Context: an optimization exercise on an open-source flow, tuned for small area. The choices shown serve that exercise and are no tape-out recipe.
RTL that was checked went through simulation tests only; none was proved equivalent to the original.
Not every run is shown, and edits may drop behaviour that the tests do not exercise.
Only the layout flow was run in runs 3 to 6; the RTL was not checked for function there.

run_1/layer_met3.png
The bar under the picture is 200 µm long. Cells faint in the background.
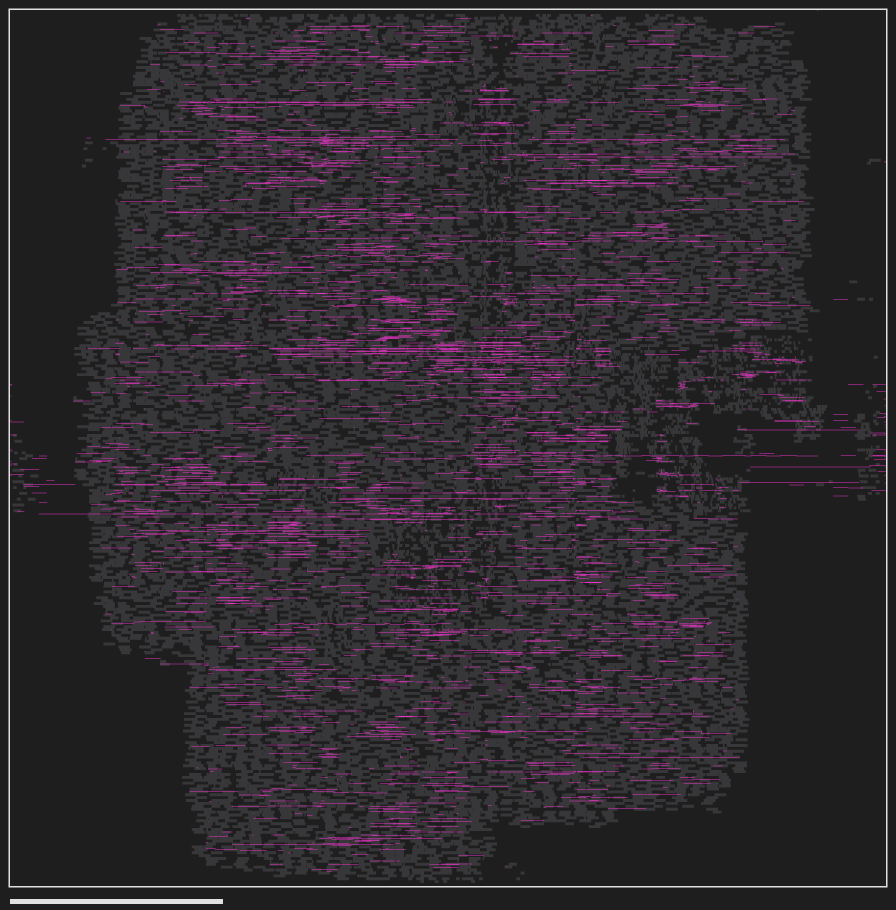
run_1/clk_routes.png
The bar under the picture is 200 µm long.
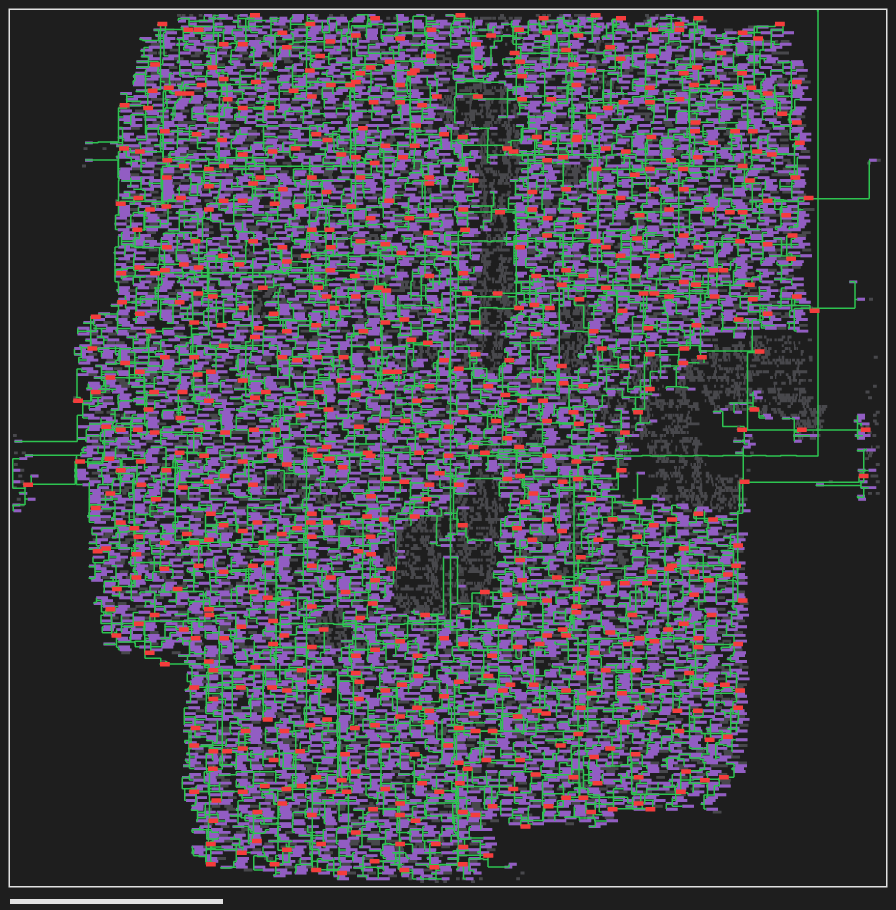
run_1/cell_density.png
The die is cut into 21 by 21 equal tiles; black is low, pale yellow is high, 0 to 100% covered.
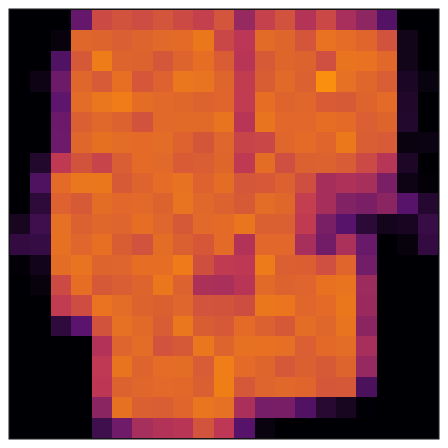
run_1/worst_path.png
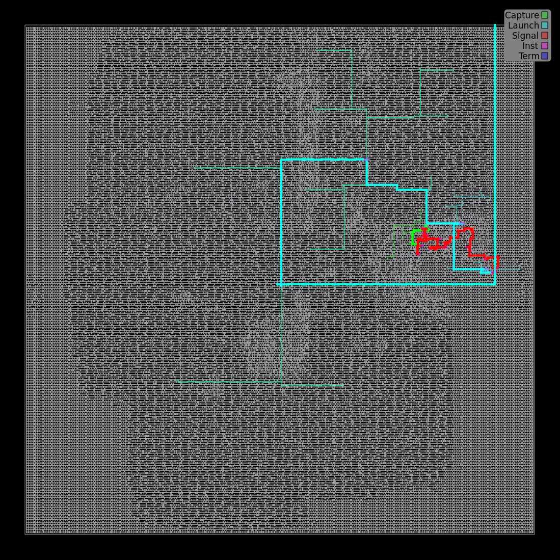
==> flow/design.v <==
module yuv_line_ram #(
parameter AW = 6
)
(
input  wire          clka,
input  wire          ena,
input  wire [0:0]    wea,
input  wire [10:0]   addra,
input  wire [31:0]   dina,
input  wire          clkb,
input  wire          enb,
input  wire [9:0]    addrb,
output reg  [63:0]   doutb
);
reg [31:0] mem [0:(1<<AW)-1];
reg [63:0] q;
always @(posedge clka)
begin
    if (ena && wea[0])
        mem[addra[AW-1:0]] <= dina;
end
always @(posedge clkb)
begin
    if (enb)
        q <= {mem[{addrb[AW-2:0],1'b1}], mem[{addrb[AW-2:0],1'b0}]};
    doutb <= q;
end
endmodule
`timescale 1ns / 1ps
module YUV_2xy_scaler #(
parameter pix_per_clock     = 1,
parameter data_width        = 8,
parameter scaler_rate       = 2,
parameter out_pix_per_clock = 4,
parameter h_total           = 64,
parameter v_total           = 16
)
(
input wire clk_in                                   ,
input wire reset                                    ,
input wire[23:0] rdata                              ,
input wire rlast                                    ,
output reg rready                                   ,
input wire ruser                                    ,
input wire rvalid                                   ,
output reg[63:0] tdata                              ,
output reg tlast                                    ,
input wire tready                                   ,
output reg tuser                                    ,
output reg tvalid                                   
);
always @ (posedge clk_in)
begin
    rready <= tready;
end
reg[23:0]   rdata_pre   [2:0];
reg         rlast_pre   [2:0];
reg         ruser_pre   [2:0];   
reg         rvalid_pre  [2:0];
always @ (posedge clk_in)
begin
    rdata_pre[0]    <= rdata;
    rlast_pre[0]    <= rlast;
    ruser_pre[0]    <= ruser;
    rvalid_pre[0]   <= rvalid;
end
genvar i;
generate
for (i=1; i<=2; i=i+1)
    begin
        always @ (posedge clk_in)
            begin
                rdata_pre[i]    <= rdata_pre[i-1];
                rlast_pre[i]    <= rlast_pre[i-1];
                ruser_pre[i]    <= ruser_pre[i-1];
                rvalid_pre[i]   <= rvalid_pre[i-1];
            end
        end
endgenerate
reg         rst_in;
reg         rst_in_dly1;
reg         rst_in_dly2;
always @ (posedge clk_in or posedge reset)
begin
    if (reset)
        rst_in_dly1    <= 1'b1;
    else
        rst_in_dly1    <= 1'b0;
end
always @ (posedge clk_in)
begin
    rst_in_dly2    <= rst_in_dly1;
    rst_in         <= rst_in_dly2 || ruser;
end
reg[23:0]       rdata_dly1;
reg[23:0]       rdata_dly2;
reg[31:0]       data_pre;
reg[7:0]        Y;
reg             rlast_dly1;
reg             rlast_dly2;
reg             ruser_dly1;
reg             ruser_dly2;
reg             rvalid_dly1;
reg             rvalid_dly2;
reg[15:0]       h_cnt;
reg[15:0]       v_cnt;
reg[5:0]        h_subcnt;
reg             h_subcnt_en;
reg             h_subcnt4_dly       ;
reg[15:0]       w_addr;
always @ (posedge clk_in)
begin
    rlast_dly1      <= rlast_pre[2];
    rlast_dly2      <= rlast_dly1;
    h_subcnt4_dly   <= h_subcnt[4];
    ruser_dly1      <= ruser_pre[2];
    ruser_dly2      <= ruser_dly1;
end
always @ (posedge clk_in)
begin
    if (rst_in)
        h_cnt   <= 16'd0;
    else if ({h_subcnt4_dly,h_subcnt[4]} == 2'b01)
        h_cnt   <= 16'd0;
    else if (rvalid_pre[2] || rvalid_dly1)
        h_cnt   <= h_cnt + 1'b1;
    else
        h_cnt   <= h_cnt;
end
always @ (posedge clk_in)
begin
    if (rst_in)
        v_cnt   <= 16'd0;
    else if ({ruser_dly2,ruser_dly1} == 2'b10)
        v_cnt   <= 16'd0;
    else if ({h_subcnt4_dly,h_subcnt[4]} == 2'b01)
        v_cnt   <= v_cnt + 1'b1;
    else
        v_cnt   <= v_cnt;
end
always @ (posedge clk_in)
begin
    if (rst_in)
        h_subcnt_en <= 1'd0;
    else if (h_subcnt[5])
        h_subcnt_en <= 1'b0;
    else if ({rlast_dly2,rlast_dly1} == 2'b01)
        h_subcnt_en <= 1'b1;
    else
        h_subcnt_en <= h_subcnt_en;
end
always @ (posedge clk_in)
begin
    if (rst_in)
        h_subcnt   <= 6'd0;
    else if (h_subcnt_en)
        h_subcnt   <= h_subcnt + 1'b1;
    else
        h_subcnt   <= 6'd0;
end
always @ (posedge clk_in)
begin
    if (rst_in)
        rvalid_dly1 <= 1'b0;
    else if (w_addr == h_total - 2'd3)
        rvalid_dly1 <= 1'b1;
    else
        rvalid_dly1 <= rvalid_pre[2];
end
always @ (posedge clk_in)
begin
    if (rst_in)
        rvalid_dly2 <= 1'b0;
    else if (rvalid_dly1 && h_cnt != 16'd1)
        rvalid_dly2 <= 1'b1;
    else
        rvalid_dly2 <= 1'b0;
end
always @ (posedge clk_in)
begin
    rdata_dly1  <= rdata_pre[2];
    rdata_dly2  <= rdata_dly1;
end
always @ (posedge clk_in) 
begin
    if(rst_in)
        Y <= 8'd0;
    else
        if (rvalid_pre[2])
            Y   <= (rdata_pre[2][7:0] >> 1) + (rdata_dly1[7:0] >> 1);
        else
            Y   <= Y;
end
always @ (posedge clk_in) 
begin
    if (rst_in)    
        data_pre <= 32'd0;
    else
        if (rvalid_dly1)
            data_pre <= {rdata_dly2[23:16],Y[7:0],rdata_dly2[15:0]};
        else
            data_pre <= 32'd0;
end
always @ (posedge clk_in)
begin
    if (rst_in)
        w_addr  <= 16'd0;
    else if ({h_subcnt4_dly,h_subcnt[4]} == 2'b01)
        w_addr  <= 16'd0;
    else if (rvalid_dly2)
        w_addr  <= w_addr + 1'b1;
    else
        w_addr  <= w_addr;
end
reg[2:0]    ena_sw;
always @ (posedge clk_in) 
begin
    if (rst_in)
        ena_sw  <= 3'd0;    
    else
        case (v_cnt%3)
            0: 
                begin
                    ena_sw[0] <= 1'b1;
                    ena_sw[1] <= 1'b0;
                    ena_sw[2] <= 1'b0;
                end
            1:
                begin
                    ena_sw[0] <= 1'b0;
                    ena_sw[1] <= 1'b1;
                    ena_sw[2] <= 1'b0;
                end
            2: 
                begin
                    ena_sw[0] <= 1'b0;
                    ena_sw[1] <= 1'b0;
                    ena_sw[2] <= 1'b1;
                end
            default: 
                begin
                    ena_sw[0] <= 1'b0;
                    ena_sw[1] <= 1'b0;
                    ena_sw[2] <= 1'b0;
                end
        endcase
end
reg         rd_last;
reg         rd_last_dly1;
reg         rd_last_dly2;
reg[15:0]   rd_cnt;
reg[2:0]    bram_sw;
always @ (posedge clk_in)
begin
    if (rst_in)
        bram_sw <= 3'd0;
    else if ({h_subcnt4_dly,h_subcnt[4]} == 2'b01)
        case (v_cnt%3)
            0: bram_sw[0]   <= 1'b1;
            1: bram_sw[1]   <= 1'b1;
            2: bram_sw[2]   <= 1'b1;
            default: bram_sw    <= 3'd0;
        endcase
    else if ({rd_last_dly2,rd_last_dly1} == 2'b10)
        case (rd_cnt%6)
            1: bram_sw[0]   <= 1'b0;
            3: bram_sw[1]   <= 1'b0;
            5: bram_sw[2]   <= 1'b0;
            default: bram_sw    <= bram_sw;
        endcase
    else
        bram_sw <= bram_sw;
end
always @ (posedge clk_in)
begin
    if (rst_in)
        rd_cnt  <= 16'd0;
    else if (rd_cnt > (v_total << 1))
        rd_cnt  <= 16'd0;
    else if ({rd_last_dly2,rd_last_dly1} == 2'b10) 
        rd_cnt  <= rd_cnt + 1'b1;
    else
        rd_cnt  <= rd_cnt;
end
localparam  RD_IDLE         = 3'd0;
localparam  RD_READ0c       = 3'd1;      
localparam  RD_READ1c       = 3'd2;      
localparam  RD_READ2c       = 3'd3;      
localparam  RD_READ0s       = 3'd4;      
localparam  RD_READ1s       = 3'd5;      
localparam  RD_READ2s       = 3'd6;      
reg[2:0]    rd_state;
reg[2:0]    rd_state_dly;
always @ (posedge clk_in)
begin
    if (rst_in)
        rd_state    <= RD_IDLE;
    else
        case (rd_state)
            RD_IDLE :   
                begin
                    if (rd_cnt == v_total << 1)          
                        case (v_total%3)
                            0:  rd_state    <= RD_READ2s;
                            1:  rd_state    <= RD_READ0s;
                            2:  rd_state    <= RD_READ1s;
                            default: rd_state   <= RD_IDLE;
                        endcase
                    else if ({h_subcnt[5:4]} == 2'b10)
                        begin
                            case (bram_sw)
                                3'b001: rd_state    <= RD_READ0c;
                                3'b010: rd_state    <= RD_READ1c;
                                3'b100: rd_state    <= RD_READ2c;
                                default: rd_state   <= RD_IDLE;
                            endcase
                        end
                    else
                        rd_state    <= RD_IDLE;
                end
            RD_READ0c:   
                begin
                    if ({rd_last_dly2,rd_last_dly1} == 2'b10)
                        rd_state    <= RD_READ0s;
                    else
                        rd_state    <= RD_READ0c;
                end
            RD_READ1c:
                begin
                    if ({rd_last_dly2,rd_last_dly1} == 2'b10)
                        rd_state    <= RD_READ1s;
                    else
                        rd_state    <= RD_READ1c;
                end   
            RD_READ2c:
                begin
                    if ({rd_last_dly2,rd_last_dly1} == 2'b10)
                        rd_state    <= RD_READ2s;
                    else
                        rd_state    <= RD_READ2c;
                end
            RD_READ0s:
                begin
                    if ({rd_last_dly2,rd_last_dly1} == 2'b10)
                        rd_state    <= RD_IDLE;
                    else
                        rd_state    <= RD_READ0s; 
                end
            RD_READ1s:
                begin
                    if ({rd_last_dly2,rd_last_dly1} == 2'b10)
                        rd_state    <= RD_IDLE;
                    else
                        rd_state    <= RD_READ1s; 
                end
            RD_READ2s:
                begin
                    if ({rd_last_dly2,rd_last_dly1} == 2'b10)
                        rd_state    <= RD_IDLE;
                    else
                        rd_state    <= RD_READ2s;
                end
            default: rd_state   <= RD_IDLE;
        endcase
end
always @ (posedge clk_in)
begin
    rd_state_dly    <= rd_state;
end
reg[9:0]    r_addr;
reg         enb0;
reg         enb1;
reg         enb2;
always @ (posedge clk_in)
begin
    if (rst_in)
        r_addr  <= 10'd0;
    else if (rd_state == RD_IDLE)
        r_addr  <= 10'd0;
    else if (rd_state_dly != rd_state)
        r_addr  <= 10'd0;
    else if (enb0 || enb1 || enb2)
        r_addr  <= r_addr + 1'b1;
    else
        r_addr  <= r_addr;
end
always @ (posedge clk_in) 
begin
    if (rst_in)
        begin
            enb0    <= 1'b0;
            enb1    <= 1'b0;
            enb2    <= 1'b0;
        end
    else if (r_addr <= (h_total >> 1))
        case (rd_state)
            RD_IDLE:
                begin
                    enb0    <= 1'b0;
                    enb1    <= 1'b0;
                    enb2    <= 1'b0;
                end
            RD_READ0c:
                begin
                    enb0    <= 1'b1;
                    enb1    <= 1'b0;
                    enb2    <= 1'b1;
                end 
            RD_READ1c:
                begin
                    enb0    <= 1'b1;
                    enb1    <= 1'b1;
                    enb2    <= 1'b0;
                end
            RD_READ2c:
                begin
                    enb0    <= 1'b0;
                    enb1    <= 1'b1;
                    enb2    <= 1'b1;
                end
            RD_READ0s:
                begin
                    enb0    <= 1'b1;
                    enb1    <= 1'b0;
                    enb2    <= 1'b0;
                end
            RD_READ1s:
                begin
                    enb0    <= 1'b0;
                    enb1    <= 1'b1;
                    enb2    <= 1'b0;
                end
            RD_READ2s: 
                begin
                    enb0    <= 1'b0;
                    enb1    <= 1'b0;
                    enb2    <= 1'b1;
                end
            default: 
                begin
                    enb0    <= 1'b0;
                    enb1    <= 1'b0;
                    enb2    <= 1'b0;
                end
        endcase
    else
        begin
            enb0    <= 1'b0;
            enb1    <= 1'b0;
            enb2    <= 1'b0;
        end
end
wire[63:0]      doutb0;
wire[63:0]      doutb1;
wire[63:0]      doutb2;
reg[63:0]       tdata_pre;
reg             tvalid_pre;
yuv_line_ram #(.AW(6)) u0 (
  .clka(clk_in),     
  .ena(ena_sw[0]),       
  .wea(rvalid_dly2),       
  .addra(w_addr[10:0]),   
  .dina(data_pre),     
  .clkb(clk_in),     
  .enb(enb0),       
  .addrb(r_addr),   
  .doutb(doutb0)   
);
yuv_line_ram #(.AW(6)) u1 (
  .clka(clk_in),     
  .ena(ena_sw[1]),       
  .wea(rvalid_dly2),       
  .addra(w_addr[10:0]),   
  .dina(data_pre),     
  .clkb(clk_in),     
  .enb(enb1),       
  .addrb(r_addr),   
  .doutb(doutb1)   
);
yuv_line_ram #(.AW(6)) u2 (
  .clka(clk_in),     
  .ena(ena_sw[2]),       
  .wea(rvalid_dly2),       
  .addra(w_addr[10:0]),   
  .dina(data_pre),     
  .clkb(clk_in),     
  .enb(enb2),       
  .addrb(r_addr),   
  .doutb(doutb2)   
);
always @ (posedge clk_in)
begin
    if (rst_in)
        tdata_pre   <= 64'd0;
    else
        case (rd_state)
            RD_IDLE:
                begin
                    tdata_pre   <= 64'd0;
                end
            RD_READ0c:
                begin
                    tdata_pre   <= (doutb0 >> 1) + (doutb2 >>1);
                end
            RD_READ0s:
                begin
                    tdata_pre   <= doutb0;
                end
            RD_READ1c:
                begin
                    tdata_pre   <= (doutb0 >> 1) + (doutb1 >>1);
                end
            RD_READ1s:
                begin
                    tdata_pre   <= doutb1;
                end
            RD_READ2c:
                begin
                    tdata_pre   <= (doutb1 >> 1) + (doutb2 >>1);
                end
            RD_READ2s: 
                begin
                    tdata_pre   <= doutb2;
                end
            default: 
                begin
                    tdata_pre   <= 64'd0;
                end
        endcase
end
always @ (posedge clk_in) 
begin
    if (rst_in)
        rd_last   <= 1'b0;
    else if (r_addr == (h_total >> 1))
        rd_last   <= 1'b1;
    else
        rd_last   <= 1'b0;
end
always @ (posedge clk_in)
begin
    rd_last_dly1    <= rd_last;
    rd_last_dly2    <= rd_last_dly1; 
end
always @ (posedge clk_in) 
begin
    if (rst_in)
        tdata   <= 64'd0;
    else if (rd_cnt >= 16'd1 && rd_cnt <= (v_total << 1))
        tdata   <= tdata_pre;
    else
        tdata   <= 64'd0;    
end
always @ (posedge clk_in)
begin
    if (rst_in)
        tuser   <= 1'b0;
    else if (rd_cnt == 16'd1 && r_addr == 16'd3)
        tuser   <= 1'b1; 
    else
        tuser   <= 1'b0;
end
always @ (posedge clk_in)
begin
    if (rst_in)
        tlast   <= 1'b0;
    else if (rd_cnt >= 1'b1)
        tlast   <= rd_last_dly1;
    else
        tlast   <= 1'b0;
end
always @ (posedge clk_in)
begin
    if (rst_in)
        tvalid_pre  <= 1'b0;
    else if (rd_cnt >= 16'd1 && r_addr >= 16'd2)
        tvalid_pre  <= enb0 || enb1 || enb2;
    else
        tvalid_pre  <= 1'b0;
end
always @ (posedge clk_in) 
begin
    tvalid  <= tvalid_pre;    
end
endmodule
==> flow/run.sh <==
#!/bin/bash
# synth_recipe.tcl (not shown) runs the flow's synth.tcl, then flattens the netlist and writes it again
# the make line also repeats each setting of config.mk as NAME=value (left out here)
make -C /OpenROAD-flow-scripts/flow DESIGN_CONFIG=/design/flow/config.mk WORK_HOME=/design/flow/orfs CLKGATE_MAP_FILE= SYNTH_SCRIPT=/design/flow/synth_recipe.tcl finish
==> flow/config.mk <==
export PLATFORM = sky130hd
export DESIGN_NAME = YUV_2xy_scaler
export DESIGN_NICKNAME = YUV_2xy_scaler
export VERILOG_FILES = /design/flow/design.v
export SDC_FILE = /design/flow/constraint.sdc
export NUM_CORES = 4
export LEC_CHECK = 0
export CAP_MARGIN = 20
export CORE_MARGIN = 2
export CORE_UTILIZATION = 40
export SLEW_MARGIN = 20
==> flow/constraint.sdc <==
create_clock -name core_clock -period 8.0 [get_ports {clk_in}]
set_input_delay 1.6000 -clock core_clock [delete_from_list [all_inputs] [get_ports {clk_in}]]
set_output_delay 1.6000 -clock core_clock [all_outputs]
set_load 0.01 [all_outputs]
==> results.txt, run 1 <==
The run finished with no timing, DRC or antenna violations. The floorplan die height was 822 µm; the number of design-rule violations left by the first detailed-router iteration was 16599. Number of cells on the worst hold path: 0. The post-synthesis compound-gate area fraction came out at 0.0213. The synthesized netlist occupies a cell area of 268000 µm². The worst hold path terminates at rdata_pre[2][18]. In this run the top signal layer used is met5. The most frequently used flop master after synthesis was sky130_fd_sc_hd__edfxtp_1. Setup repair after global routing left no endpoint under its margin. Routability-driven placement finished with a final weighted congestion of 0.846. The area growth from synthesis to layout is 14.1%. The met3 demand-to-capacity share in global routing was 0.0280; the area taken by multi-input logic gates was 64500 µm². The post-synthesis share of cell area spent on full adders, half adders and majority gates is 0.00732, and the fraction of synthesized cell area in xor and xnor cells is 0.00638. The type of destination of the critical path is a flip-flop. The logs give 0.755 for the register area share after synthesis and 8.51 ns for the arrival time of the worst setup path. Entering global routing, the biggest net connects 162 pins. The maximum clock skew at final layout is 0.0938 ns. The floorplan has 300 rows. Counting distinct cell types in the post-synthesis netlist gives 127. The run gives 0 as the count of endpoints failing hold in the final timing report. The run gives 0.47 ns as the slack of the worst reg-to-reg path. TritonCTS built the clock tree. The wire length of the first global-routing pass came out at 994000 µm. The number of sinks handled by clock tree synthesis is 6939. The fraction of registers with async set/reset is 0.000144. The layer flagged by global routing as most heavily used is met2. The fraction of met1 tracks used by global routing was 0.295; the peak per-stage delay on the critical path was 0.51 ns. The count of buffers added on input and output ports is 97. At the pin with the least slew margin, the transition time is 1.38 ns. The tools report the initial antenna violation count as 62.

Summing over every cut layer, the via total after detailed routing is 129600. The kind of path behind the tightest hold check is reg2reg. Global routing finished with a remaining overflow of 0. The tools report the clock latency reported for the late side of the worst-skew pair as 1.15 ns. The longest clock path from root to sink contains 4 buffers. Summed over all nets, wire length on met2 after detailed routing comes to 343000 µm. The hold path startpoint is rdata_pre[1][18].

Timing analysis after detailed placement gives a worst setup slack of 0.348 ns. The combinational family with the most area after synthesis is multiplexers. Detailed placement finished with a half-perimeter wire length of 390000 µm. Max-cap violations in this run came to 0. Mux contribution to synthesized area: 0.176. In the synthesized netlist, the number of instances is 12412. The via count of the first global-routing pass is 129177.

The logs give 0.0802 for the tightest slew margin relative to the limit and 21191 for the number of placed cells counting well taps. After detailed routing, the number of remaining DRC violations is 0. Ratio of final minimum period to clock period: 0.941.

The layout net count was 13176; the via count normalized by instance count was 5.76. The average wire per cell in the routed design came out at 31.5 µm. The share of synthesized cell area in and, or, nand and nor gates works out to 0.0236. The worst register-to-register path has a depth of 28.

The launching point of the worst reg2reg path was v_cnt[14]. The logs give 49900 µm for the routed length on met3 and 0 for the number of nets with antenna violations after detailed routing. The run gives 0.333 as the routing usage on met2. The tools report the type of origin of the critical path as a flip-flop. Type of the worst setup path: reg2reg.

In this run the horizontal extent of the chip is 822 µm. Leaving out fill and tap cells, the most frequent cell in the layout is sky130_fd_sc_hd__edfxtp_1. Wires add up to 709000 µm. The total of flip-flops plus latches after synthesis was 6939. The tools report the root buffer cell as sky130_fd_sc_hd__clkbuf_16.
-- layer_met3.png (at the start) --
longest straight run: 331 µm
main direction: horizontal
nets with wire on the layer: 1064

-- clk_routes.png (at the start) --
[flip-flops] purple | count: 6939
[clock wires] green | length: 79.0 mm
[clock drivers] red | count: 704
routed clock nets: 705

-- cell_density.png (at the start) --
fullest tile: 76%
mean over tiles: 44%
nearly empty tiles: 20%
tiles over 75% full: 0.20%
final design utilization: 0.458
initial cell density of the core: 0.401

-- worst_path.png (at the start) --
final critical delay including setup and external delays: 7.53 ns
total negative setup slack: 0 ns
non-filler cells in the finished layout: 22504
setup ws final: 0.470 ns

-- run 1: Yosys cell counts (38+ instances only) --
master                     instances  share of area
sky130_fd_sc_hd__a21o_1           67         0.0019
sky130_fd_sc_hd__dfxtp_1         602          0.045
sky130_fd_sc_hd__clkbuf_1        471         0.0066
sky130_fd_sc_hd__and2_1          119         0.0028
sky130_fd_sc_hd__mux4_2         1921           0.16
sky130_fd_sc_hd__nand2b_1         38        0.00089
sky130_fd_sc_hd__nor2b_1          48         0.0011
sky130_fd_sc_hd__xnor2_1         119         0.0039
sky130_fd_sc_hd__nand2_1         315         0.0044
sky130_fd_sc_hd__mux2i_1          90         0.0034
sky130_fd_sc_hd__nor3_1           50        0.00093
sky130_fd_sc_hd__xor2_1           76         0.0025
sky130_fd_sc_hd__ha_1            152         0.0071
sky130_fd_sc_hd__mux2_2          261          0.011
sky130_fd_sc_hd__nand3_1          76         0.0014
sky130_fd_sc_hd__a22oi_1          46         0.0013
sky130_fd_sc_hd__inv_1            77         0.0011
sky130_fd_sc_hd__a21oi_1         199         0.0037
sky130_fd_sc_hd__edfxtp_1       6336           0.71
sky130_fd_sc_hd__buf_1           137         0.0019
sky130_fd_sc_hd__nor2_1          460         0.0064
sky130_fd_sc_hd__o21ai_0         166         0.0031
-- run 1: critical path, delay by kind of cell, from the launching register on --
kind                     cells  cell delay [ns]
flip-flops                   1             0.46
multiplexers                 3             1.02
AO/OA/AOI/OAI               14             3.33
AND/OR/NAND/NOR              8             1.68
adder cells (fa/ha/maj)      3             0.87
-- run 1: what timing repair did --
action / CTS / global route
setup buffers: 0 / 1
setup endpoints to repair: 0 / 6
resized for setup: 0 / 9
hold buffers: 0 / 0
-- run 1: final cells by class --
cell class	instances	area share
Timing Repair Buffer	487	0.0148
Antenna cell	19	0.000156
Clock buffer	900	0.0619
Multi-Input combinational cell	4777	0.211
Sequential cell	6939	0.662
Inverter	82	0.00101
Tap cell	8909	0.0365
Clock inverter	391	0.0125
-- run 1: how the worst max path moves through the flow --
stage	startpoint	endpoint	cells after the start
2_1_floorplan	v_cnt[14]	bram_sw[1]	29
3_3_place_gp	v_cnt[15]	bram_sw[1]	28
3_5_place_dp	v_cnt[15]	bram_sw[1]	28
4_1_cts	v_cnt[15]	bram_sw[1]	28
5_1_grt	rd_cnt[15]	bram_sw[1]	25
6_report	v_cnt[14]	bram_sw[1]	28
==> run 2: a larger rewrite; changed files in full <==
==> flow/design.v <==
module yuv_line_ram #(
parameter DEPTH = 8
)
(
input  wire                  clk,
input  wire                  sh_e,      
input  wire                  sh_o,      
input  wire [23:0]           din,       
output wire [23:0]           head_e,
output wire [23:0]           head_o,
output wire [7:0]            next_ye    
);
reg [24*DEPTH-1:0] ce;
reg [24*DEPTH-1:0] co;
always @(posedge clk)
begin
    if (sh_e)
        ce <= {din, ce[24*DEPTH-1:24]};
    if (sh_o)
        co <= {din, co[24*DEPTH-1:24]};
end
assign head_e  = ce[23:0];
assign head_o  = co[23:0];
assign next_ye = ce[31:24];
endmodule
module YUV_2xy_scaler #(
parameter pix_per_clock     = 1,
parameter data_width        = 8,
parameter scaler_rate       = 2,
parameter out_pix_per_clock = 4,
parameter h_total           = 64,
parameter v_total           = 16
)
(
input wire clk_in                                   ,
input wire reset                                    ,
input wire[23:0] rdata                              ,
input wire rlast                                    ,
output reg rready                                   ,
input wire ruser                                    ,
input wire rvalid                                   ,
output reg[63:0] tdata                              ,
output reg tlast                                    ,
input wire tready                                   ,
output reg tuser                                    ,
output reg tvalid
);
always @ (posedge clk_in)
begin
    rready <= tready;
end
reg         rlast_pre   [2:0];
reg         ruser_pre   [2:0];
reg         rvalid_pre  [2:0];
always @ (posedge clk_in)
begin
    rlast_pre[0]    <= rlast;
    ruser_pre[0]    <= ruser;
    rvalid_pre[0]   <= rvalid;
    rlast_pre[1]    <= rlast_pre[0];
    ruser_pre[1]    <= ruser_pre[0];
    rvalid_pre[1]   <= rvalid_pre[0];
    rlast_pre[2]    <= rlast_pre[1];
    ruser_pre[2]    <= ruser_pre[1];
    rvalid_pre[2]   <= rvalid_pre[1];
end
reg         rst_in;
reg         rst_in_dly1;
reg         rst_in_dly2;
always @ (posedge clk_in or posedge reset)
begin
    if (reset)
        rst_in_dly1    <= 1'b1;
    else
        rst_in_dly1    <= 1'b0;
end
always @ (posedge clk_in)
begin
    rst_in_dly2    <= rst_in_dly1;
    rst_in         <= rst_in_dly2 || ruser;
end
reg             rlast_dly1;
reg             rlast_dly2;
reg             ruser_dly1;
reg             ruser_dly2;
reg[15:0]       v_cnt;
reg[5:0]        h_subcnt;
reg             h_subcnt_en;
reg             h_subcnt4_dly;
always @ (posedge clk_in)
begin
    rlast_dly1      <= rlast_pre[2];
    rlast_dly2      <= rlast_dly1;
    h_subcnt4_dly   <= h_subcnt[4];
    ruser_dly1      <= ruser_pre[2];
    ruser_dly2      <= ruser_dly1;
end
always @ (posedge clk_in)
begin
    if (rst_in)
        v_cnt   <= 16'd0;
    else if ({ruser_dly2,ruser_dly1} == 2'b10)
        v_cnt   <= 16'd0;
    else if ({h_subcnt4_dly,h_subcnt[4]} == 2'b01)
        v_cnt   <= v_cnt + 1'b1;
end
always @ (posedge clk_in)
begin
    if (rst_in)
        h_subcnt_en <= 1'd0;
    else if (h_subcnt[5])
        h_subcnt_en <= 1'b0;
    else if ({rlast_dly2,rlast_dly1} == 2'b01)
        h_subcnt_en <= 1'b1;
end
always @ (posedge clk_in)
begin
    if (rst_in)
        h_subcnt   <= 6'd0;
    else if (h_subcnt_en)
        h_subcnt   <= h_subcnt + 1'b1;
    else
        h_subcnt   <= 6'd0;
end
reg         rd_last;
reg         rd_last_dly1;
reg         rd_last_dly2;
reg[15:0]   rd_cnt;
reg[2:0]    bram_sw;
always @ (posedge clk_in)
begin
    if (rst_in)
        bram_sw <= 3'd0;
    else if ({h_subcnt4_dly,h_subcnt[4]} == 2'b01)
        case (v_cnt%3)
            0: bram_sw[0]   <= 1'b1;
            1: bram_sw[1]   <= 1'b1;
            2: bram_sw[2]   <= 1'b1;
            default: bram_sw    <= 3'd0;
        endcase
    else if ({rd_last_dly2,rd_last_dly1} == 2'b10)
        case (rd_cnt%6)
            1: bram_sw[0]   <= 1'b0;
            3: bram_sw[1]   <= 1'b0;
            5: bram_sw[2]   <= 1'b0;
            default: bram_sw    <= bram_sw;
        endcase
end
always @ (posedge clk_in)
begin
    if (rst_in)
        rd_cnt  <= 16'd0;
    else if (rd_cnt > (v_total << 1))
        rd_cnt  <= 16'd0;
    else if ({rd_last_dly2,rd_last_dly1} == 2'b10)
        rd_cnt  <= rd_cnt + 1'b1;
end
localparam  RD_IDLE         = 3'd0;
localparam  RD_READ0c       = 3'd1;
localparam  RD_READ1c       = 3'd2;
localparam  RD_READ2c       = 3'd3;
localparam  RD_READ0s       = 3'd4;
localparam  RD_READ1s       = 3'd5;
localparam  RD_READ2s       = 3'd6;
reg[2:0]    rd_state;
reg[2:0]    rd_state_dly;
wire        rd_end = ({rd_last_dly2,rd_last_dly1} == 2'b10);
always @ (posedge clk_in)
begin
    if (rst_in)
        rd_state    <= RD_IDLE;
    else
        case (rd_state)
            RD_IDLE :
                begin
                    if (rd_cnt == v_total << 1)
                        case (v_total%3)
                            0:  rd_state    <= RD_READ2s;
                            1:  rd_state    <= RD_READ0s;
                            2:  rd_state    <= RD_READ1s;
                            default: rd_state   <= RD_IDLE;
                        endcase
                    else if ({h_subcnt[5:4]} == 2'b10)
                        begin
                            case (bram_sw)
                                3'b001: rd_state    <= RD_READ0c;
                                3'b010: rd_state    <= RD_READ1c;
                                3'b100: rd_state    <= RD_READ2c;
                                default: rd_state   <= RD_IDLE;
                            endcase
                        end
                end
            RD_READ0c: if (rd_end) rd_state <= RD_READ0s;
            RD_READ1c: if (rd_end) rd_state <= RD_READ1s;
            RD_READ2c: if (rd_end) rd_state <= RD_READ2s;
            RD_READ0s: if (rd_end) rd_state <= RD_IDLE;
            RD_READ1s: if (rd_end) rd_state <= RD_IDLE;
            RD_READ2s: if (rd_end) rd_state <= RD_IDLE;
            default: rd_state   <= RD_IDLE;
        endcase
end
always @ (posedge clk_in)
begin
    rd_state_dly    <= rd_state;
end
reg[9:0]    r_addr;
reg         enb;
always @ (posedge clk_in)
begin
    if (rst_in)
        r_addr  <= 10'd0;
    else if (rd_state == RD_IDLE)
        r_addr  <= 10'd0;
    else if (rd_state_dly != rd_state)
        r_addr  <= 10'd0;
    else if (enb)
        r_addr  <= r_addr + 1'b1;
end
always @ (posedge clk_in)
begin
    if (rst_in)
        enb     <= 1'b0;
    else if (r_addr <= (h_total >> 1))
        enb     <= (rd_state != RD_IDLE) && (rd_state != 3'd7);
    else
        enb     <= 1'b0;
end
always @ (posedge clk_in)
begin
    if (rst_in)
        rd_last   <= 1'b0;
    else if (r_addr == (h_total >> 1))
        rd_last   <= 1'b1;
    else
        rd_last   <= 1'b0;
end
always @ (posedge clk_in)
begin
    rd_last_dly1    <= rd_last;
    rd_last_dly2    <= rd_last_dly1;
end
always @ (posedge clk_in)
begin
    if (rst_in)
        tuser   <= 1'b0;
    else if (rd_cnt == 16'd1 && r_addr == 16'd3)
        tuser   <= 1'b1;
    else
        tuser   <= 1'b0;
end
always @ (posedge clk_in)
begin
    if (rst_in)
        tlast   <= 1'b0;
    else if (rd_cnt >= 1'b1)
        tlast   <= rd_last_dly1;
    else
        tlast   <= 1'b0;
end
reg tvalid_pre;
always @ (posedge clk_in)
begin
    if (rst_in)
        tvalid_pre  <= 1'b0;
    else if (rd_cnt >= 16'd1 && r_addr >= 16'd2)
        tvalid_pre  <= enb;
    else
        tvalid_pre  <= 1'b0;
end
always @ (posedge clk_in)
begin
    tvalid  <= tvalid_pre;
end
reg[5:0]    wx;
always @ (posedge clk_in)
begin
    if (rst_in_dly2)
        wx  <= 6'd0;
    else if (rvalid)
        wx  <= wx + 1'b1;
end
reg         rs1, rs2, rsh;
reg[4:0]    rk;
always @ (posedge clk_in)
begin
    if (rst_in)
        begin
            rs1 <= 1'b0;
            rs2 <= 1'b0;
            rsh <= 1'b0;
        end
    else
        begin
            rs1 <= enb && (r_addr < 10'd32);
            rs2 <= rs1;
            rsh <= rs2;
        end
end
always @ (posedge clk_in)
begin
    if (rst_in)
        rk  <= 5'd0;
    else if (rsh)
        rk  <= rk + 1'b1;
end
wire interp = (rd_state_dly == RD_READ0c) || (rd_state_dly == RD_READ1c) ||
              (rd_state_dly == RD_READ2c);
wire[23:0]  qe [3:0];
wire[23:0]  qo [3:0];
wire[7:0]   qn [3:0];
genvar q;
generate
for (q = 0; q < 4; q = q + 1)
    begin : g_q
        wire rd_q = rsh && interp && (rk[4:3] == q);
        wire wr_q = rvalid && (wx[5:4] == q);
        yuv_line_ram #(.DEPTH(8)) u_q (
            .clk    (clk_in),
            .sh_e   (rd_q || (wr_q && !wx[0])),
            .sh_o   (rd_q || (wr_q &&  wx[0])),
            .din    (rdata),
            .head_e (qe[q]),
            .head_o (qo[q]),
            .next_ye(qn[q])
        );
    end
endgenerate
wire[1:0]   kq = rk[4:3];
wire[23:0]  xe = qe[kq];
wire[23:0]  xo = qo[kq];
wire[7:0]   xn = (rk[2:0] == 3'd7) ? qe[kq + 2'd1][7:0] : qn[kq];
reg[32*48-1:0] ych;
always @ (posedge clk_in)
begin
    if (rsh)
        ych <= {(interp ? {xo, xe} : ych[47:0]), ych[32*48-1:48]};
end
wire[23:0]  ye = ych[23:0];
wire[23:0]  yo = ych[47:24];
wire[7:0]   yn = ych[55:48];
function [63:0] pack;
    input [23:0] e;
    input [23:0] o;
    input [7:0]  n;
    input        last;
    reg [7:0] ye_i, yo_i;
    begin
        ye_i = (e[7:0] >> 1) + (o[7:0] >> 1);
        yo_i = last ? ye_i : (o[7:0] >> 1) + (n >> 1);
        pack = {o[23:16], yo_i, o[15:0], e[23:16], ye_i, e[15:0]};
    end
endfunction
wire        klast = (rk == 5'd31);
wire[63:0]  xw = pack(xe, xo, xn, klast);
wire[63:0]  yw = pack(ye, yo, yn, klast);
reg         rst_in_dly;
always @ (posedge clk_in)
begin
    rst_in_dly  <= rst_in;
end
wire        zero = rst_in || rst_in_dly || (rd_cnt == 16'd0) || (rd_cnt > (v_total << 1)) ||
                   (rd_state_dly == RD_IDLE) || (rd_state_dly == 3'd7);
always @ (posedge clk_in)
begin
    if (zero)
        tdata   <= 64'd0;
    else if (interp)
        tdata   <= (xw >> 1) + (yw >> 1);
    else
        tdata   <= yw;
end
endmodule
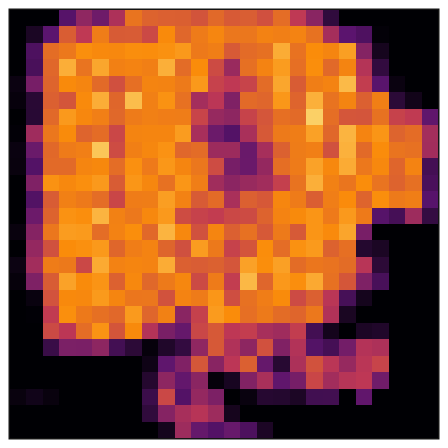
run_2/cell_density.png
The die is cut into 26 by 26 equal tiles; black is low, pale yellow is high, 0 to 100% covered.
nearly empty tiles: 21%
fullest tile: 90%
mean over tiles: 44%
tiles over 75% full: 12%
emptiest ninth of the die: lower right

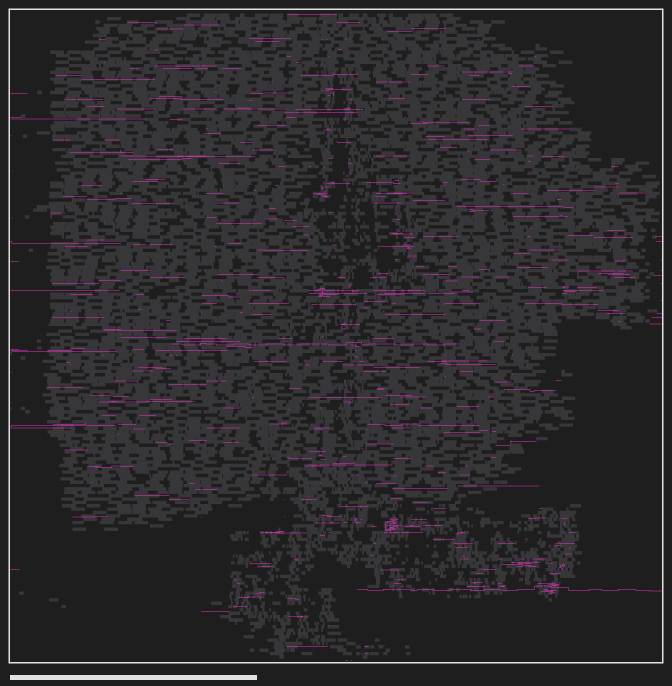
run_2/layer_met3.png
The bar under the picture is 200 µm long. Cells faint in the background.
share of all routed wire: 4.5%
longest straight run: 110 µm
main direction: horizontal
nets with wire on the layer: 307

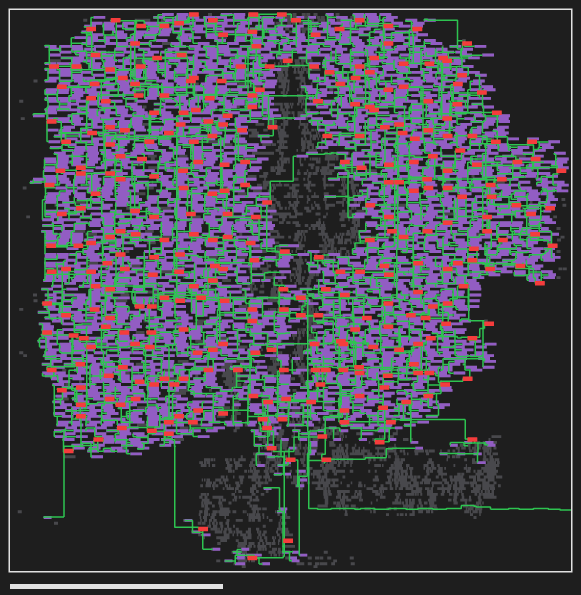
run_2/clk_routes.png
The bar under the picture is 200 µm long.
[clock drivers] red | count: 323
[clock wires] green | length: 34.8 mm
[flip-flops] purple | count: 3232
routed clock nets: 324
worst-case clock skew: 0.0860 ns
Clock Latency Late Sink: 0.88 ns

==> run 2 against run 1 <==
  * Still clean
  * Final area shrank 58%
  * Utilization grew 0.75 points
  * Worst hold slack gained 0.015 ns
  * Synthesized cell count shrank 57%
  * Non-clock buffer count shrank 232
  * Global-route usage shrank 7.6 points
  * Cell count shrank 57%
  * Count of clock-buffer cells in the layout shrank 498
  * Highest routed layer unchanged
==> results.txt, run 2 <==
The flow ran to the end and the layout has no timing, DRC or antenna violations. The type of destination of the critical path is a flip-flop. In the synthesized netlist the dominant register cell turns out to be sky130_fd_sc_hd__edfxtp_1. The total of flip-flops plus latches after synthesis came out at 3232 (-53%). The final setup violation count came out at 0.

In the synthesized netlist, the cells that appear most often are sky130_fd_sc_hd__edfxtp_1, sky130_fd_sc_hd__nand2_1, sky130_fd_sc_hd__nor2_1. Total wire length after detailed routing: 183000 µm (-74%). The most frequent cell after synthesis is sky130_fd_sc_hd__edfxtp_1.

The sequential cells in the finished layout cover a total of 95500 µm². The run gives 0 (unchanged) as the number of buffers inserted by hold repair at cts. The area of the core came out at 273000 µm².

The register with the most flip-flops in the layout has 1536 of them. For the overall overflow remaining after global route, the log shows 0 (unchanged). The relative area change from synthesis to final layout is 16.0%. The tools report the routed via count as 47202 (-64%). The boundary pin count is 98. The run gives 278000 µm (-72%) as the wire length of the first global-routing pass. The register area share after synthesis was 0.870 (+0.114).

The routed length on met3 is 8230 µm (-84%), and the floorplan die height is 528 µm (-36%). For the post-placement worst setup slack, the log shows -0.398 ns (-0.745 ns). The layout has 22525 filler cells. The tools report the number of design-rule violations left by the first detailed-router iteration as 3888 (-77%).

STA puts the critical path data required time at 8.72 ns. The total standard cell area after synthesis came out at 110000 µm² (-59%). CTS built an H-tree with a depth of 5. By startpoint and endpoint, the worst setup path is classified as reg2reg. The tightest slew margin relative to the limit was 0.231 (+0.151). The run gives 0.0239 (-0.00418) as the met3 demand-to-capacity share in global routing. Final critical path time including I/O delays and setup: 7.67 ns (+0.145 ns). The total global-route track usage is 0.128.

In the post-synthesis netlist, the biggest area contributors are sky130_fd_sc_hd__edfxtp_1, sky130_fd_sc_hd__dfxtp_1, sky130_fd_sc_hd__mux4_2, sky130_fd_sc_hd__ha_1, sky130_fd_sc_hd__nand2_1. Number of port buffers: 97 (unchanged). The run gives 3232 (-53%) as the number of sinks handled by clock tree synthesis. Register ranked first by flip-flop count: ych. The routability congestion estimate from global placement is 0.835 (-1.3%). For the number of nets with antenna violations after detailed routing, the log shows 0 (unchanged). The die covers 279000 µm².

The count of yosys warnings during synthesis came out at 8. The peak per-stage delay on the critical path was 0.35 ns (-0.16 ns).

The worst path setup slack after routing came out at 0.325 ns (-0.145 ns). The top cell types in the final layout, fill and taps aside, are sky130_fd_sc_hd__edfxtp_1, sky130_fd_sc_hd__nand2_1, sky130_fd_sc_hd__clkbuf_16. The tools report the root buffer cell as sky130_fd_sc_hd__clkbuf_16. The area taken by multi-input logic gates is 14200 µm² (-78%).

For the filler-free cell count of the finished design, the log shows 9679 (-57%). The tools report the initial antenna violation count as 12 (-81%). The placement-stage cell area is 116000 µm². The area share of the largest cell type after synthesis is 0.840 (+0.130). The run gives 5371 (-57%) as the post-synthesis instance total. TritonCTS built the clock tree. The run gives 0.191 (-0.142) as the routing usage on met2. The starting utilization of the core area is 0.402 (about the same), and the arrival time of the worst setup path is 8.39 ns (-0.12 ns). For the post-route met1 wirelength, the log shows 87300 µm. The share of final-layout standard cells stronger than drive strength 1 came out at 0.138. The length of routed met2 wiring came out at 81300 µm (-76%). Type of origin of the critical path: a flip-flop. By instance count, the cell type seen most on the critical path is sky130_fd_sc_hd__buf_4. The run gives 5976 (-55%) as the layout net count.

The logs give 0.187 (-0.108) for the fraction of met1 tracks used by global routing and 46312 (-64%) for the via count of the first global-routing pass. The run gives 0 (unchanged) as the post-detailed-route DRC marker count. The clock-pin slew reported for the worst setup and hold paths after clock tree synthesis is 0.08 ns. The tools report the pin count of the biggest net entering global routing as 231 (+43%).

The via count normalized by instance count works out to 4.88 (-15%). Leaving out fill and tap cells, the most frequent cell in the layout is sky130_fd_sc_hd__edfxtp_1. The post-route core utilization came out at 0.466 (+0.00747).

Average wire per cell in the routed design: 19.0 µm (-40%). Cell type contributing the most total cell area after synthesis: sky130_fd_sc_hd__edfxtp_1. The slew at the pin closest to its max-slew limit was 1.15 ns (-0.226 ns); the number of max-capacitance violations reported was 0 (unchanged). The count of different cell masters after synthesis is 121 (-4.7%). Summing all non-filler instances in the final layout gives an area of 127000 µm². The kind of path behind the tightest hold check was reg2reg. The number of flops mapped to enable cells by yosys is 3072. Number of placed cells counting well taps: 9054 (-57%). For the count of endpoints failing hold in the final timing report, the log shows 0 (unchanged). The worst slack on hold paths came out at 0.319 ns.

The topmost layer with routed signal wires was met5. The final HPWL from detailed placement was 105000 µm (-73%). Clock tree synthesis inserted a total of 323 buffers. The sum of negative setup slack was 0 ns (unchanged).

The deepest clock path buffer count is 4 (unchanged). The maximum fanout along the worst path was 7; the cell row count was 192 (-36%). The logic depth of the worst register-to-register path came out at 35 (+25%). The most utilized layer in the global route result was met2.

The ratio of final minimum period to clock period works out to 0.959 (+0.0181). The average instance in the mapped netlist occupies 20.4 µm². Fraction of registers with async set/reset: 0.000309 (+0.000165). The horizontal extent of the die is 528 µm (-36%). The maximum achievable frequency is 0.130 GHz. The slowest stage of the critical path belongs to the cell sky130_fd_sc_hd__o31ai_2. The number of cells on the worst hold path is 0 (unchanged), and the number of detailed-routing iterations run before antenna repair is 5. For the max-slew violation count, the log shows 0.

-- run 2: cell count changes in the layout (fill, tap and decap cells not counted), sizes merged, moves of 245 or more --
cell,previous run,this run
mux4,1921,63
nor2,461,202
edfxtp,6336,3072
dfxtp,602,159
clkbuf,900,402
mux2,264,19
-- run 2: cells by family (layout without fill, tap and decap cells) --
kind of cell / after synthesis / count (layout) / synth area share
fa+ha+maj: 117 / 117 / 0.0136
buf+inv: 202 / 907 / 0.00712
mux: 104 / 104 / 0.0170
other cells: 1 / 14 / 0.0000342
flops: 3232 / 3232 / 0.870
simple gates: 894 / 894 / 0.0387
xor+xnor: 157 / 157 / 0.0126
compound gates: 664 / 665 / 0.0414
-- run 2: worst max-delay path, delay by kind of cell, from the launching register on --
family                     cells  cell delay [ns]
and+or+nand+nor                7             1.26
DFF                            1             0.34
xor gates and xnor gates       1             0.21
adders and majority gates      3             0.72
AOI/OAI and AO/OA             17             3.69
muxes                          1             0.33
buffers and inverters          6             1.03
-- run 2: area by class of cell --
| cell class | count | area share |
|---|---|---|
| Sequential cell | 3232 | 0.750 |
| Antenna cell | 3 | 0.0000590 |
| Inverter | 71 | 0.00209 |
| Clock inverter | 179 | 0.0143 |
| Timing Repair Buffer | 255 | 0.0187 |
| Tap cell | 3589 | 0.0353 |
| Multi-Input combinational cell | 1948 | 0.112 |
| Clock buffer | 402 | 0.0677 |
-- run 2: repair_timing --
action | in CTS | in global routing
pin swaps | 7 | 43
endpoints found under the setup margin | 4 | 9
buffers inserted | 7 | 31
gates resized for setup | 21 | 84
gates cloned | 0 | 1
hold endpoints to repair | 0 | 0
-- run 2: worst paths after layout --
path,from,to,slack [ns]
setup reg to reg,v_cnt[15],bram_sw[2],0.33
hold reg to reg,tvalid_pre,tvalid,0.32
min in group asynchronous,reset,rst_in_dly1,1.10
setup / recovery,v_cnt[15],bram_sw[2],0.33
hold / removal,tvalid_pre,tvalid,0.32
max in group asynchronous,reset,rst_in_dly1,6.88
--- run 3 (changed files replaced; the others as in run 2) ---
==> flow/design.v <==
module yuv_line_ram #(
parameter DEPTH = 8
)
(
input  wire                  clk,
input  wire                  sh_e,      
input  wire                  sh_o,      
input  wire [23:0]           din,       
output wire [23:0]           head_e,
output wire [23:0]           head_o,
output wire [7:0]            next_ye    
);
reg [24*DEPTH-1:0] ce;
reg [24*DEPTH-1:0] co;
always @(posedge clk)
begin
    if (sh_e)
        ce <= {din, ce[24*DEPTH-1:24]};
    if (sh_o)
        co <= {din, co[24*DEPTH-1:24]};
end
assign head_e  = ce[23:0];
assign head_o  = co[23:0];
assign next_ye = ce[31:24];
endmodule
module YUV_2xy_scaler #(
parameter pix_per_clock     = 1,
parameter data_width        = 8,
parameter scaler_rate       = 2,
parameter out_pix_per_clock = 4,
parameter h_total           = 64,
parameter v_total           = 16
)
(
input wire clk_in                                   ,
input wire reset                                    ,
input wire[23:0] rdata                              ,
input wire rlast                                    ,
output reg rready                                   ,
input wire ruser                                    ,
input wire rvalid                                   ,
output reg[63:0] tdata                              ,
output reg tlast                                    ,
input wire tready                                   ,
output reg tuser                                    ,
output reg tvalid
);
always @ (posedge clk_in)
begin
    rready <= tready;
end
reg         rst_in;
reg         rst_in_dly1;
reg         rst_in_dly2;
always @ (posedge clk_in or posedge reset)
begin
    if (reset)
        rst_in_dly1    <= 1'b1;
    else
        rst_in_dly1    <= 1'b0;
end
always @ (posedge clk_in)
begin
    rst_in_dly2    <= rst_in_dly1;
    rst_in         <= rst_in_dly2 || ruser;
end
reg[5:0]    hc;
always @ (posedge clk_in)
begin
    if (rst_in)
        hc  <= 6'd0;
    else if (rlast)
        hc  <= 6'd1;
    else if (hc == 6'd38)
        hc  <= 6'd0;
    else if (hc != 6'd0)
        hc  <= hc + 1'b1;
end
localparam  RD_IDLE = 2'd0;
localparam  RD_C    = 2'd1;      
localparam  RD_S    = 2'd2;      
reg         rd_last;
reg         rd_last_dly1;
reg         rd_last_dly2;
reg[5:0]    rd_cnt;              
reg[1:0]    rd_state;
reg[1:0]    rd_state_dly;
reg[5:0]    r_addr;
reg         enb;
always @ (posedge clk_in)
begin
    if (rst_in)
        rd_cnt  <= 6'd0;
    else if (rd_cnt > (v_total << 1))
        rd_cnt  <= 6'd0;
    else if (rd_last_dly2)
        rd_cnt  <= rd_cnt + 1'b1;
end
always @ (posedge clk_in)
begin
    if (rst_in)
        rd_state    <= RD_IDLE;
    else
        case (rd_state)
            RD_IDLE:
                if (rd_cnt == (v_total << 1))
                    rd_state    <= RD_S;
                else if (hc == 6'd37 || hc == 6'd38)
                    rd_state    <= RD_C;
            RD_C:
                if (rd_last_dly2)
                    rd_state    <= RD_S;
            RD_S:
                if (rd_last_dly2)
                    rd_state    <= RD_IDLE;
            default:
                rd_state    <= RD_IDLE;
        endcase
end
always @ (posedge clk_in)
begin
    rd_state_dly    <= rd_state;
end
always @ (posedge clk_in)
begin
    if (rst_in)
        r_addr  <= 6'd0;
    else if (rd_state == RD_IDLE || rd_state_dly != rd_state)
        r_addr  <= 6'd0;
    else if (enb)
        r_addr  <= r_addr + 1'b1;
end
always @ (posedge clk_in)
begin
    if (rst_in)
        enb     <= 1'b0;
    else
        enb     <= (r_addr <= (h_total >> 1)) && (rd_state == RD_C || rd_state == RD_S);
end
always @ (posedge clk_in)
begin
    if (rst_in)
        rd_last <= 1'b0;
    else
        rd_last <= (r_addr == (h_total >> 1));
end
always @ (posedge clk_in)
begin
    rd_last_dly1    <= rd_last;
    rd_last_dly2    <= rd_last_dly1;
end
always @ (posedge clk_in)
begin
    if (rst_in)
        tuser   <= 1'b0;
    else
        tuser   <= (rd_cnt == 6'd1) && (r_addr == 6'd3);
end
always @ (posedge clk_in)
begin
    if (rst_in)
        tlast   <= 1'b0;
    else
        tlast   <= (rd_cnt != 6'd0) && rd_last_dly1;
end
reg         rsh;
reg         tvalid_pre;
always @ (posedge clk_in)
begin
    if (rst_in)
        begin
            rsh         <= 1'b0;
            tvalid_pre  <= 1'b0;
        end
    else
        begin
            rsh         <= enb && (r_addr >= 6'd2);
            tvalid_pre  <= enb && (r_addr >= 6'd2) && (rd_cnt != 6'd0);
        end
end
always @ (posedge clk_in)
begin
    tvalid  <= tvalid_pre;
end
reg[5:0]    wx;
always @ (posedge clk_in)
begin
    if (rst_in_dly2)
        wx  <= 6'd0;
    else if (rvalid)
        wx  <= wx + 1'b1;
end
wire[4:0]   rk = r_addr[4:0] - 5'd3;
wire        interp = (rd_state_dly == RD_C);
wire[23:0]  qe [3:0];
wire[23:0]  qo [3:0];
wire[7:0]   qn [3:0];
genvar q;
generate
for (q = 0; q < 4; q = q + 1)
    begin : g_q
        wire rd_q = rsh && interp && (rk[4:3] == q);
        wire wr_q = rvalid && (wx[5:4] == q);
        yuv_line_ram #(.DEPTH(8)) u_q (
            .clk    (clk_in),
            .sh_e   (rd_q || (wr_q && !wx[0])),
            .sh_o   (rd_q || (wr_q &&  wx[0])),
            .din    (rdata),
            .head_e (qe[q]),
            .head_o (qo[q]),
            .next_ye(qn[q])
        );
    end
endgenerate
wire[1:0]   kq = rk[4:3];
wire[23:0]  xe = qe[kq];
wire[23:0]  xo = qo[kq];
wire[7:0]   xn = (rk[2:0] == 3'd7) ? qe[kq + 2'd1][7:0] : qn[kq];
reg[32*48-1:0] ych;
always @ (posedge clk_in)
begin
    if (rsh)
        ych <= {(interp ? {xo, xe} : ych[47:0]), ych[32*48-1:48]};
end
wire[23:0]  ye = ych[23:0];
wire[23:0]  yo = ych[47:24];
wire[7:0]   yn = ych[55:48];
function [63:0] pack;
    input [23:0] e;
    input [23:0] o;
    input [7:0]  n;
    input        last;
    reg [7:0] ye_i, yo_i;
    begin
        ye_i = (e[7:0] >> 1) + (o[7:0] >> 1);
        yo_i = last ? ye_i : (o[7:0] >> 1) + (n >> 1);
        pack = {o[23:16], yo_i, o[15:0], e[23:16], ye_i, e[15:0]};
    end
endfunction
wire        klast = (rk == 5'd31);
wire[63:0]  xw = pack(xe, xo, xn, klast);
wire[63:0]  yw = pack(ye, yo, yn, klast);
always @ (posedge clk_in)
begin
    if (rst_in)
        tdata   <= 64'd0;
    else if (interp)
        tdata   <= (xw >> 1) + (yw >> 1);
    else
        tdata   <= yw;
end
endmodule
==> flow/config.mk <==
export PLATFORM = sky130hd
export DESIGN_NAME = YUV_2xy_scaler
export DESIGN_NICKNAME = YUV_2xy_scaler
export VERILOG_FILES = /design/flow/design.v
export SDC_FILE = /design/flow/constraint.sdc
export NUM_CORES = 4
export LEC_CHECK = 0
export ABC_AREA = 1
export CAP_MARGIN = 20
export CORE_MARGIN = 2
export CORE_UTILIZATION = 70
export CTS_BUF_LIST = sky130_fd_sc_hd__clkbuf_8
export CTS_CLUSTER_SIZE = 20
export SLEW_MARGIN = 20
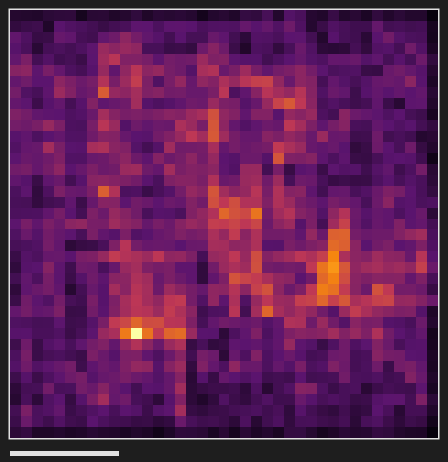
run_3/metal_density.png
The bar under the picture is 100 µm long. The die is cut into 39 by 39 equal tiles; black is low, pale yellow is high, scaled to the fullest tile. Values are wire area over tile area, all layers added.
densest ninth of the die: centre
mean over tiles: 0.23
nearly empty tiles: 0.10%
fullest tile: 0.80
tiles over half the peak: 5.1%

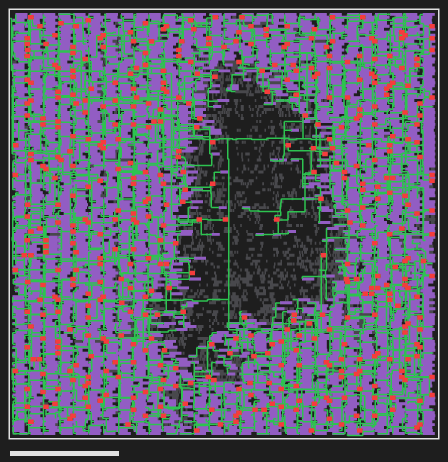
run_3/clk_routes.png
The bar under the picture is 100 µm long.
[clock wires] green | length: 36.3 mm
[clock drivers] red | count: 461
[flip-flops] purple | count: 3177
flops lie: all over the die
worst-case clock skew: 0.111 ns
Clock Latency Late Sink: 1.12 ns

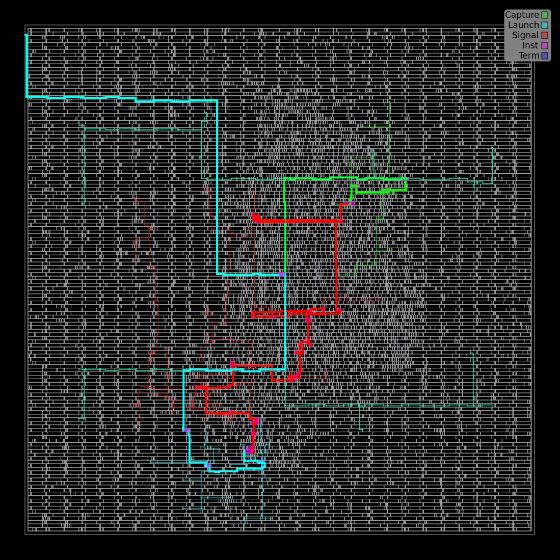
run_3/worst_path.png
final critical delay including setup and external delays: 6.54 ns
setup ws final: 1.46 ns
non-filler cells in the finished layout: 8363
final design utilization: 0.788

==> run 3 against run 2 <==
  * Still clean
  * Die area decreased by 45%
  * Clock skew increased by 0.025 ns
  * Worst setup slack improved by 1.1 ns
  * Wire length increased by 17%
  * Utilization increased by 32 points
  * Critical path type unchanged
  * Largest cell class unchanged
==> results.txt, run 3 <==
Worst reg2reg path endpoint: tdata[39]. Type of the worst setup path: reg2reg. The number of port buffers works out to 97 (unchanged). The run gives 0 (unchanged) as the final setup violation count.

The mean post-synth cell area came out at 19.4 µm² (-5.2%). The average wire per cell in the routed design came out at 25.7 µm (+36%). The register with the most flip-flops in the final layout is ych. The count of yosys warnings during synthesis was 2 (-6). The clock-pin slew reported for the worst setup and hold paths after clock tree synthesis was 0.06 ns (-0.02 ns). The cell type of the slowest stage on the worst timing path was sky130_fd_sc_hd__nor2_2.

The final non-filler cell area is 118000 µm² (-7.5%). The placement-stage cell area is 109000 µm² (-6.0%), and the number of placed cells counting well taps is 7535 (-17%). In the post-synthesis netlist, the biggest area contributors are sky130_fd_sc_hd__edfxtp_1, sky130_fd_sc_hd__nand2_1, sky130_fd_sc_hd__dfxtp_1, sky130_fd_sc_hd__inv_1, sky130_fd_sc_hd__ha_1. The logs give 105000 µm² (-4.2%) for the total standard cell area after synthesis and 98 (unchanged) for the boundary pin count. The ratio of final minimum period to clock period was 0.818 (-0.142); the number of max-capacitance violations reported was 0 (unchanged). Leaving out fill and tap cells, the most frequent cell in the layout is sky130_fd_sc_hd__edfxtp_1.

The floorplan die height was 392 µm (-26%). The wire length of the first global-routing pass is 311000 µm (+12%). The area of the core was 149000 µm² (-45%).

The routability congestion estimate from global placement came out at 0.934 (+12%). The register area share after synthesis is 0.897 (+0.0276). The tools report the layout net count as 6124 (+2.5%). The run gives 5430 (+1.1%) as the post-synthesis instance total.

The worst register-to-register path begins at r_addr[0]. Fraction of registers with async set/reset: 0.000315 (+0.00000536). The total number of H-tree levels is 5 (unchanged), and the initial antenna violation count is 9 (-3). The horizontal extent of the die came out at 392 µm (-26%). The most frequent cell after synthesis is sky130_fd_sc_hd__edfxtp_1.

The total wire length after detailed routing came out at 215000 µm (+17%). Root buffer cell: sky130_fd_sc_hd__clkbuf_8. The run gives 0 (unchanged) as the number of nets with antenna violations after detailed routing. The number of buffers inserted by hold repair at cts is 0 (unchanged).

The number of instances resized during post-cts repair came out at 0 (-100%). After synthesis, the most frequently instantiated cells are sky130_fd_sc_hd__edfxtp_1, sky130_fd_sc_hd__nand2_1, sky130_fd_sc_hd__inv_1. The max-slew violation count is 0 (unchanged), and the deepest clock path buffer count is 4 (unchanged). The logic depth of the worst register-to-register path came out at 29 (-17%). The starting utilization of the core area was 0.704 (+0.302); the area share of the largest cell type after synthesis was 0.877 (+0.0368).

Pin count of the biggest net entering global routing: 167 (-28%). The run finished with no timing, DRC or antenna violations. The number of setup buffers added after CTS was 0 (-7). TritonCTS built the clock tree.

The tools report the type of origin of the critical path as a flip-flop. For the count of different cell masters after synthesis, the log shows 51 (-58%). For the cell row count, the log shows 142 (-26%). The maximum fanout along the worst path works out to 35 (+28). In the layout the commonest cells are sky130_fd_sc_hd__edfxtp_1, sky130_fd_sc_hd__nand2_1, sky130_fd_sc_hd__inv_1.

The most used flip-flop cell after synthesis is sky130_fd_sc_hd__edfxtp_1. The post-detailed-route DRC marker count is 0 (unchanged). The peak per-stage delay on the critical path is 0.72 ns (+0.37 ns). The routed via count came out at 47831 (+1.3%).

Slew at the pin closest to its max-slew limit: 1.25 ns (+0.101 ns). The arrival time of the worst setup path is 7.49 ns (-0.90 ns). The tools report the type of destination of the critical path as a flip-flop. The tools report the data required time at the worst endpoint as 8.95 ns (+0.23 ns). The biggest area contributor in the post-synthesis netlist is sky130_fd_sc_hd__edfxtp_1. The total of flip-flops plus latches after synthesis works out to 3177 (-1.7%).

Total die area: 153000 µm² (-45%). For the count of endpoints failing hold in the final timing report, the log shows 0 (unchanged). Number of cells on the worst hold path: 0 (unchanged). Via count normalized by instance count: 5.72 (+17%). The tightest slew margin relative to the limit is 0.164 (-0.0672), and the maximum achievable frequency is 0.153 GHz (+17%).

The via count of the first global-routing pass is 48136 (+3.9%), and the number of flip-flops in the largest register is 1536 (unchanged). The slack of the worst reg-to-reg path is 1.46 ns (+1.13 ns), and the number of flops mapped to enable cells by yosys is 3072 (unchanged).

In this run the most critical hold path is launched from tvalid_pre. The tightest min-delay check is of the reg2reg type. The tools report the sum of negative setup slack as 0 ns (unchanged). The run gives 123000 µm (+17%) as the final HPWL from detailed placement. For the total global-route track usage, the log shows 0.284 (+0.156). The cell with the most instances on the worst path is sky130_fd_sc_hd__nand2_1.

The number of design-rule violations left by the first detailed-router iteration was 5486 (+41%); the overall overflow remaining after global route was 0 (unchanged). Number of sinks handled by clock tree synthesis: 3177 (-1.7%). The worst hold path terminates at tvalid. The share of final-layout standard cells stronger than drive strength 1 was 0.107 (-0.0311). The logs give 8 (+3) for the number of detailed-routing iterations run before antenna repair and 461 (+43%) for the number of buffers inserted during clock tree synthesis.
==> run 3: metrics by stage <==
stage / util / setup WS, ns / hold WS, ns
detailed placement: 0.729 / 1.67 / 0.312
global route: 0.788 / 1.14 / 0.329
finish: 0.788 / 1.46 / 0.328
global placement: 0.729 / 1.82 / 0.313
CTS: 0.787 / 1.53 / 0.326
floorplan: - / -5.23 / 0.310
==> run 3: logic make-up after synthesis <==
logic type | count (synthesis) | synth area share
XOR/XNOR | 29 | 0.00266
AO/OA/AOI/OAI | 391 | 0.0208
other | 1 | 0.0000357
AND/OR/NAND/NOR | 1241 | 0.0482
adder cells (fa/ha/maj) | 110 | 0.0134
multiplexers | 1 | 0.0000952
flip-flops | 3177 | 0.897
buffers and inverters | 480 | 0.0176
==> run 3: routing by layer <==
metal  vias up  part of all wire  track usage
li1      21251                 -            -
met1     23881              0.41        0.412
met2      2276              0.48        0.449
met3       419             0.074       0.0512
met4         4             0.029       0.0940
met5         -           0.00013            0
==> run 3: worst max-delay path: cells and delay by family (launching register included) <==
kind | cells | cell delay [ns]
buffers and inverters | 5 | 1.01
adder cells (fa/ha/maj) | 3 | 0.91
AO/OA/AOI/OAI | 8 | 1.71
flip-flops | 1 | 0.33
XOR/XNOR | 1 | 0.15
AND/OR/NAND/NOR | 12 | 2.27
==> run 3: worst max-delay path by stage <==
| stage | start | end | cells after the start |
|---|---|---|---|
| final | r_addr[0] | tdata[39] | 29 |
| after global routing | r_addr[0] | tdata[39] | 29 |
| after CTS | r_addr[0] | tdata[39] | 29 |
| after detailed placement | r_addr[0] | tdata[39] | 29 |
| after global placement | r_addr[0] | tdata[39] | 29 |
| after floorplan | rsh | g_q[0].u_q.co[0] | 4 |
==> run 3: final cells by class <==
type / instances / area [µm²]
antenna: 7 / 17.5
clock buffer: 497 / 6840
clock inverter: 322 / 1820
fill: 6771 / 31700
inverter: 425 / 1600
multi-input combinational: 1773 / 9060
sequential: 3177 / 94400
tap: 2016 / 2520
timing repair buffer: 146 / 1520
==> run 4: changes to the inputs <==
--- a/flow/design.v
+++ b/flow/design.v
@@ -214,7 +214,7 @@
 endgenerate
+reg[32*48-1:0] ych;
 wire[1:0]   kq = rk[4:3];
-wire[23:0]  xe = qe[kq];
-wire[23:0]  xo = qo[kq];
-wire[7:0]   xn = (rk[2:0] == 3'd7) ? qe[kq + 2'd1][7:0] : qn[kq];
-reg[32*48-1:0] ych;
+wire[23:0]  ae = interp ? qe[kq] : ych[23:0];
+wire[23:0]  ao = interp ? qo[kq] : ych[47:24];
+wire[7:0]   an = !interp ? ych[55:48] : (rk[2:0] == 3'd7) ? qe[kq + 2'd1][7:0] : qn[kq];
 always @ (posedge clk_in)
@@ -222,7 +222,4 @@
     if (rsh)
-        ych <= {(interp ? {xo, xe} : ych[47:0]), ych[32*48-1:48]};
-end
-wire[23:0]  ye = ych[23:0];
-wire[23:0]  yo = ych[47:24];
-wire[7:0]   yn = ych[55:48];
+        ych <= {ao, ae, ych[32*48-1:48]};
+end
 function [63:0] pack;
@@ -240,4 +237,4 @@
 wire        klast = (rk == 5'd31);
-wire[63:0]  xw = pack(xe, xo, xn, klast);
-wire[63:0]  yw = pack(ye, yo, yn, klast);
+wire[63:0]  aw = pack(ae, ao, an, klast);
+wire[63:0]  yw = pack(ych[23:0], ych[47:24], ych[55:48], klast);
 always @ (posedge clk_in)
@@ -246,6 +243,4 @@
         tdata   <= 64'd0;
-    else if (interp)
-        tdata   <= (xw >> 1) + (yw >> 1);
-    else
-        tdata   <= yw;
+    else
+        tdata   <= (aw >> 1) + (yw >> 1) + (!interp && yw[0]);
 end
--- a/flow/config.mk
+++ b/flow/config.mk
@@ -7,3 +7,2 @@
 export LEC_CHECK = 0
-export ABC_AREA = 1
 export CAP_MARGIN = 20
@@ -11,4 +10,5 @@
 export CORE_UTILIZATION = 70
-export CTS_BUF_LIST = sky130_fd_sc_hd__clkbuf_8
-export CTS_CLUSTER_SIZE = 20
+export CTS_BUF_LIST = sky130_fd_sc_hd__clkbuf_16
+export CTS_CLUSTER_DIAMETER = 50
+export CTS_CLUSTER_SIZE = 30
 export SLEW_MARGIN = 20
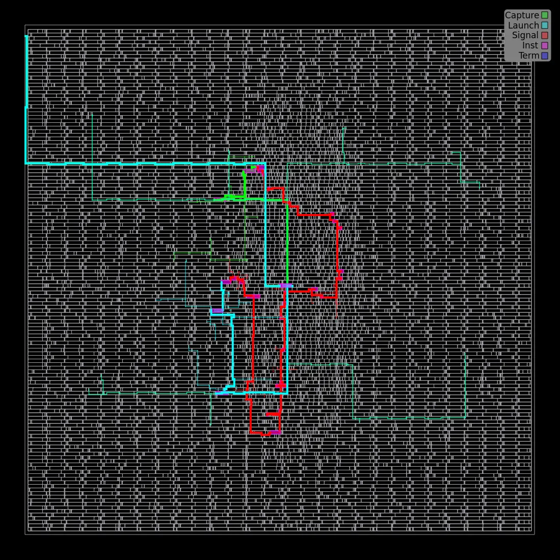
run_4/worst_path.png
final design utilization: 0.778
setup ws final: 1.17 ns
final critical delay including setup and external delays: 6.83 ns
non-filler cells in the finished layout: 6738

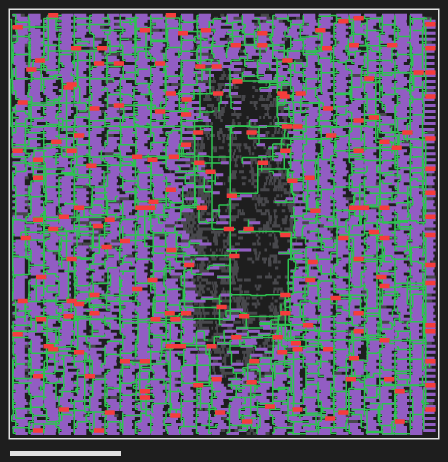
run_4/clk_routes.png
The bar under the picture is 100 µm long.
[clock drivers] red | count: 182
[clock wires] green | length: 29.3 mm
[flip-flops] purple | count: 3177
routed clock nets: 183
flops lie: all over the die

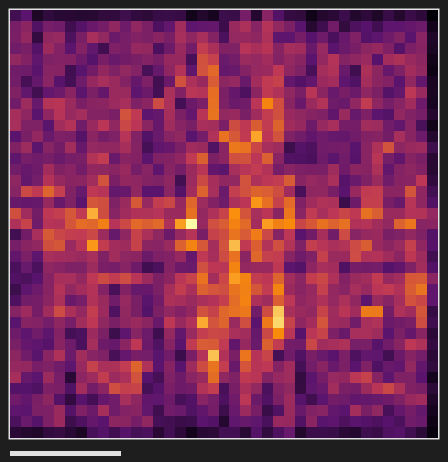
run_4/metal_density.png
The bar under the picture is 100 µm long. The die is cut into 39 by 39 equal tiles; black is low, pale yellow is high, scaled to the fullest tile. Values are wire area over tile area, all layers added.
nearly empty tiles: 0.10%
fullest tile: 0.50
densest ninth of the die: centre
mean over tiles: 0.18
tiles over half the peak: 16%

==> run 4 against run 3 <==
  * Critical path depth fell by 5
  * Highest routed layer is now met4
  * Cell count fell by 19%
  * Critical path type unchanged
  * Worst hold slack improved by 0.022 ns
  * Synthesized area fell by 2.4%
  * Final area fell by 3.8%
  * Register-to-register slack got worse by 0.29 ns
  * Flip-flop and latch count did not move
  * Global-route usage shrank 4.5 points
  * Critical endpoint is now tdata[57]
  * Maximum frequency decreased by 4.2%
  * Clock skew decreased by 0.062 ns
==> results.txt, run 4 <==
The flow ran to the end and the layout has no timing, DRC or antenna violations. The largest individual stage delay along the critical path comes from the cell sky130_fd_sc_hd__mux4_2.

For the total global-route track usage, the log shows 0.239 (-0.0451). The path class of the tightest hold or removal check is reg2reg. The number of buffers inserted during clock tree synthesis was 182 (-61%); the fraction of synthesized cell area in xor and xnor cells was 0.00861 (+0.00594).

The run gives 0 (unchanged) as the count of endpoints failing hold in the final timing report. The cell type contributing the most total cell area after synthesis is sky130_fd_sc_hd__edfxtp_1. The most frequent cell after synthesis is sky130_fd_sc_hd__edfxtp_1.

The floorplan die height was 387 µm (-1.2%); the sequential cell area was 94400 µm² (about the same). The total die area is 150000 µm² (-2.4%). The run gives 3177 (unchanged) as the number of sinks handled by clock tree synthesis.

The total wire length after detailed routing was 175000 µm (-19%); the starting utilization of the core area was 0.705 (+0.00121). The tools report the wire length of the first global-routing pass as 261000 µm (-16%). The layout net count is 4803 (-22%), and the deepest clock path buffer count is 3 (-1).

The total of flip-flops plus latches after synthesis was 3177 (unchanged); the share of final-layout standard cells stronger than drive strength 1 was 0.0948 (-0.0123). The run gives 0 (unchanged) as the number of max-capacitance violations reported.

Tightest slew margin relative to the limit: 0.292 (+0.128). The number of port buffers is 97 (unchanged). The number of flip-flops in the largest register came out at 1536 (unchanged). The run gives 0 (unchanged) as the number of instances resized during post-cts repair. For the final HPWL from detailed placement, the log shows 91400 µm (-26%). The number of setup buffers added after CTS was 0 (unchanged); the via count normalized by instance count was 5.87 (+2.7%).

For the total standard cell area after synthesis, the log shows 103000 µm² (-2.4%). Leaving out fill and tap cells, the most frequent cell in the layout is sky130_fd_sc_hd__edfxtp_1. The fraction of registers with async set/reset was 0.000315 (unchanged).

The routability congestion estimate from global placement was 0.844 (-9.6%); the area share of the largest cell type after synthesis was 0.899 (+0.0217). The post-synthesis compound-gate area fraction was 0.0198 (-0.000961). Maximum clock skew at final layout: 0.0487 ns (-0.0621 ns).

The max-slew violation count is 0 (unchanged). The pin count of the biggest net entering global routing is 209 (+25%), and the fill cell total of the finished layout is 6930 (+2.3%). The tools report the overall overflow remaining after global route as 0 (unchanged). The clock latency reported for the late side of the worst-skew pair was 0.84 ns (-0.28 ns). The cell family contributing the most delay on the critical path is compound AO/OA/AOI/OAI gates. The final setup violation count was 0 (unchanged). The top cell types in the final layout, fill and taps aside, are sky130_fd_sc_hd__edfxtp_1, sky130_fd_sc_hd__nand2_1, sky130_fd_sc_hd__clkbuf_16. The share of synthesized cell area in and, or, nand and nor gates came out at 0.0227 (-0.0255).

The mux contribution to synthesized area works out to 0.0111 (+0.0110). The type of origin of the critical path was a flip-flop. For the number of buffers inserted by hold repair at cts, the log shows 0 (unchanged). The worst path buffer plus inverter count came out at 0 (-5). The area taken by multi-input logic gates is 7970 µm² (-12%), and the arrival time of the worst setup path is 7.51 ns (+0.02 ns). The total number of H-tree levels came out at 4 (-1).

The tools report the root buffer cell as sky130_fd_sc_hd__clkbuf_16. The clock-pin slew reported for the worst setup and hold paths after clock tree synthesis works out to 0.09 ns (+0.03 ns). The area of the core was 146000 µm² (-2.6%). The ratio of final minimum period to clock period came out at 0.854 (+0.0360).

By area, the combinational part of the netlist is dominated by simple AND/OR/NAND/NOR gates. By area the synthesized netlist is led by sky130_fd_sc_hd__edfxtp_1, sky130_fd_sc_hd__dfxtp_1, sky130_fd_sc_hd__ha_1, sky130_fd_sc_hd__mux4_2, sky130_fd_sc_hd__nand2_1. The worst setup path is captured at a flip-flop.
-- run 4: cell types whose count changed after synthesis, moves of 48 or more --
cell / previous run / this run
sky130_fd_sc_hd__a21oi_1: 159 / 108
sky130_fd_sc_hd__xnor2_1: 8 / 56
sky130_fd_sc_hd__mux4_2: 0 / 48
sky130_fd_sc_hd__nand2_1: 843 / 270
sky130_fd_sc_hd__o21ai_0: 143 / 57
sky130_fd_sc_hd__nand3_1: 150 / 23
sky130_fd_sc_hd__inv_1: 409 / 44
-- run 4: cell type report --
cell class | count | share of cell area
Sequential cell | 3177 | 0.833
Multi-Input combinational cell | 1118 | 0.0703
Clock buffer | 189 | 0.0417
Tap cell | 1917 | 0.0212
Clock inverter | 152 | 0.0196
Timing Repair Buffer | 140 | 0.0127
Inverter | 44 | 0.00146
Antenna cell | 1 | 0.0000221
-- run 4: stage by stage --
| step | std cells | setup WS (ns) | cell area [µm²] |
|---|---|---|---|
| finish | 6738 | 1.17 | 113000 |
| global route | 6737 | 0.745 | 113000 |
| CTS | 6736 | 1.21 | 113000 |
| detailed placement | 6395 | 1.32 | 106000 |
| global placement | 6395 | 1.44 | 106000 |
| floorplan | 4410 | -8.86 | 103000 |
-- run 4: cells by family after synthesis --
logic type      after synthesis
mux                          54
xor+xnor                    100
buf+inv                     115
other cells                   1
fa+ha+maj                   110
flops                      3177
simple gates                533
compound gates              320
-- run 4: final timing paths --
path | to | start | slack [ns] | cells after the start
min in group asynchronous | rst_in_dly1 | reset | 1.13 | 2
max in group asynchronous | rst_in_dly1 | reset | 6.85 | 2
worst min register to register | rd_last_dly2 | rd_last_dly1 | 0.35 | 0
worst max register to register | tdata[57] | r_addr[1] | 1.17 | 24
worst max-delay path | tdata[57] | r_addr[1] | 1.17 | 24
worst min-delay path | rd_last_dly2 | rd_last_dly1 | 0.35 | 0
-- run 4: routing by layer --
metal  part of all wire  up-vias  global-route usage  wire length (µm)
met4              0.024        0              0.0635              4130
met5                  0        -                   0                 0
met2               0.49     1188               0.380             85900
li1                   -    17808                   -                 -
met3              0.052      225              0.0332              9160
met1               0.43    20338               0.361             75400
==> run 5: changes to the inputs <==
--- a/flow/config.mk
+++ b/flow/config.mk
@@ -11,4 +11,4 @@
 export CTS_BUF_LIST = sky130_fd_sc_hd__clkbuf_16
-export CTS_CLUSTER_DIAMETER = 50
-export CTS_CLUSTER_SIZE = 30
+export CTS_CLUSTER_DIAMETER = 80
+export CTS_CLUSTER_SIZE = 24
 export SLEW_MARGIN = 20
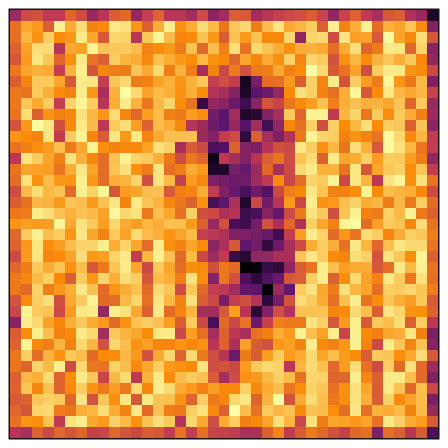
run_5/cell_density.png
The die is cut into 39 by 39 equal tiles; black is low, pale yellow is high, 0 to 100% covered.
tiles over 75% full: 53%
mean over tiles: 73%
fullest tile: 100%
nearly empty tiles: 0.10%
emptiest ninth of the die: centre

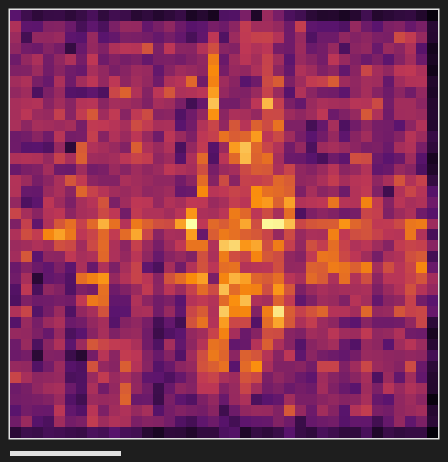
run_5/metal_density.png
The bar under the picture is 100 µm long. The die is cut into 39 by 39 equal tiles; black is low, pale yellow is high, scaled to the fullest tile. Values are wire area over tile area, all layers added.
tiles over half the peak: 23%
nearly empty tiles: 0.10%
fullest tile: 0.44
mean over tiles: 0.18
densest ninth of the die: centre
count of vias placed by the detailed router: 38850
Post-Route WL: 169000 µm
overall track demand over capacity in global routing: 0.230
mean routed wirelength per cell: 25.4 µm

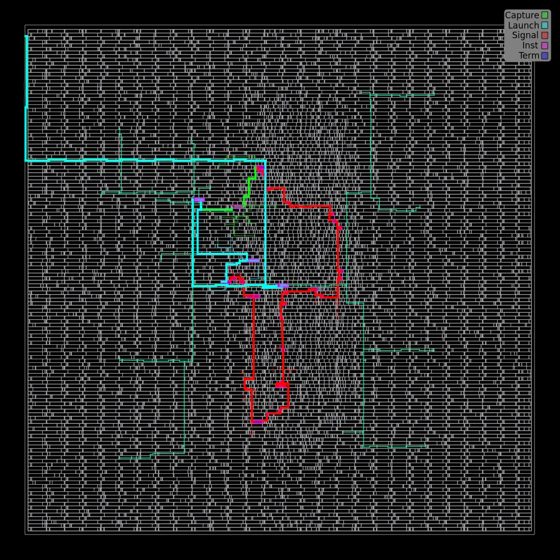
run_5/worst_path.png
non-filler cells in the finished layout: 6661
setup ws final: 1.22 ns
final critical delay including setup and external delays: 6.78 ns

==> run 5 against run 4 <==
  * Synthesized area is the same
  * Critical endpoint unchanged
  * First-iteration DRC count up 1.6%
  * Flip-flop and latch count unchanged
  * Count of clock-buffer cells in the layout decreased by 29
==> results.txt, run 5 <==
The most frequent cell after synthesis is sky130_fd_sc_hd__edfxtp_1. The number of flip-flops in the largest register is 1536 (unchanged). For the initial antenna violation count, the log shows 12. The starting utilization of the core area was 0.705 (unchanged); the post-synthesis share of cell area spent on full adders, half adders and majority gates was 0.0138. Area of the core: 146000 µm² (unchanged). Area taken by multi-input logic gates: 7970 µm² (unchanged). Row generation in the floorplan step produced 140 rows. The number of setup buffers added after CTS was 0 (unchanged). Counting flops per register, the top entry is ych. Fill cell total of the finished layout: 7281 (+5.1%). For the deepest clock path buffer count, the log shows 3 (unchanged).

The tools report the placement-stage cell area as 106000 µm² (unchanged). The library cell used most frequently in the layout, excluding fill and tap cells, is sky130_fd_sc_hd__edfxtp_1. The run gives 0 (unchanged) as the number of buffers inserted by hold repair at cts. The tightest slew margin relative to the limit came out at 0.227 (-0.0644). The number of flops mapped to enable cells by yosys works out to 3072.

The worst setup path is launched from a flip-flop. The total number of H-tree levels was 4 (unchanged). Sum of negative setup slack: 0 ns.

The critical path goes through ha_1 > nor3_2 > xor2_4 > mux4_2 > nand2_1 > nand2_1 > ha_1 > a21o_1 > a21oi_1 > o21bai_1 > a21oi_1 > o21bai_1 > a21o_1 > ha_1 > a21oi_1 > o21bai_1 > a31o_1 > a31oi_1 > nor3b_1 > a211oi_1 > o21ai_1 > nand2_1 > a41oi_1 > mux2_1. Ranked by instance count, the synthesized netlist is headed by sky130_fd_sc_hd__edfxtp_1, sky130_fd_sc_hd__nand2_1, sky130_fd_sc_hd__nor2_1. The tools report the wire length of the first global-routing pass as 252000 µm (-3.6%). The pin count of the biggest net entering global routing came out at 209 (unchanged). The run gives 0 (unchanged) as the number of max-capacitance violations reported. At the pin with the least slew margin, the transition time is 1.16 ns. Max-slew violation count: 0 (unchanged). The run gives 4776 (-0.56%) as the layout net count.

The number of port buffers was 97 (unchanged); the share of synthesized cell area in and, or, nand and nor gates was 0.0227 (unchanged). The run gives 1.22 ns (+0.05 ns) as the slack of the worst reg-to-reg path. The fraction of synthesized cell area in xor and xnor cells was 0.00861 (unchanged).

Cell type contributing the most total cell area after synthesis: sky130_fd_sc_hd__edfxtp_1. The floorplan die height was 387 µm (unchanged). The combinational family with the most area after synthesis is simple AND/OR/NAND/NOR gates. The clock-pin slew reported for the worst setup and hold paths after clock tree synthesis is 0.09 ns (about the same), and the number of sinks handled by clock tree synthesis is 3177 (unchanged).

The via count normalized by instance count is 5.83 (-0.66%). The tools report the via count of the first global-routing pass as 39134. The clock latency reported for the late side of the worst-skew pair is 0.81 ns (-0.03 ns).

The ratio of final minimum period to clock period is 0.848 (-0.00576), and the post-synthesis instance total is 4410. The min-delay analysis places its worst path in the category reg2reg. The maximum fanout along the worst path was 14. Among all flip-flop cells after synthesis, the most frequent one is sky130_fd_sc_hd__edfxtp_1.

STA classifies the critical path endpoint as a flip-flop. The area share of the largest cell type after synthesis came out at 0.899 (unchanged). The tools report the sequential cell area as 94400 µm² (unchanged).

After the first detailed-routing iteration, the DRC count stood at 3960. The number of placed cells counting well taps was 6395 (unchanged); the boundary pin count was 98. The overall overflow remaining after global route came out at 0 (unchanged). The netlist uses 74 different library cells. The number of instances resized during post-cts repair is 0 (unchanged), and the maximum achievable frequency is 0.147 GHz. The total die area came out at 150000 µm² (unchanged).

The run gives 7.47 ns (-0.04 ns) as the arrival time of the worst setup path. In the layout the commonest cells are sky130_fd_sc_hd__edfxtp_1, sky130_fd_sc_hd__nand2_1, sky130_fd_sc_hd__clkbuf_16. The count of endpoints failing hold in the final timing report is 0 (unchanged), and the worst path buffer plus inverter count is 0 (unchanged).

The share of final-layout standard cells stronger than drive strength 1 came out at 0.0640 (-0.0309). The routability congestion estimate from global placement is 0.844 (unchanged). TritonCTS built the clock tree.

The number of buffers inserted during clock tree synthesis was 155 (-15%); the total of flip-flops plus latches after synthesis was 3177 (unchanged). The total standard cell area after synthesis is 103000 µm² (unchanged), and the mux contribution to synthesized area is 0.0111 (unchanged). The largest delay contributor family on the critical path was compound AO/OA/AOI/OAI gates.

The root buffer cell was sky130_fd_sc_hd__clkbuf_16. Yosys attributes the largest share of cell area to sky130_fd_sc_hd__edfxtp_1, sky130_fd_sc_hd__dfxtp_1, sky130_fd_sc_hd__ha_1, sky130_fd_sc_hd__mux4_2, sky130_fd_sc_hd__nand2_1. Maximum clock skew at final layout: 0.0394 ns (-0.00929 ns). Cell type of the slowest stage on the worst timing path: sky130_fd_sc_hd__mux4_2. The post-synthesis compound-gate area fraction is 0.0198 (unchanged).

Setup repair after global routing left no endpoint under its margin. The fraction of registers with async set/reset was 0.000315 (unchanged); the final non-filler cell area was 111000 µm² (-2.1%).

The final HPWL from detailed placement is 91400 µm (unchanged). For the final setup violation count, the log shows 0 (unchanged). The flow ran to the end and the layout has no timing, DRC or antenna violations.

## run 5: cell types whose count changed in the layout (fill, tap and decap cells not counted), sizes merged
| cell | previous run | this run |
|---|---|---|
| clkinv | 63 | 9 |
| clkbuf | 189 | 160 |
| inv | 122 | 132 |
| clkinvlp | 7 | 2 |
| diode | 1 | 6 |
| bufinv | 4 | 0 |
## run 5: cell type report
class	count	area share
clock buffer	160	0.0361
multi-input combinational	1118	0.0719
sequential	3177	0.851
antenna	6	0.000135
tap	1917	0.0216
clock inverter	99	0.00499
timing repair buffer	140	0.0130
inverter	44	0.00149
## run 5: logic make-up (layout without fill, tap and decap cells)
group | count (synthesis) | count (layout)
buffers and inverters | 115 | 443
xor gates and xnor gates | 100 | 100
other | 1 | 7
AOI/OAI and AO/OA | 320 | 320
and+or+nand+nor | 533 | 533
adders and majority gates | 110 | 110
DFF | 3177 | 3177
muxes | 54 | 54
## run 5: stage by stage
stage,hold WS (ns),util,setup WS [ns]
finish,0.340,0.762,1.22
detailed placement,0.315,0.730,1.32
global route,0.347,0.762,0.810
CTS,0.339,0.762,1.28
floorplan,0.310,-,-8.86
global placement,0.310,0.730,1.44
## run 5: metal layers
layer  share of wire  global-route usage
met1            0.43               0.347
met2            0.49               0.370
met3           0.052              0.0293
met4           0.023              0.0614
met5               0                   0
## run 5: worst paths after layout
path / from / to / depth (start not counted)
setup / recovery: r_addr[1] / tdata[57] / 24
hold / removal: tvalid_pre / tvalid / 0
setup reg to reg: r_addr[1] / tdata[57] / 24
hold reg to reg: tvalid_pre / tvalid / 0
max in group asynchronous: reset / rst_in_dly1 / 2
min in group asynchronous: reset / rst_in_dly1 / 2
==> run 6: changes to the inputs <==
==> flow/flow/run.sh (new file) <==
#!/bin/bash
# The standard layout (standard.sh: standard synthesis, floorplan,
# placement, CTS, routing, finish), with two settings changed:
# - clock tree: clkbuf_16 buffers with larger sink clusters and no dummy
#   loads (the tree is still built and balanced by TritonCTS);
# - port buffers: buf_1 cells (every port still gets a buffer).
set -euo pipefail
export CTS_ARGS="-sink_clustering_enable -repair_clock_nets -buf_list sky130_fd_sc_hd__clkbuf_16 -sink_clustering_size 24 -sink_clustering_max_diameter 80 -dont_use_dummy_load"
export BUFFER_PORTS_ARGS="-buffer_cell sky130_fd_sc_hd__buf_1"
bash standard.sh > standard.log 2>&1
==> flow/standard.sh (new file) <==
#!/bin/bash
# synth_recipe.tcl (not shown) runs the flow's synth.tcl, then flattens the netlist and writes it again
# the make line also repeats each setting of config.mk as NAME=value (left out here)
make -C /OpenROAD-flow-scripts/flow DESIGN_CONFIG=/design/flow/config.mk WORK_HOME=/design/flow/orfs CLKGATE_MAP_FILE= SYNTH_SCRIPT=/design/flow/synth_recipe.tcl "${@:-finish}"
--- a/flow/config.mk
+++ b/flow/config.mk
@@ -10,5 +10,2 @@
 export CORE_UTILIZATION = 70
-export CTS_BUF_LIST = sky130_fd_sc_hd__clkbuf_16
-export CTS_CLUSTER_DIAMETER = 80
-export CTS_CLUSTER_SIZE = 24
 export SLEW_MARGIN = 20
removed: flow/run.sh
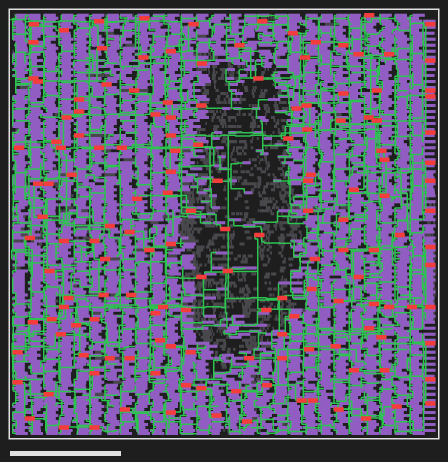
run_6/clk_routes.png
The bar under the picture is 100 µm long.
[clock wires] green | length: 27.9 mm
[clock drivers] red | count: 154
[flip-flops] purple | count: 3177
routed clock nets: 155
flops lie: all over the die
Clock Latency Late Sink: 0.78 ns

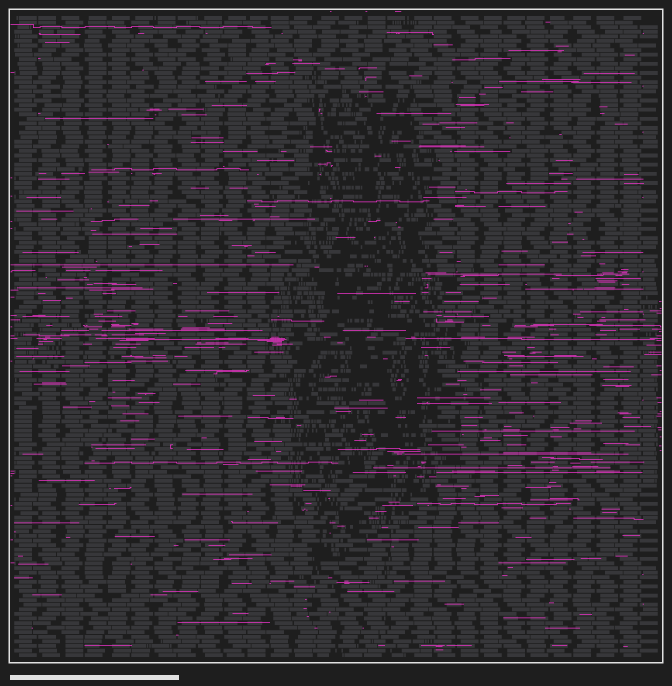
run_6/layer_met3.png
The bar under the picture is 100 µm long. Cells faint in the background.
share of all routed wire: 5.2%
nets with wire on the layer: 354
longest straight run: 168 µm
main direction: horizontal
met3 GRT Util: 0.0302
count of vias placed by the detailed router: 38675

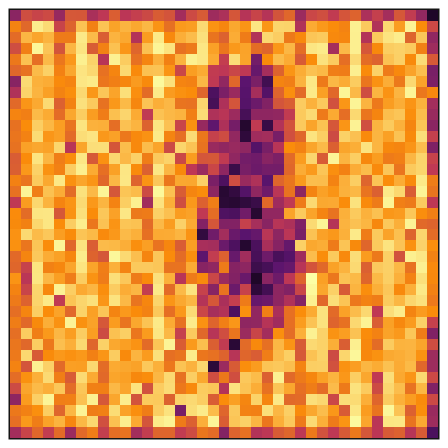
run_6/cell_density.png
The die is cut into 39 by 39 equal tiles; black is low, pale yellow is high, 0 to 100% covered.
fullest tile: 100%
mean over tiles: 72%
emptiest ninth of the die: centre
tiles over 75% full: 51%
initial cell density of the core: 0.705
final design utilization: 0.754
Floorplan Core Area: 146000 µm²

==> run 6 against run 5 <==
  * The layout now fails its checks (antenna rules)
  * Largest cell class unchanged
  * Die area stayed put
  * First-iteration DRC count is 7.3% lower
  * Utilization decreased by 0.84 points
==> results.txt, run 6 <==
Setup repair after global routing left no endpoint under its margin. The worst path setup slack after routing is 1.35 ns (+0.131 ns), and the number of placed cells counting well taps is 6395 (unchanged). The number of port buffers is 97 (unchanged).

TritonCTS built the clock tree. Number of flip-flops in the largest register: 1536 (unchanged). The pin count of the biggest net entering global routing is 216 (+3.3%), and the deepest clock path buffer count is 3 (unchanged). The placement-stage cell area is 106000 µm² (-0.57%), and the share of synthesized cell area in and, or, nand and nor gates is 0.0227 (unchanged). The number of instances resized during post-cts repair came out at 0 (unchanged). Fraction of synthesized cell area in xor and xnor cells: 0.00861 (unchanged). The reasons given for failing layout checks are antenna rules. Wire length of the first global-routing pass: 245000 µm (-2.6%). The floorplan die height is 387 µm (unchanged). Post-placement worst setup slack: 1.29 ns (-0.0281 ns). The final non-filler cell area is 110000 µm² (-1.1%). The number of cells on the worst hold path works out to 0 (unchanged).

The flow ran to the end, but the layout failed its checks. The slew at the pin closest to its max-slew limit was 1.17 ns (+0.0103 ns); the maximum clock skew at final layout was 0.0959 ns (+0.0565 ns). Sorting the synthesized cells by how often they occur yields sky130_fd_sc_hd__edfxtp_1, sky130_fd_sc_hd__nand2_1, sky130_fd_sc_hd__nor2_1. The average wire per cell in the routed design was 25.3 µm (-0.28%). Leaving out fill and tap cells, the most frequent cells in the layout are sky130_fd_sc_hd__edfxtp_1, sky130_fd_sc_hd__nand2_1, sky130_fd_sc_hd__clkbuf_16. The share of final-layout standard cells stronger than drive strength 1 came out at 0.0613 (-0.00269). The most frequent standard cell in the layout excluding fill and tap cells was sky130_fd_sc_hd__edfxtp_1. The cell row count is 140 (unchanged), and the tightest slew margin relative to the limit is 0.221 (-0.00684). The tools report the number of max-capacitance violations reported as 0 (unchanged).

For this run, the leading register cell type out of synthesis is sky130_fd_sc_hd__edfxtp_1. The count of different cell masters after synthesis was 74 (unchanged); the area share of the largest cell type after synthesis was 0.899 (unchanged). The logs give 0.330 ns (-0.0104 ns) for the worst slack on hold paths and 0 (unchanged) for the number of setup buffers added after CTS. The sum of negative setup slack was 0 ns (unchanged); the via count normalized by instance count was 5.89 (+0.99%). The run gives 8610 µm (-2.7%) as the routed length on met3. The tree is rooted in a sky130_fd_sc_hd__clkbuf_16.

STA classifies the critical path endpoint as a flip-flop. Post-synthesis share of cell area spent on full adders, half adders and majority gates: 0.0138 (unchanged). In this run the most used layer during global routing was met2. The detail route stage leaves a number of antenna-violating nets equal to 2. The post-synthesis instance total is 4410 (unchanged). In the post-synthesis netlist, the cell with the most instances is sky130_fd_sc_hd__edfxtp_1. Ranked by total cell area, the synthesized netlist is headed by sky130_fd_sc_hd__edfxtp_1, sky130_fd_sc_hd__dfxtp_1, sky130_fd_sc_hd__ha_1, sky130_fd_sc_hd__mux4_2, sky130_fd_sc_hd__nand2_1. The layout net count was 4778 (+0.042%). For the number of sinks handled by clock tree synthesis, the log shows 3177 (unchanged). By area, the combinational part of the netlist is dominated by simple AND/OR/NAND/NOR gates. The total standard cell area after synthesis is 103000 µm² (unchanged). The logs give 3670 (-7.3%) for the number of design-rule violations left by the first detailed-router iteration and 0.355 (-0.0147) for the routing usage on met2. The length of routed met2 wiring is 81300 µm (-2.5%). The max-slew violation count came out at 0 (unchanged). The arrival time of the worst setup path was 7.32 ns (-0.15 ns); the routability congestion estimate from global placement was 0.860 (+1.9%). Of all cell types, the one taking the most synthesized area is sky130_fd_sc_hd__edfxtp_1. The worst setup path is launched from a flip-flop. The post-synthesis compound-gate area fraction was 0.0198 (unchanged). Total global-route track usage: 0.223 (-0.00741).

Overall overflow remaining after global route: 0 (unchanged). The fraction of registers with async set/reset is 0.000315 (unchanged). Maximum fanout along the worst path: 50 (+36). The tools report the final setup violation count as 0 (unchanged).

The tools report the fraction of met1 tracks used by global routing as 0.340 (-0.00729). The number of buffers inserted during clock tree synthesis was 154 (-0.65%); the ratio of final minimum period to clock period was 0.832 (-0.0163). The boundary pin count came out at 98 (unchanged). The total wire length after detailed routing was 166000 µm (-1.7%); the mux contribution to synthesized area was 0.0111 (unchanged). The final HPWL from detailed placement is 89800 µm (-1.8%), and the initial antenna violation count is 11 (-1).

The filler-free cell count of the finished design came out at 6566 (-1.4%).
==> run 6: cell counts after synthesis <==
Identical to the previous run, type by type.
==> run 6: worst max-delay path, stage by stage (launching register included) <==
cell	delay [ns]
sky130_fd_sc_hd__dfxtp_1	0.39
sky130_fd_sc_hd__ha_1	0.28
sky130_fd_sc_hd__nor3_2	0.39
sky130_fd_sc_hd__xor2_4	0.54
sky130_fd_sc_hd__buf_12	0.44
sky130_fd_sc_hd__mux4_2	0.57
sky130_fd_sc_hd__nand2_1	0.08
sky130_fd_sc_hd__nand2_1	0.12
sky130_fd_sc_hd__ha_1	0.35
sky130_fd_sc_hd__inv_1	0.07
sky130_fd_sc_hd__o21bai_1	0.09
sky130_fd_sc_hd__a21oi_1	0.25
sky130_fd_sc_hd__o21bai_1	0.10
sky130_fd_sc_hd__a21o_1	0.21
sky130_fd_sc_hd__ha_1	0.38
sky130_fd_sc_hd__a21oi_1	0.27
sky130_fd_sc_hd__o21bai_1	0.10
sky130_fd_sc_hd__a31o_1	0.24
sky130_fd_sc_hd__a31oi_1	0.22
sky130_fd_sc_hd__nor3b_1	0.28
sky130_fd_sc_hd__a211oi_1	0.19
sky130_fd_sc_hd__o21ai_1	0.25
sky130_fd_sc_hd__nand2_1	0.13
sky130_fd_sc_hd__a41oi_1	0.25
sky130_fd_sc_hd__mux2_1	0.34
==> run 6: cell type report <==
| class | instances | area, µm² | share of cell area |
|---|---|---|---|
| Sequential cell | 3177 | 94400 | 0.860 |
| Clock buffer | 154 | 3850 | 0.0351 |
| Multi-Input combinational cell | 1118 | 7970 | 0.0726 |
| Inverter | 44 | 165 | 0.00151 |
| Antenna cell | 13 | 32.5 | 0.000297 |
| Tap cell | 1917 | 2400 | 0.0219 |
| Timing Repair Buffer | 143 | 906 | 0.00826 |
==> run 6: worst paths after layout <==
| path | start | slack, ns | to |
|---|---|---|---|
| min in group asynchronous | reset | 0.77 | rst_in_dly1 |
| worst max register to register | r_addr[1] | 1.35 | tdata[57] |
| worst max-delay path | r_addr[1] | 1.35 | tdata[57] |
| worst min register to register | rd_last | 0.33 | rd_last_dly1 |
| worst min-delay path | rd_last | 0.33 | rd_last_dly1 |
| max in group asynchronous | reset | 7.21 | rst_in_dly1 |
==> run 7: changes to the inputs <==
--- a/flow/design.v
+++ b/flow/design.v
@@ -6,3 +6,5 @@
 input  wire                  sh_e,      
+input  wire                  hd_e,      
 input  wire                  sh_o,      
+input  wire                  hd_o,      
 input  wire [23:0]           din,       
@@ -12,10 +14,9 @@
 );
-reg [24*DEPTH-1:0] ce;
-reg [24*DEPTH-1:0] co;
+localparam W = 24*DEPTH;
+reg [W-1:0] ce;
+reg [W-1:0] co;
 always @(posedge clk)
 begin
-    if (sh_e)
-        ce <= {din, ce[24*DEPTH-1:24]};
-    if (sh_o)
-        co <= {din, co[24*DEPTH-1:24]};
+    ce <= ~((ce | {W{sh_e}}) & ({din, ce[W-1:24]} | {W{hd_e}}));
+    co <= ~((co | {W{sh_o}}) & ({din, co[W-1:24]} | {W{hd_o}}));
 end
@@ -184,5 +185,12 @@
 end
+reg         pol;
+always @ (posedge clk_in)
+begin
+    pol <= ~pol;
+end
 reg[5:0]    wx;
-always @ (posedge clk_in)
-begin
+reg[23:0]   rdata_d;
+always @ (posedge clk_in)
+begin
+    rdata_d <= rdata;
     if (rst_in_dly2)
@@ -194,2 +202,21 @@
 wire        interp = (rd_state_dly == RD_C);
+wire        rsh_nx  = !rst_in && enb && (r_addr >= 6'd2);
+wire        ip_nx   = (rd_state == RD_C);
+wire[4:0]   rk_nx   = r_addr[4:0] - 5'd2;
+reg[3:0]    sh_e, hd_e, sh_o, hd_o;
+reg         sh_y, hd_y;
+integer j;
+always @ (posedge clk_in)
+begin
+    for (j = 0; j < 4; j = j + 1)
+        begin
+            sh_e[j] <=  ((rsh_nx && ip_nx && rk_nx[4:3] == j) || (rvalid && wx[5:4] == j && !wx[0]));
+            hd_e[j] <= !((rsh_nx && ip_nx && rk_nx[4:3] == j) || (rvalid && wx[5:4] == j && !wx[0]));
+            sh_o[j] <=  ((rsh_nx && ip_nx && rk_nx[4:3] == j) || (rvalid && wx[5:4] == j &&  wx[0]));
+            hd_o[j] <= !((rsh_nx && ip_nx && rk_nx[4:3] == j) || (rvalid && wx[5:4] == j &&  wx[0]));
+        end
+    sh_y    <=  rsh_nx;
+    hd_y    <= !rsh_nx;
+end
+wire[23:0]  din = rdata_d ^ {24{pol}};
 wire[23:0]  qe [3:0];
@@ -201,9 +228,9 @@
     begin : g_q
-        wire rd_q = rsh && interp && (rk[4:3] == q);
-        wire wr_q = rvalid && (wx[5:4] == q);
         yuv_line_ram #(.DEPTH(8)) u_q (
             .clk    (clk_in),
-            .sh_e   (rd_q || (wr_q && !wx[0])),
-            .sh_o   (rd_q || (wr_q &&  wx[0])),
-            .din    (rdata),
+            .sh_e   (sh_e[q]),
+            .hd_e   (hd_e[q]),
+            .sh_o   (sh_o[q]),
+            .hd_o   (hd_o[q]),
+            .din    (din),
             .head_e (qe[q]),
@@ -221,4 +248,3 @@
 begin
-    if (rsh)
-        ych <= {ao, ae, ych[32*48-1:48]};
+    ych <= ~((ych | {1536{sh_y}}) & ({ao, ae, ych[32*48-1:48]} | {1536{hd_y}}));
 end
@@ -237,4 +263,4 @@
 wire        klast = (rk == 5'd31);
-wire[63:0]  aw = pack(ae, ao, an, klast);
-wire[63:0]  yw = pack(ych[23:0], ych[47:24], ych[55:48], klast);
+wire[63:0]  aw = pack(ae ^ {24{pol}}, ao ^ {24{pol}}, an ^ {8{pol}}, klast);
+wire[63:0]  yw = pack(ych[23:0] ^ {24{pol}}, ych[47:24] ^ {24{pol}}, ych[55:48] ^ {8{pol}}, klast);
 always @ (posedge clk_in)
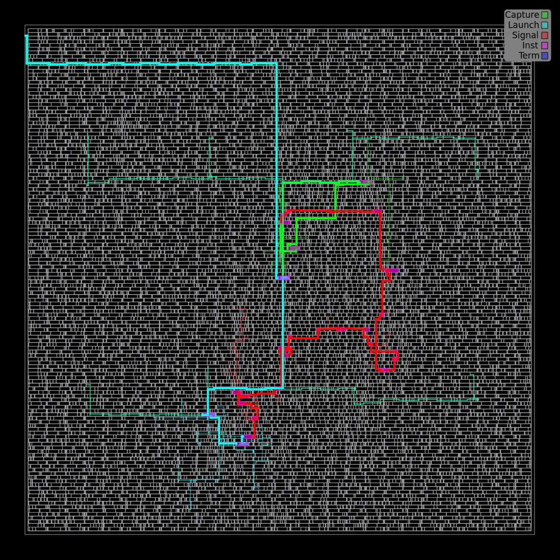
run_7/worst_path.png
final critical delay including setup and external delays: 7.26 ns
non-filler cells in the finished layout: 9938
final design utilization: 0.738
setup ws final: 0.742 ns

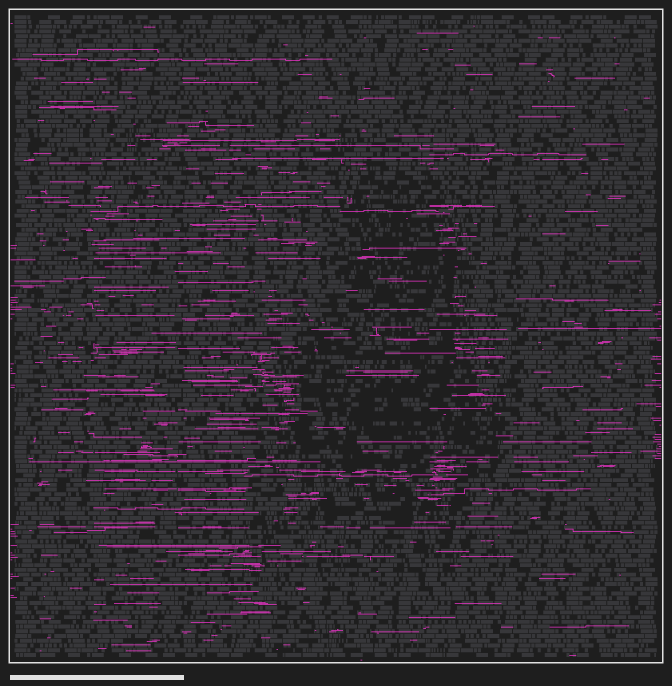
run_7/layer_met3.png
The bar under the picture is 100 µm long. Cells faint in the background.
share of all routed wire: 5.0%
nets with wire on the layer: 523
longest straight run: 167 µm
count of vias placed by the detailed router: 65284
Post-Route WL: 207000 µm
met3 GRT Util: 0.0347

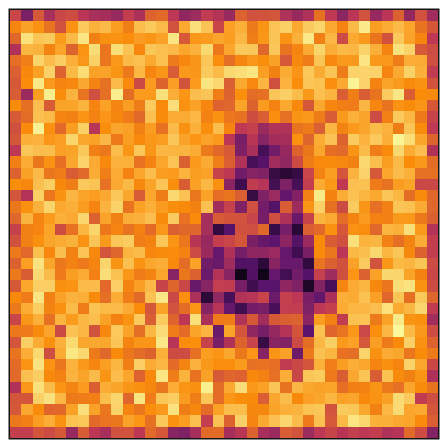
run_7/cell_density.png
The die is cut into 38 by 38 equal tiles; black is low, pale yellow is high, 0 to 100% covered.
mean over tiles: 70%
fullest tile: 98%
emptiest ninth of the die: centre
Floorplan Core Area: 137000 µm²
initial cell density of the core: 0.704

==> run 7 against run 6 <==
  * Now clean on timing, DRC and antenna
  * Via count increased by 69%
  * Synthesized cell count increased by 95%
  * Global-route usage increased by 6.2 points
  * Count of clock-buffer cells in the layout increased by 3
  * Utilization decreased by 1.6 points
  * Critical path type unchanged
  * Critical endpoint is now tdata[60]
  * Largest cell class unchanged
==> results.txt, run 7 <==
The flow ran to the end and the layout has no timing, DRC or antenna violations. Most utilized layer in the global route result: met1. The fill cell total of the finished layout is 9426.

The tools report the type of origin of the critical path as a flip-flop. The share of final-layout standard cells stronger than drive strength 1 was 0.0389 (-0.0223). The number of inverters outside the clock class in the layout is 58 (+32%), and the number of detailed-routing iterations run before antenna repair is 6. The post-detailed-route DRC marker count was 0; the clock-pin slew reported for the worst setup and hold paths after clock tree synthesis was 0.09 ns.

The tools report the number of max-capacitance violations reported as 0 (unchanged). The run gives 8283 (+73%) as the layout net count. TritonCTS built the clock tree. Ranked by instance count, the synthesized netlist is headed by sky130_fd_sc_hd__dfxtp_1, sky130_fd_sc_hd__o22ai_1, sky130_fd_sc_hd__clkbuf_1.

For the routability congestion estimate from global placement, the log shows 0.897 (+4.3%). Fraction of registers with async set/reset: 0.000311 (-0.00000411). For this run, the leading register cell type out of synthesis is sky130_fd_sc_hd__dfxtp_1. The portion of the layout cell area used by non-clock buffers was 0.0111 (+0.00280).

The number of port buffers is 97 (unchanged), and the slew at the pin closest to its max-slew limit is 1.19 ns (+0.0166 ns). Timing would allow up to 0.138 GHz. The final non-filler cell area is 101000 µm² (-7.8%). The maximum clock skew at final layout was 0.0872 ns (-0.00869 ns); the register area share after synthesis was 0.667.

For the number of placed cells counting well taps, the log shows 9779 (+53%). The count of endpoints failing hold in the final timing report is 0. Root buffer cell: sky130_fd_sc_hd__clkbuf_16. The post-synthesis compound-gate area fraction came out at 0.232 (+0.212). The number of sinks handled by clock tree synthesis came out at 3219 (+1.3%). The area share of the largest cell type after synthesis was 0.667 (-0.232). The wire length of the first global-routing pass is 329000 µm (+34%). For the number of buffers inserted during clock tree synthesis, the log shows 157 (+1.9%).

The run gives 0 (unchanged) as the max-slew violation count. The final setup violation count was 0 (unchanged). The ratio of final minimum period to clock period was 0.907 (+0.0757). The post-synthesis instance total came out at 8602 (+95%). The tools report the tightest slew margin relative to the limit as 0.209 (-0.0118). The count of yosys warnings during synthesis is 2, and the number of cells on the worst hold path is 0 (unchanged). The area taken by multi-input logic gates was 29200 µm² (+270%); the cell row count was 136 (-2.9%). The total global-route track usage is 0.285 (+0.0624).

By area the synthesized netlist is led by sky130_fd_sc_hd__dfxtp_1, sky130_fd_sc_hd__o22ai_1, sky130_fd_sc_hd__clkbuf_1, sky130_fd_sc_hd__ha_1, sky130_fd_sc_hd__xor2_1. The min-delay analysis places its worst path in the category reg2reg. The tools report the placement-stage cell area as 97200 µm² (-8.0%). The topmost layer with routed signal wires is met5. Leading cell category by total area: registers. Non-clock buffer instance count of the final layout: 175 (+22%). The top cell types in the final layout, fill and taps aside, are sky130_fd_sc_hd__dfxtp_1, sky130_fd_sc_hd__o22ai_1, sky130_fd_sc_hd__nand2_1. The tools report the routing usage on met2 as 0.423 (+0.0685).

Deepest clock path buffer count: 3 (unchanged). The type of the worst setup path was reg2reg. Total die area: 141000 µm². The final HPWL from detailed placement came out at 130000 µm (+45%). The run gives 90800 µm (+12%) as the length of routed met2 wiring.

The number of flip-flops in the largest register is 1536 (unchanged), and the number of buffers inserted by hold repair at cts is 0. Fraction of synthesized cell area in xor and xnor cells: 0.0209 (+0.0123). The initial antenna violation count was 8 (-3). After detailed routing, the wire length on met1 is 101000 µm.

At the worst endpoint, the required time is 8.63 ns. In this run, synthesis produced a sequential element count of 3219. Cell type contributing the most total cell area after synthesis: sky130_fd_sc_hd__dfxtp_1. Post-placement worst setup slack: 0.813 ns (-0.475 ns). The logs give 0 (-2) for the number of nets with antenna violations after detailed routing and 0 (unchanged) for the number of setup buffers added after CTS. The tools report the worst slack on hold paths as 0.336 ns (+0.00629 ns). The number of instances resized during post-cts repair was 0 (unchanged); the overall overflow remaining after global route was 0 (unchanged). For the total standard cell area after synthesis, the log shows 96600 µm² (-5.9%).

Routed length on met3: 10400 µm (+21%). The logs give 0 ns (unchanged) for the sum of negative setup slack and 5516 (+50%) for the number of design-rule violations left by the first detailed-router iteration. The post-synthesis share of cell area spent on full adders, half adders and majority gates was 0.0142 (+0.000325). A synthesized cell averages 11.2 µm². The combinational family with the most area after synthesis was compound AO/OA/AOI/OAI gates. The library cell used most frequently in the layout, excluding fill and tap cells, is sky130_fd_sc_hd__dfxtp_1. The tools report the arrival time of the worst setup path as 7.89 ns (+0.57 ns). The sequential cell area was 64500 µm² (-32%). The run gives 1794 (-6.4%) as the number of well taps.

The share of synthesized cell area in and, or, nand and nor gates was 0.0301 (+0.00741); the number of sequential storage elements was 3219 (+1.3%). The run gives 4535 (+310%) as the multi-input gate count. Average wire per cell in the routed design: 20.9 µm (-18%).

The pin count of the biggest net entering global routing is 276 (+28%). The register share of the cell area came out at 0.638 (-0.223). The register ranked first by flip-flop count is ych.

For the clock latency reported for the late side of the worst-skew pair, the log shows 0.80 ns (+0.02 ns). The fraction of area in clock buffers and inverters was 0.0388 (+0.00370); the number of clock buffer instances in the layout was 157 (+1.9%). The total number of H-tree levels is 4, and the via count of the first global-routing pass is 59392.

Multi-input logic portion of the cell area: 0.288 (+0.215). Most frequent cell after synthesis: sky130_fd_sc_hd__dfxtp_1. From synthesis to final layout, the design area changed by 4.77%. The floorplan die height works out to 375 µm (-3.0%). Number of antenna cells inserted: 0 (-13).

Yosys mapped a number of flops with a built-in enable equal to 0. The run gives 85 (+15%) as the count of different cell masters after synthesis. The maximum fanout along the worst path is 18 (-64%), and the boundary pin count is 98 (unchanged). The mux contribution to synthesized area was 0.00233 (-0.00881); the fraction of met1 tracks used by global routing was 0.444 (+0.104).

Measured in cells, the most critical reg-to-reg path has a length of 26. Setup repair after global routing left no endpoint under its margin. From left edge to right edge, the die measures 375 µm. The via count normalized by instance count was 6.57 (+12%). STA classifies the critical path endpoint as a flip-flop.
run 7: cell count changes in the layout (fill, tap and decap cells not counted), moves of 23 or more:
cell / previous run / this run
sky130_fd_sc_hd__o22ai_1: 8 / 3075
sky130_fd_sc_hd__dfxtp_1: 102 / 3198
sky130_fd_sc_hd__nand3_1: 23 / 64
sky130_fd_sc_hd__buf_4: 30 / 63
sky130_fd_sc_hd__o221ai_1: 9 / 48
sky130_fd_sc_hd__edfxtp_1: 3072 / 0
sky130_fd_sc_hd__mux4_2: 48 / 3
sky130_fd_sc_hd__a21o_1: 33 / 56
sky130_fd_sc_hd__xor2_1: 42 / 93
sky130_fd_sc_hd__xnor2_1: 54 / 111
sky130_fd_sc_hd__o21ai_0: 51 / 112
run 7: final timing paths:
kind                            start     endpoint  slack (ns)
max                         r_addr[1]    tdata[60]        0.74
min                        tvalid_pre       tvalid        0.34
max reg2reg                 r_addr[1]    tdata[60]        0.74
min reg2reg                tvalid_pre       tvalid        0.34
max in group asynchronous       reset  rst_in_dly1        7.20
min in group asynchronous       reset  rst_in_dly1        0.78
run 7: worst max-delay path: stages (launching register included):
cell and delay (ns):
sky130_fd_sc_hd__dfxtp_1 0.55, sky130_fd_sc_hd__ha_1 0.53, sky130_fd_sc_hd__nor3_4 0.11, sky130_fd_sc_hd__xnor2_2 0.72, sky130_fd_sc_hd__o32ai_2 0.29, sky130_fd_sc_hd__o31ai_1 0.47, sky130_fd_sc_hd__o211ai_1 0.19, sky130_fd_sc_hd__and2_1 0.22
sky130_fd_sc_hd__ha_1 0.20, sky130_fd_sc_hd__nor3_1 0.19, sky130_fd_sc_hd__o21bai_1 0.16, sky130_fd_sc_hd__a21oi_1 0.20, sky130_fd_sc_hd__o21bai_1 0.09, sky130_fd_sc_hd__xor2_1 0.24, sky130_fd_sc_hd__ha_1 0.34, sky130_fd_sc_hd__a21oi_1 0.26
sky130_fd_sc_hd__o21bai_1 0.10, sky130_fd_sc_hd__a21oi_1 0.18, sky130_fd_sc_hd__o21ai_0 0.10, sky130_fd_sc_hd__a311o_1 0.28, sky130_fd_sc_hd__a41oi_1 0.24, sky130_fd_sc_hd__buf_4 0.20, sky130_fd_sc_hd__o41ai_4 0.09, sky130_fd_sc_hd__a41oi_2 0.32
sky130_fd_sc_hd__o21ai_1 0.19, sky130_fd_sc_hd__a221oi_1 0.30, sky130_fd_sc_hd__mux2_1 0.34

==> notes/layouts.md <==
Pictures saved along the way, in no particular order.

Wiring heat map.
Plate I
The bar under the picture is 200 µm long. The die is cut into 21 by 21 equal tiles; black is low, pale yellow is high, scaled to the fullest tile. Values are wire area over tile area, all layers added.
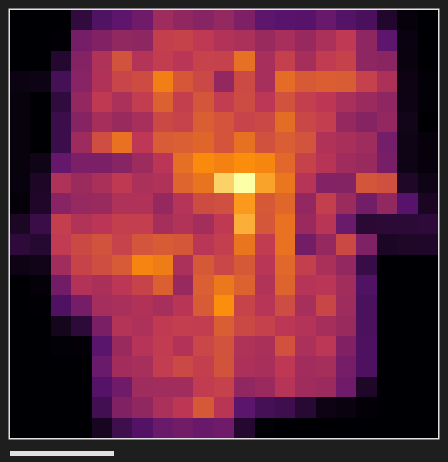
Plate II
The bar under the picture is 100 µm long. The die is cut into 39 by 39 equal tiles; black is low, pale yellow is high, scaled to the fullest tile. Values are wire area over tile area, all layers added.
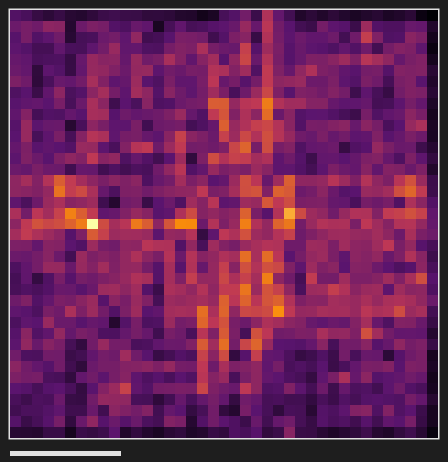
Plate III
The bar under the picture is 200 µm long. The die is cut into 26 by 26 equal tiles; black is low, pale yellow is high, scaled to the fullest tile. Values are wire area over tile area, all layers added.
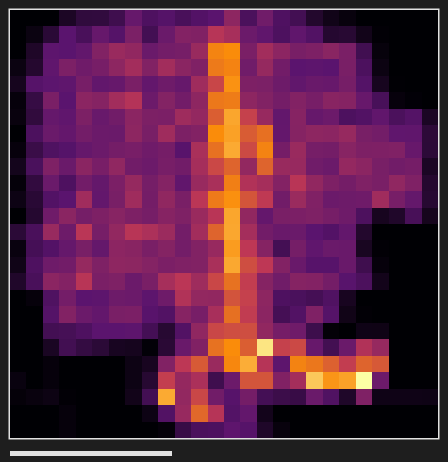
Plate IV
The bar under the picture is 100 µm long. The die is cut into 38 by 38 equal tiles; black is low, pale yellow is high, scaled to the fullest tile. Values are wire area over tile area, all layers added.
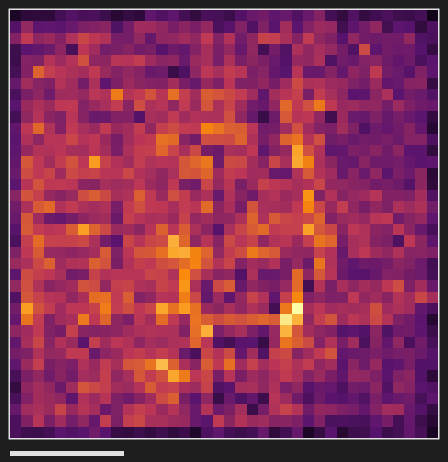
| from | picture |
|---|---|
| run 6 | Plate II |
| run 1 | Plate I |
| run 7 | Plate IV |
| run 2 | Plate III |
The one with the largest die is Plate I.

## port drivers added, routing unchanged
The flow's constraints put no driver on any port. The routed layouts listed below were extracted and timed again, unchanged, in two steps.
Step 1 sets driving cells, clkbuf_16 on the clock port and buf_2 on the other inputs (assumed; they add their load-dependent delay and slew).
Step 2 adds t to the input delays and takes it off the output delays; t is the mean of the earliest and latest rising clock arrival at the registers after step 1. Input paths then give back, and output paths get back, about the clock's delay inside the block.
a / b / c = ideal / step 1 / step 2; a / b = the first two.
run | t (ns) | slack for setup (ns) | hold WS [ns] | worst register clock-pin slew, ns
run 1 | 1.240 | 0.470 / 0.470 / 0.470 | 0.303 / 0.303 / 0.303 | 0.07 / 0.07
run 2 | 0.933 | 0.325 / 0.325 / 0.325 | 0.319 / 0.319 / 0.319 | 0.08 / 0.08
run 3 | 1.143 | 1.459 / 1.459 / 1.459 | 0.328 / 0.328 / 0.328 | 0.11 / 0.11
run 4 | 0.897 | 1.171 / 1.171 / 1.171 | 0.350 / 0.350 / 0.350 | 0.11 / 0.11
run 5 | 0.873 | 1.217 / 1.217 / 1.217 | 0.340 / 0.340 / 0.340 | 0.11 / 0.11
run 6 | 0.832 | 1.348 / 1.348 / 1.348 | 0.330 / 0.330 / 0.330 | 0.10 / 0.10
run 7 | 0.837 | 0.742 / 0.742 / 0.742 | 0.336 / 0.336 / 0.336 | 0.09 / 0.09
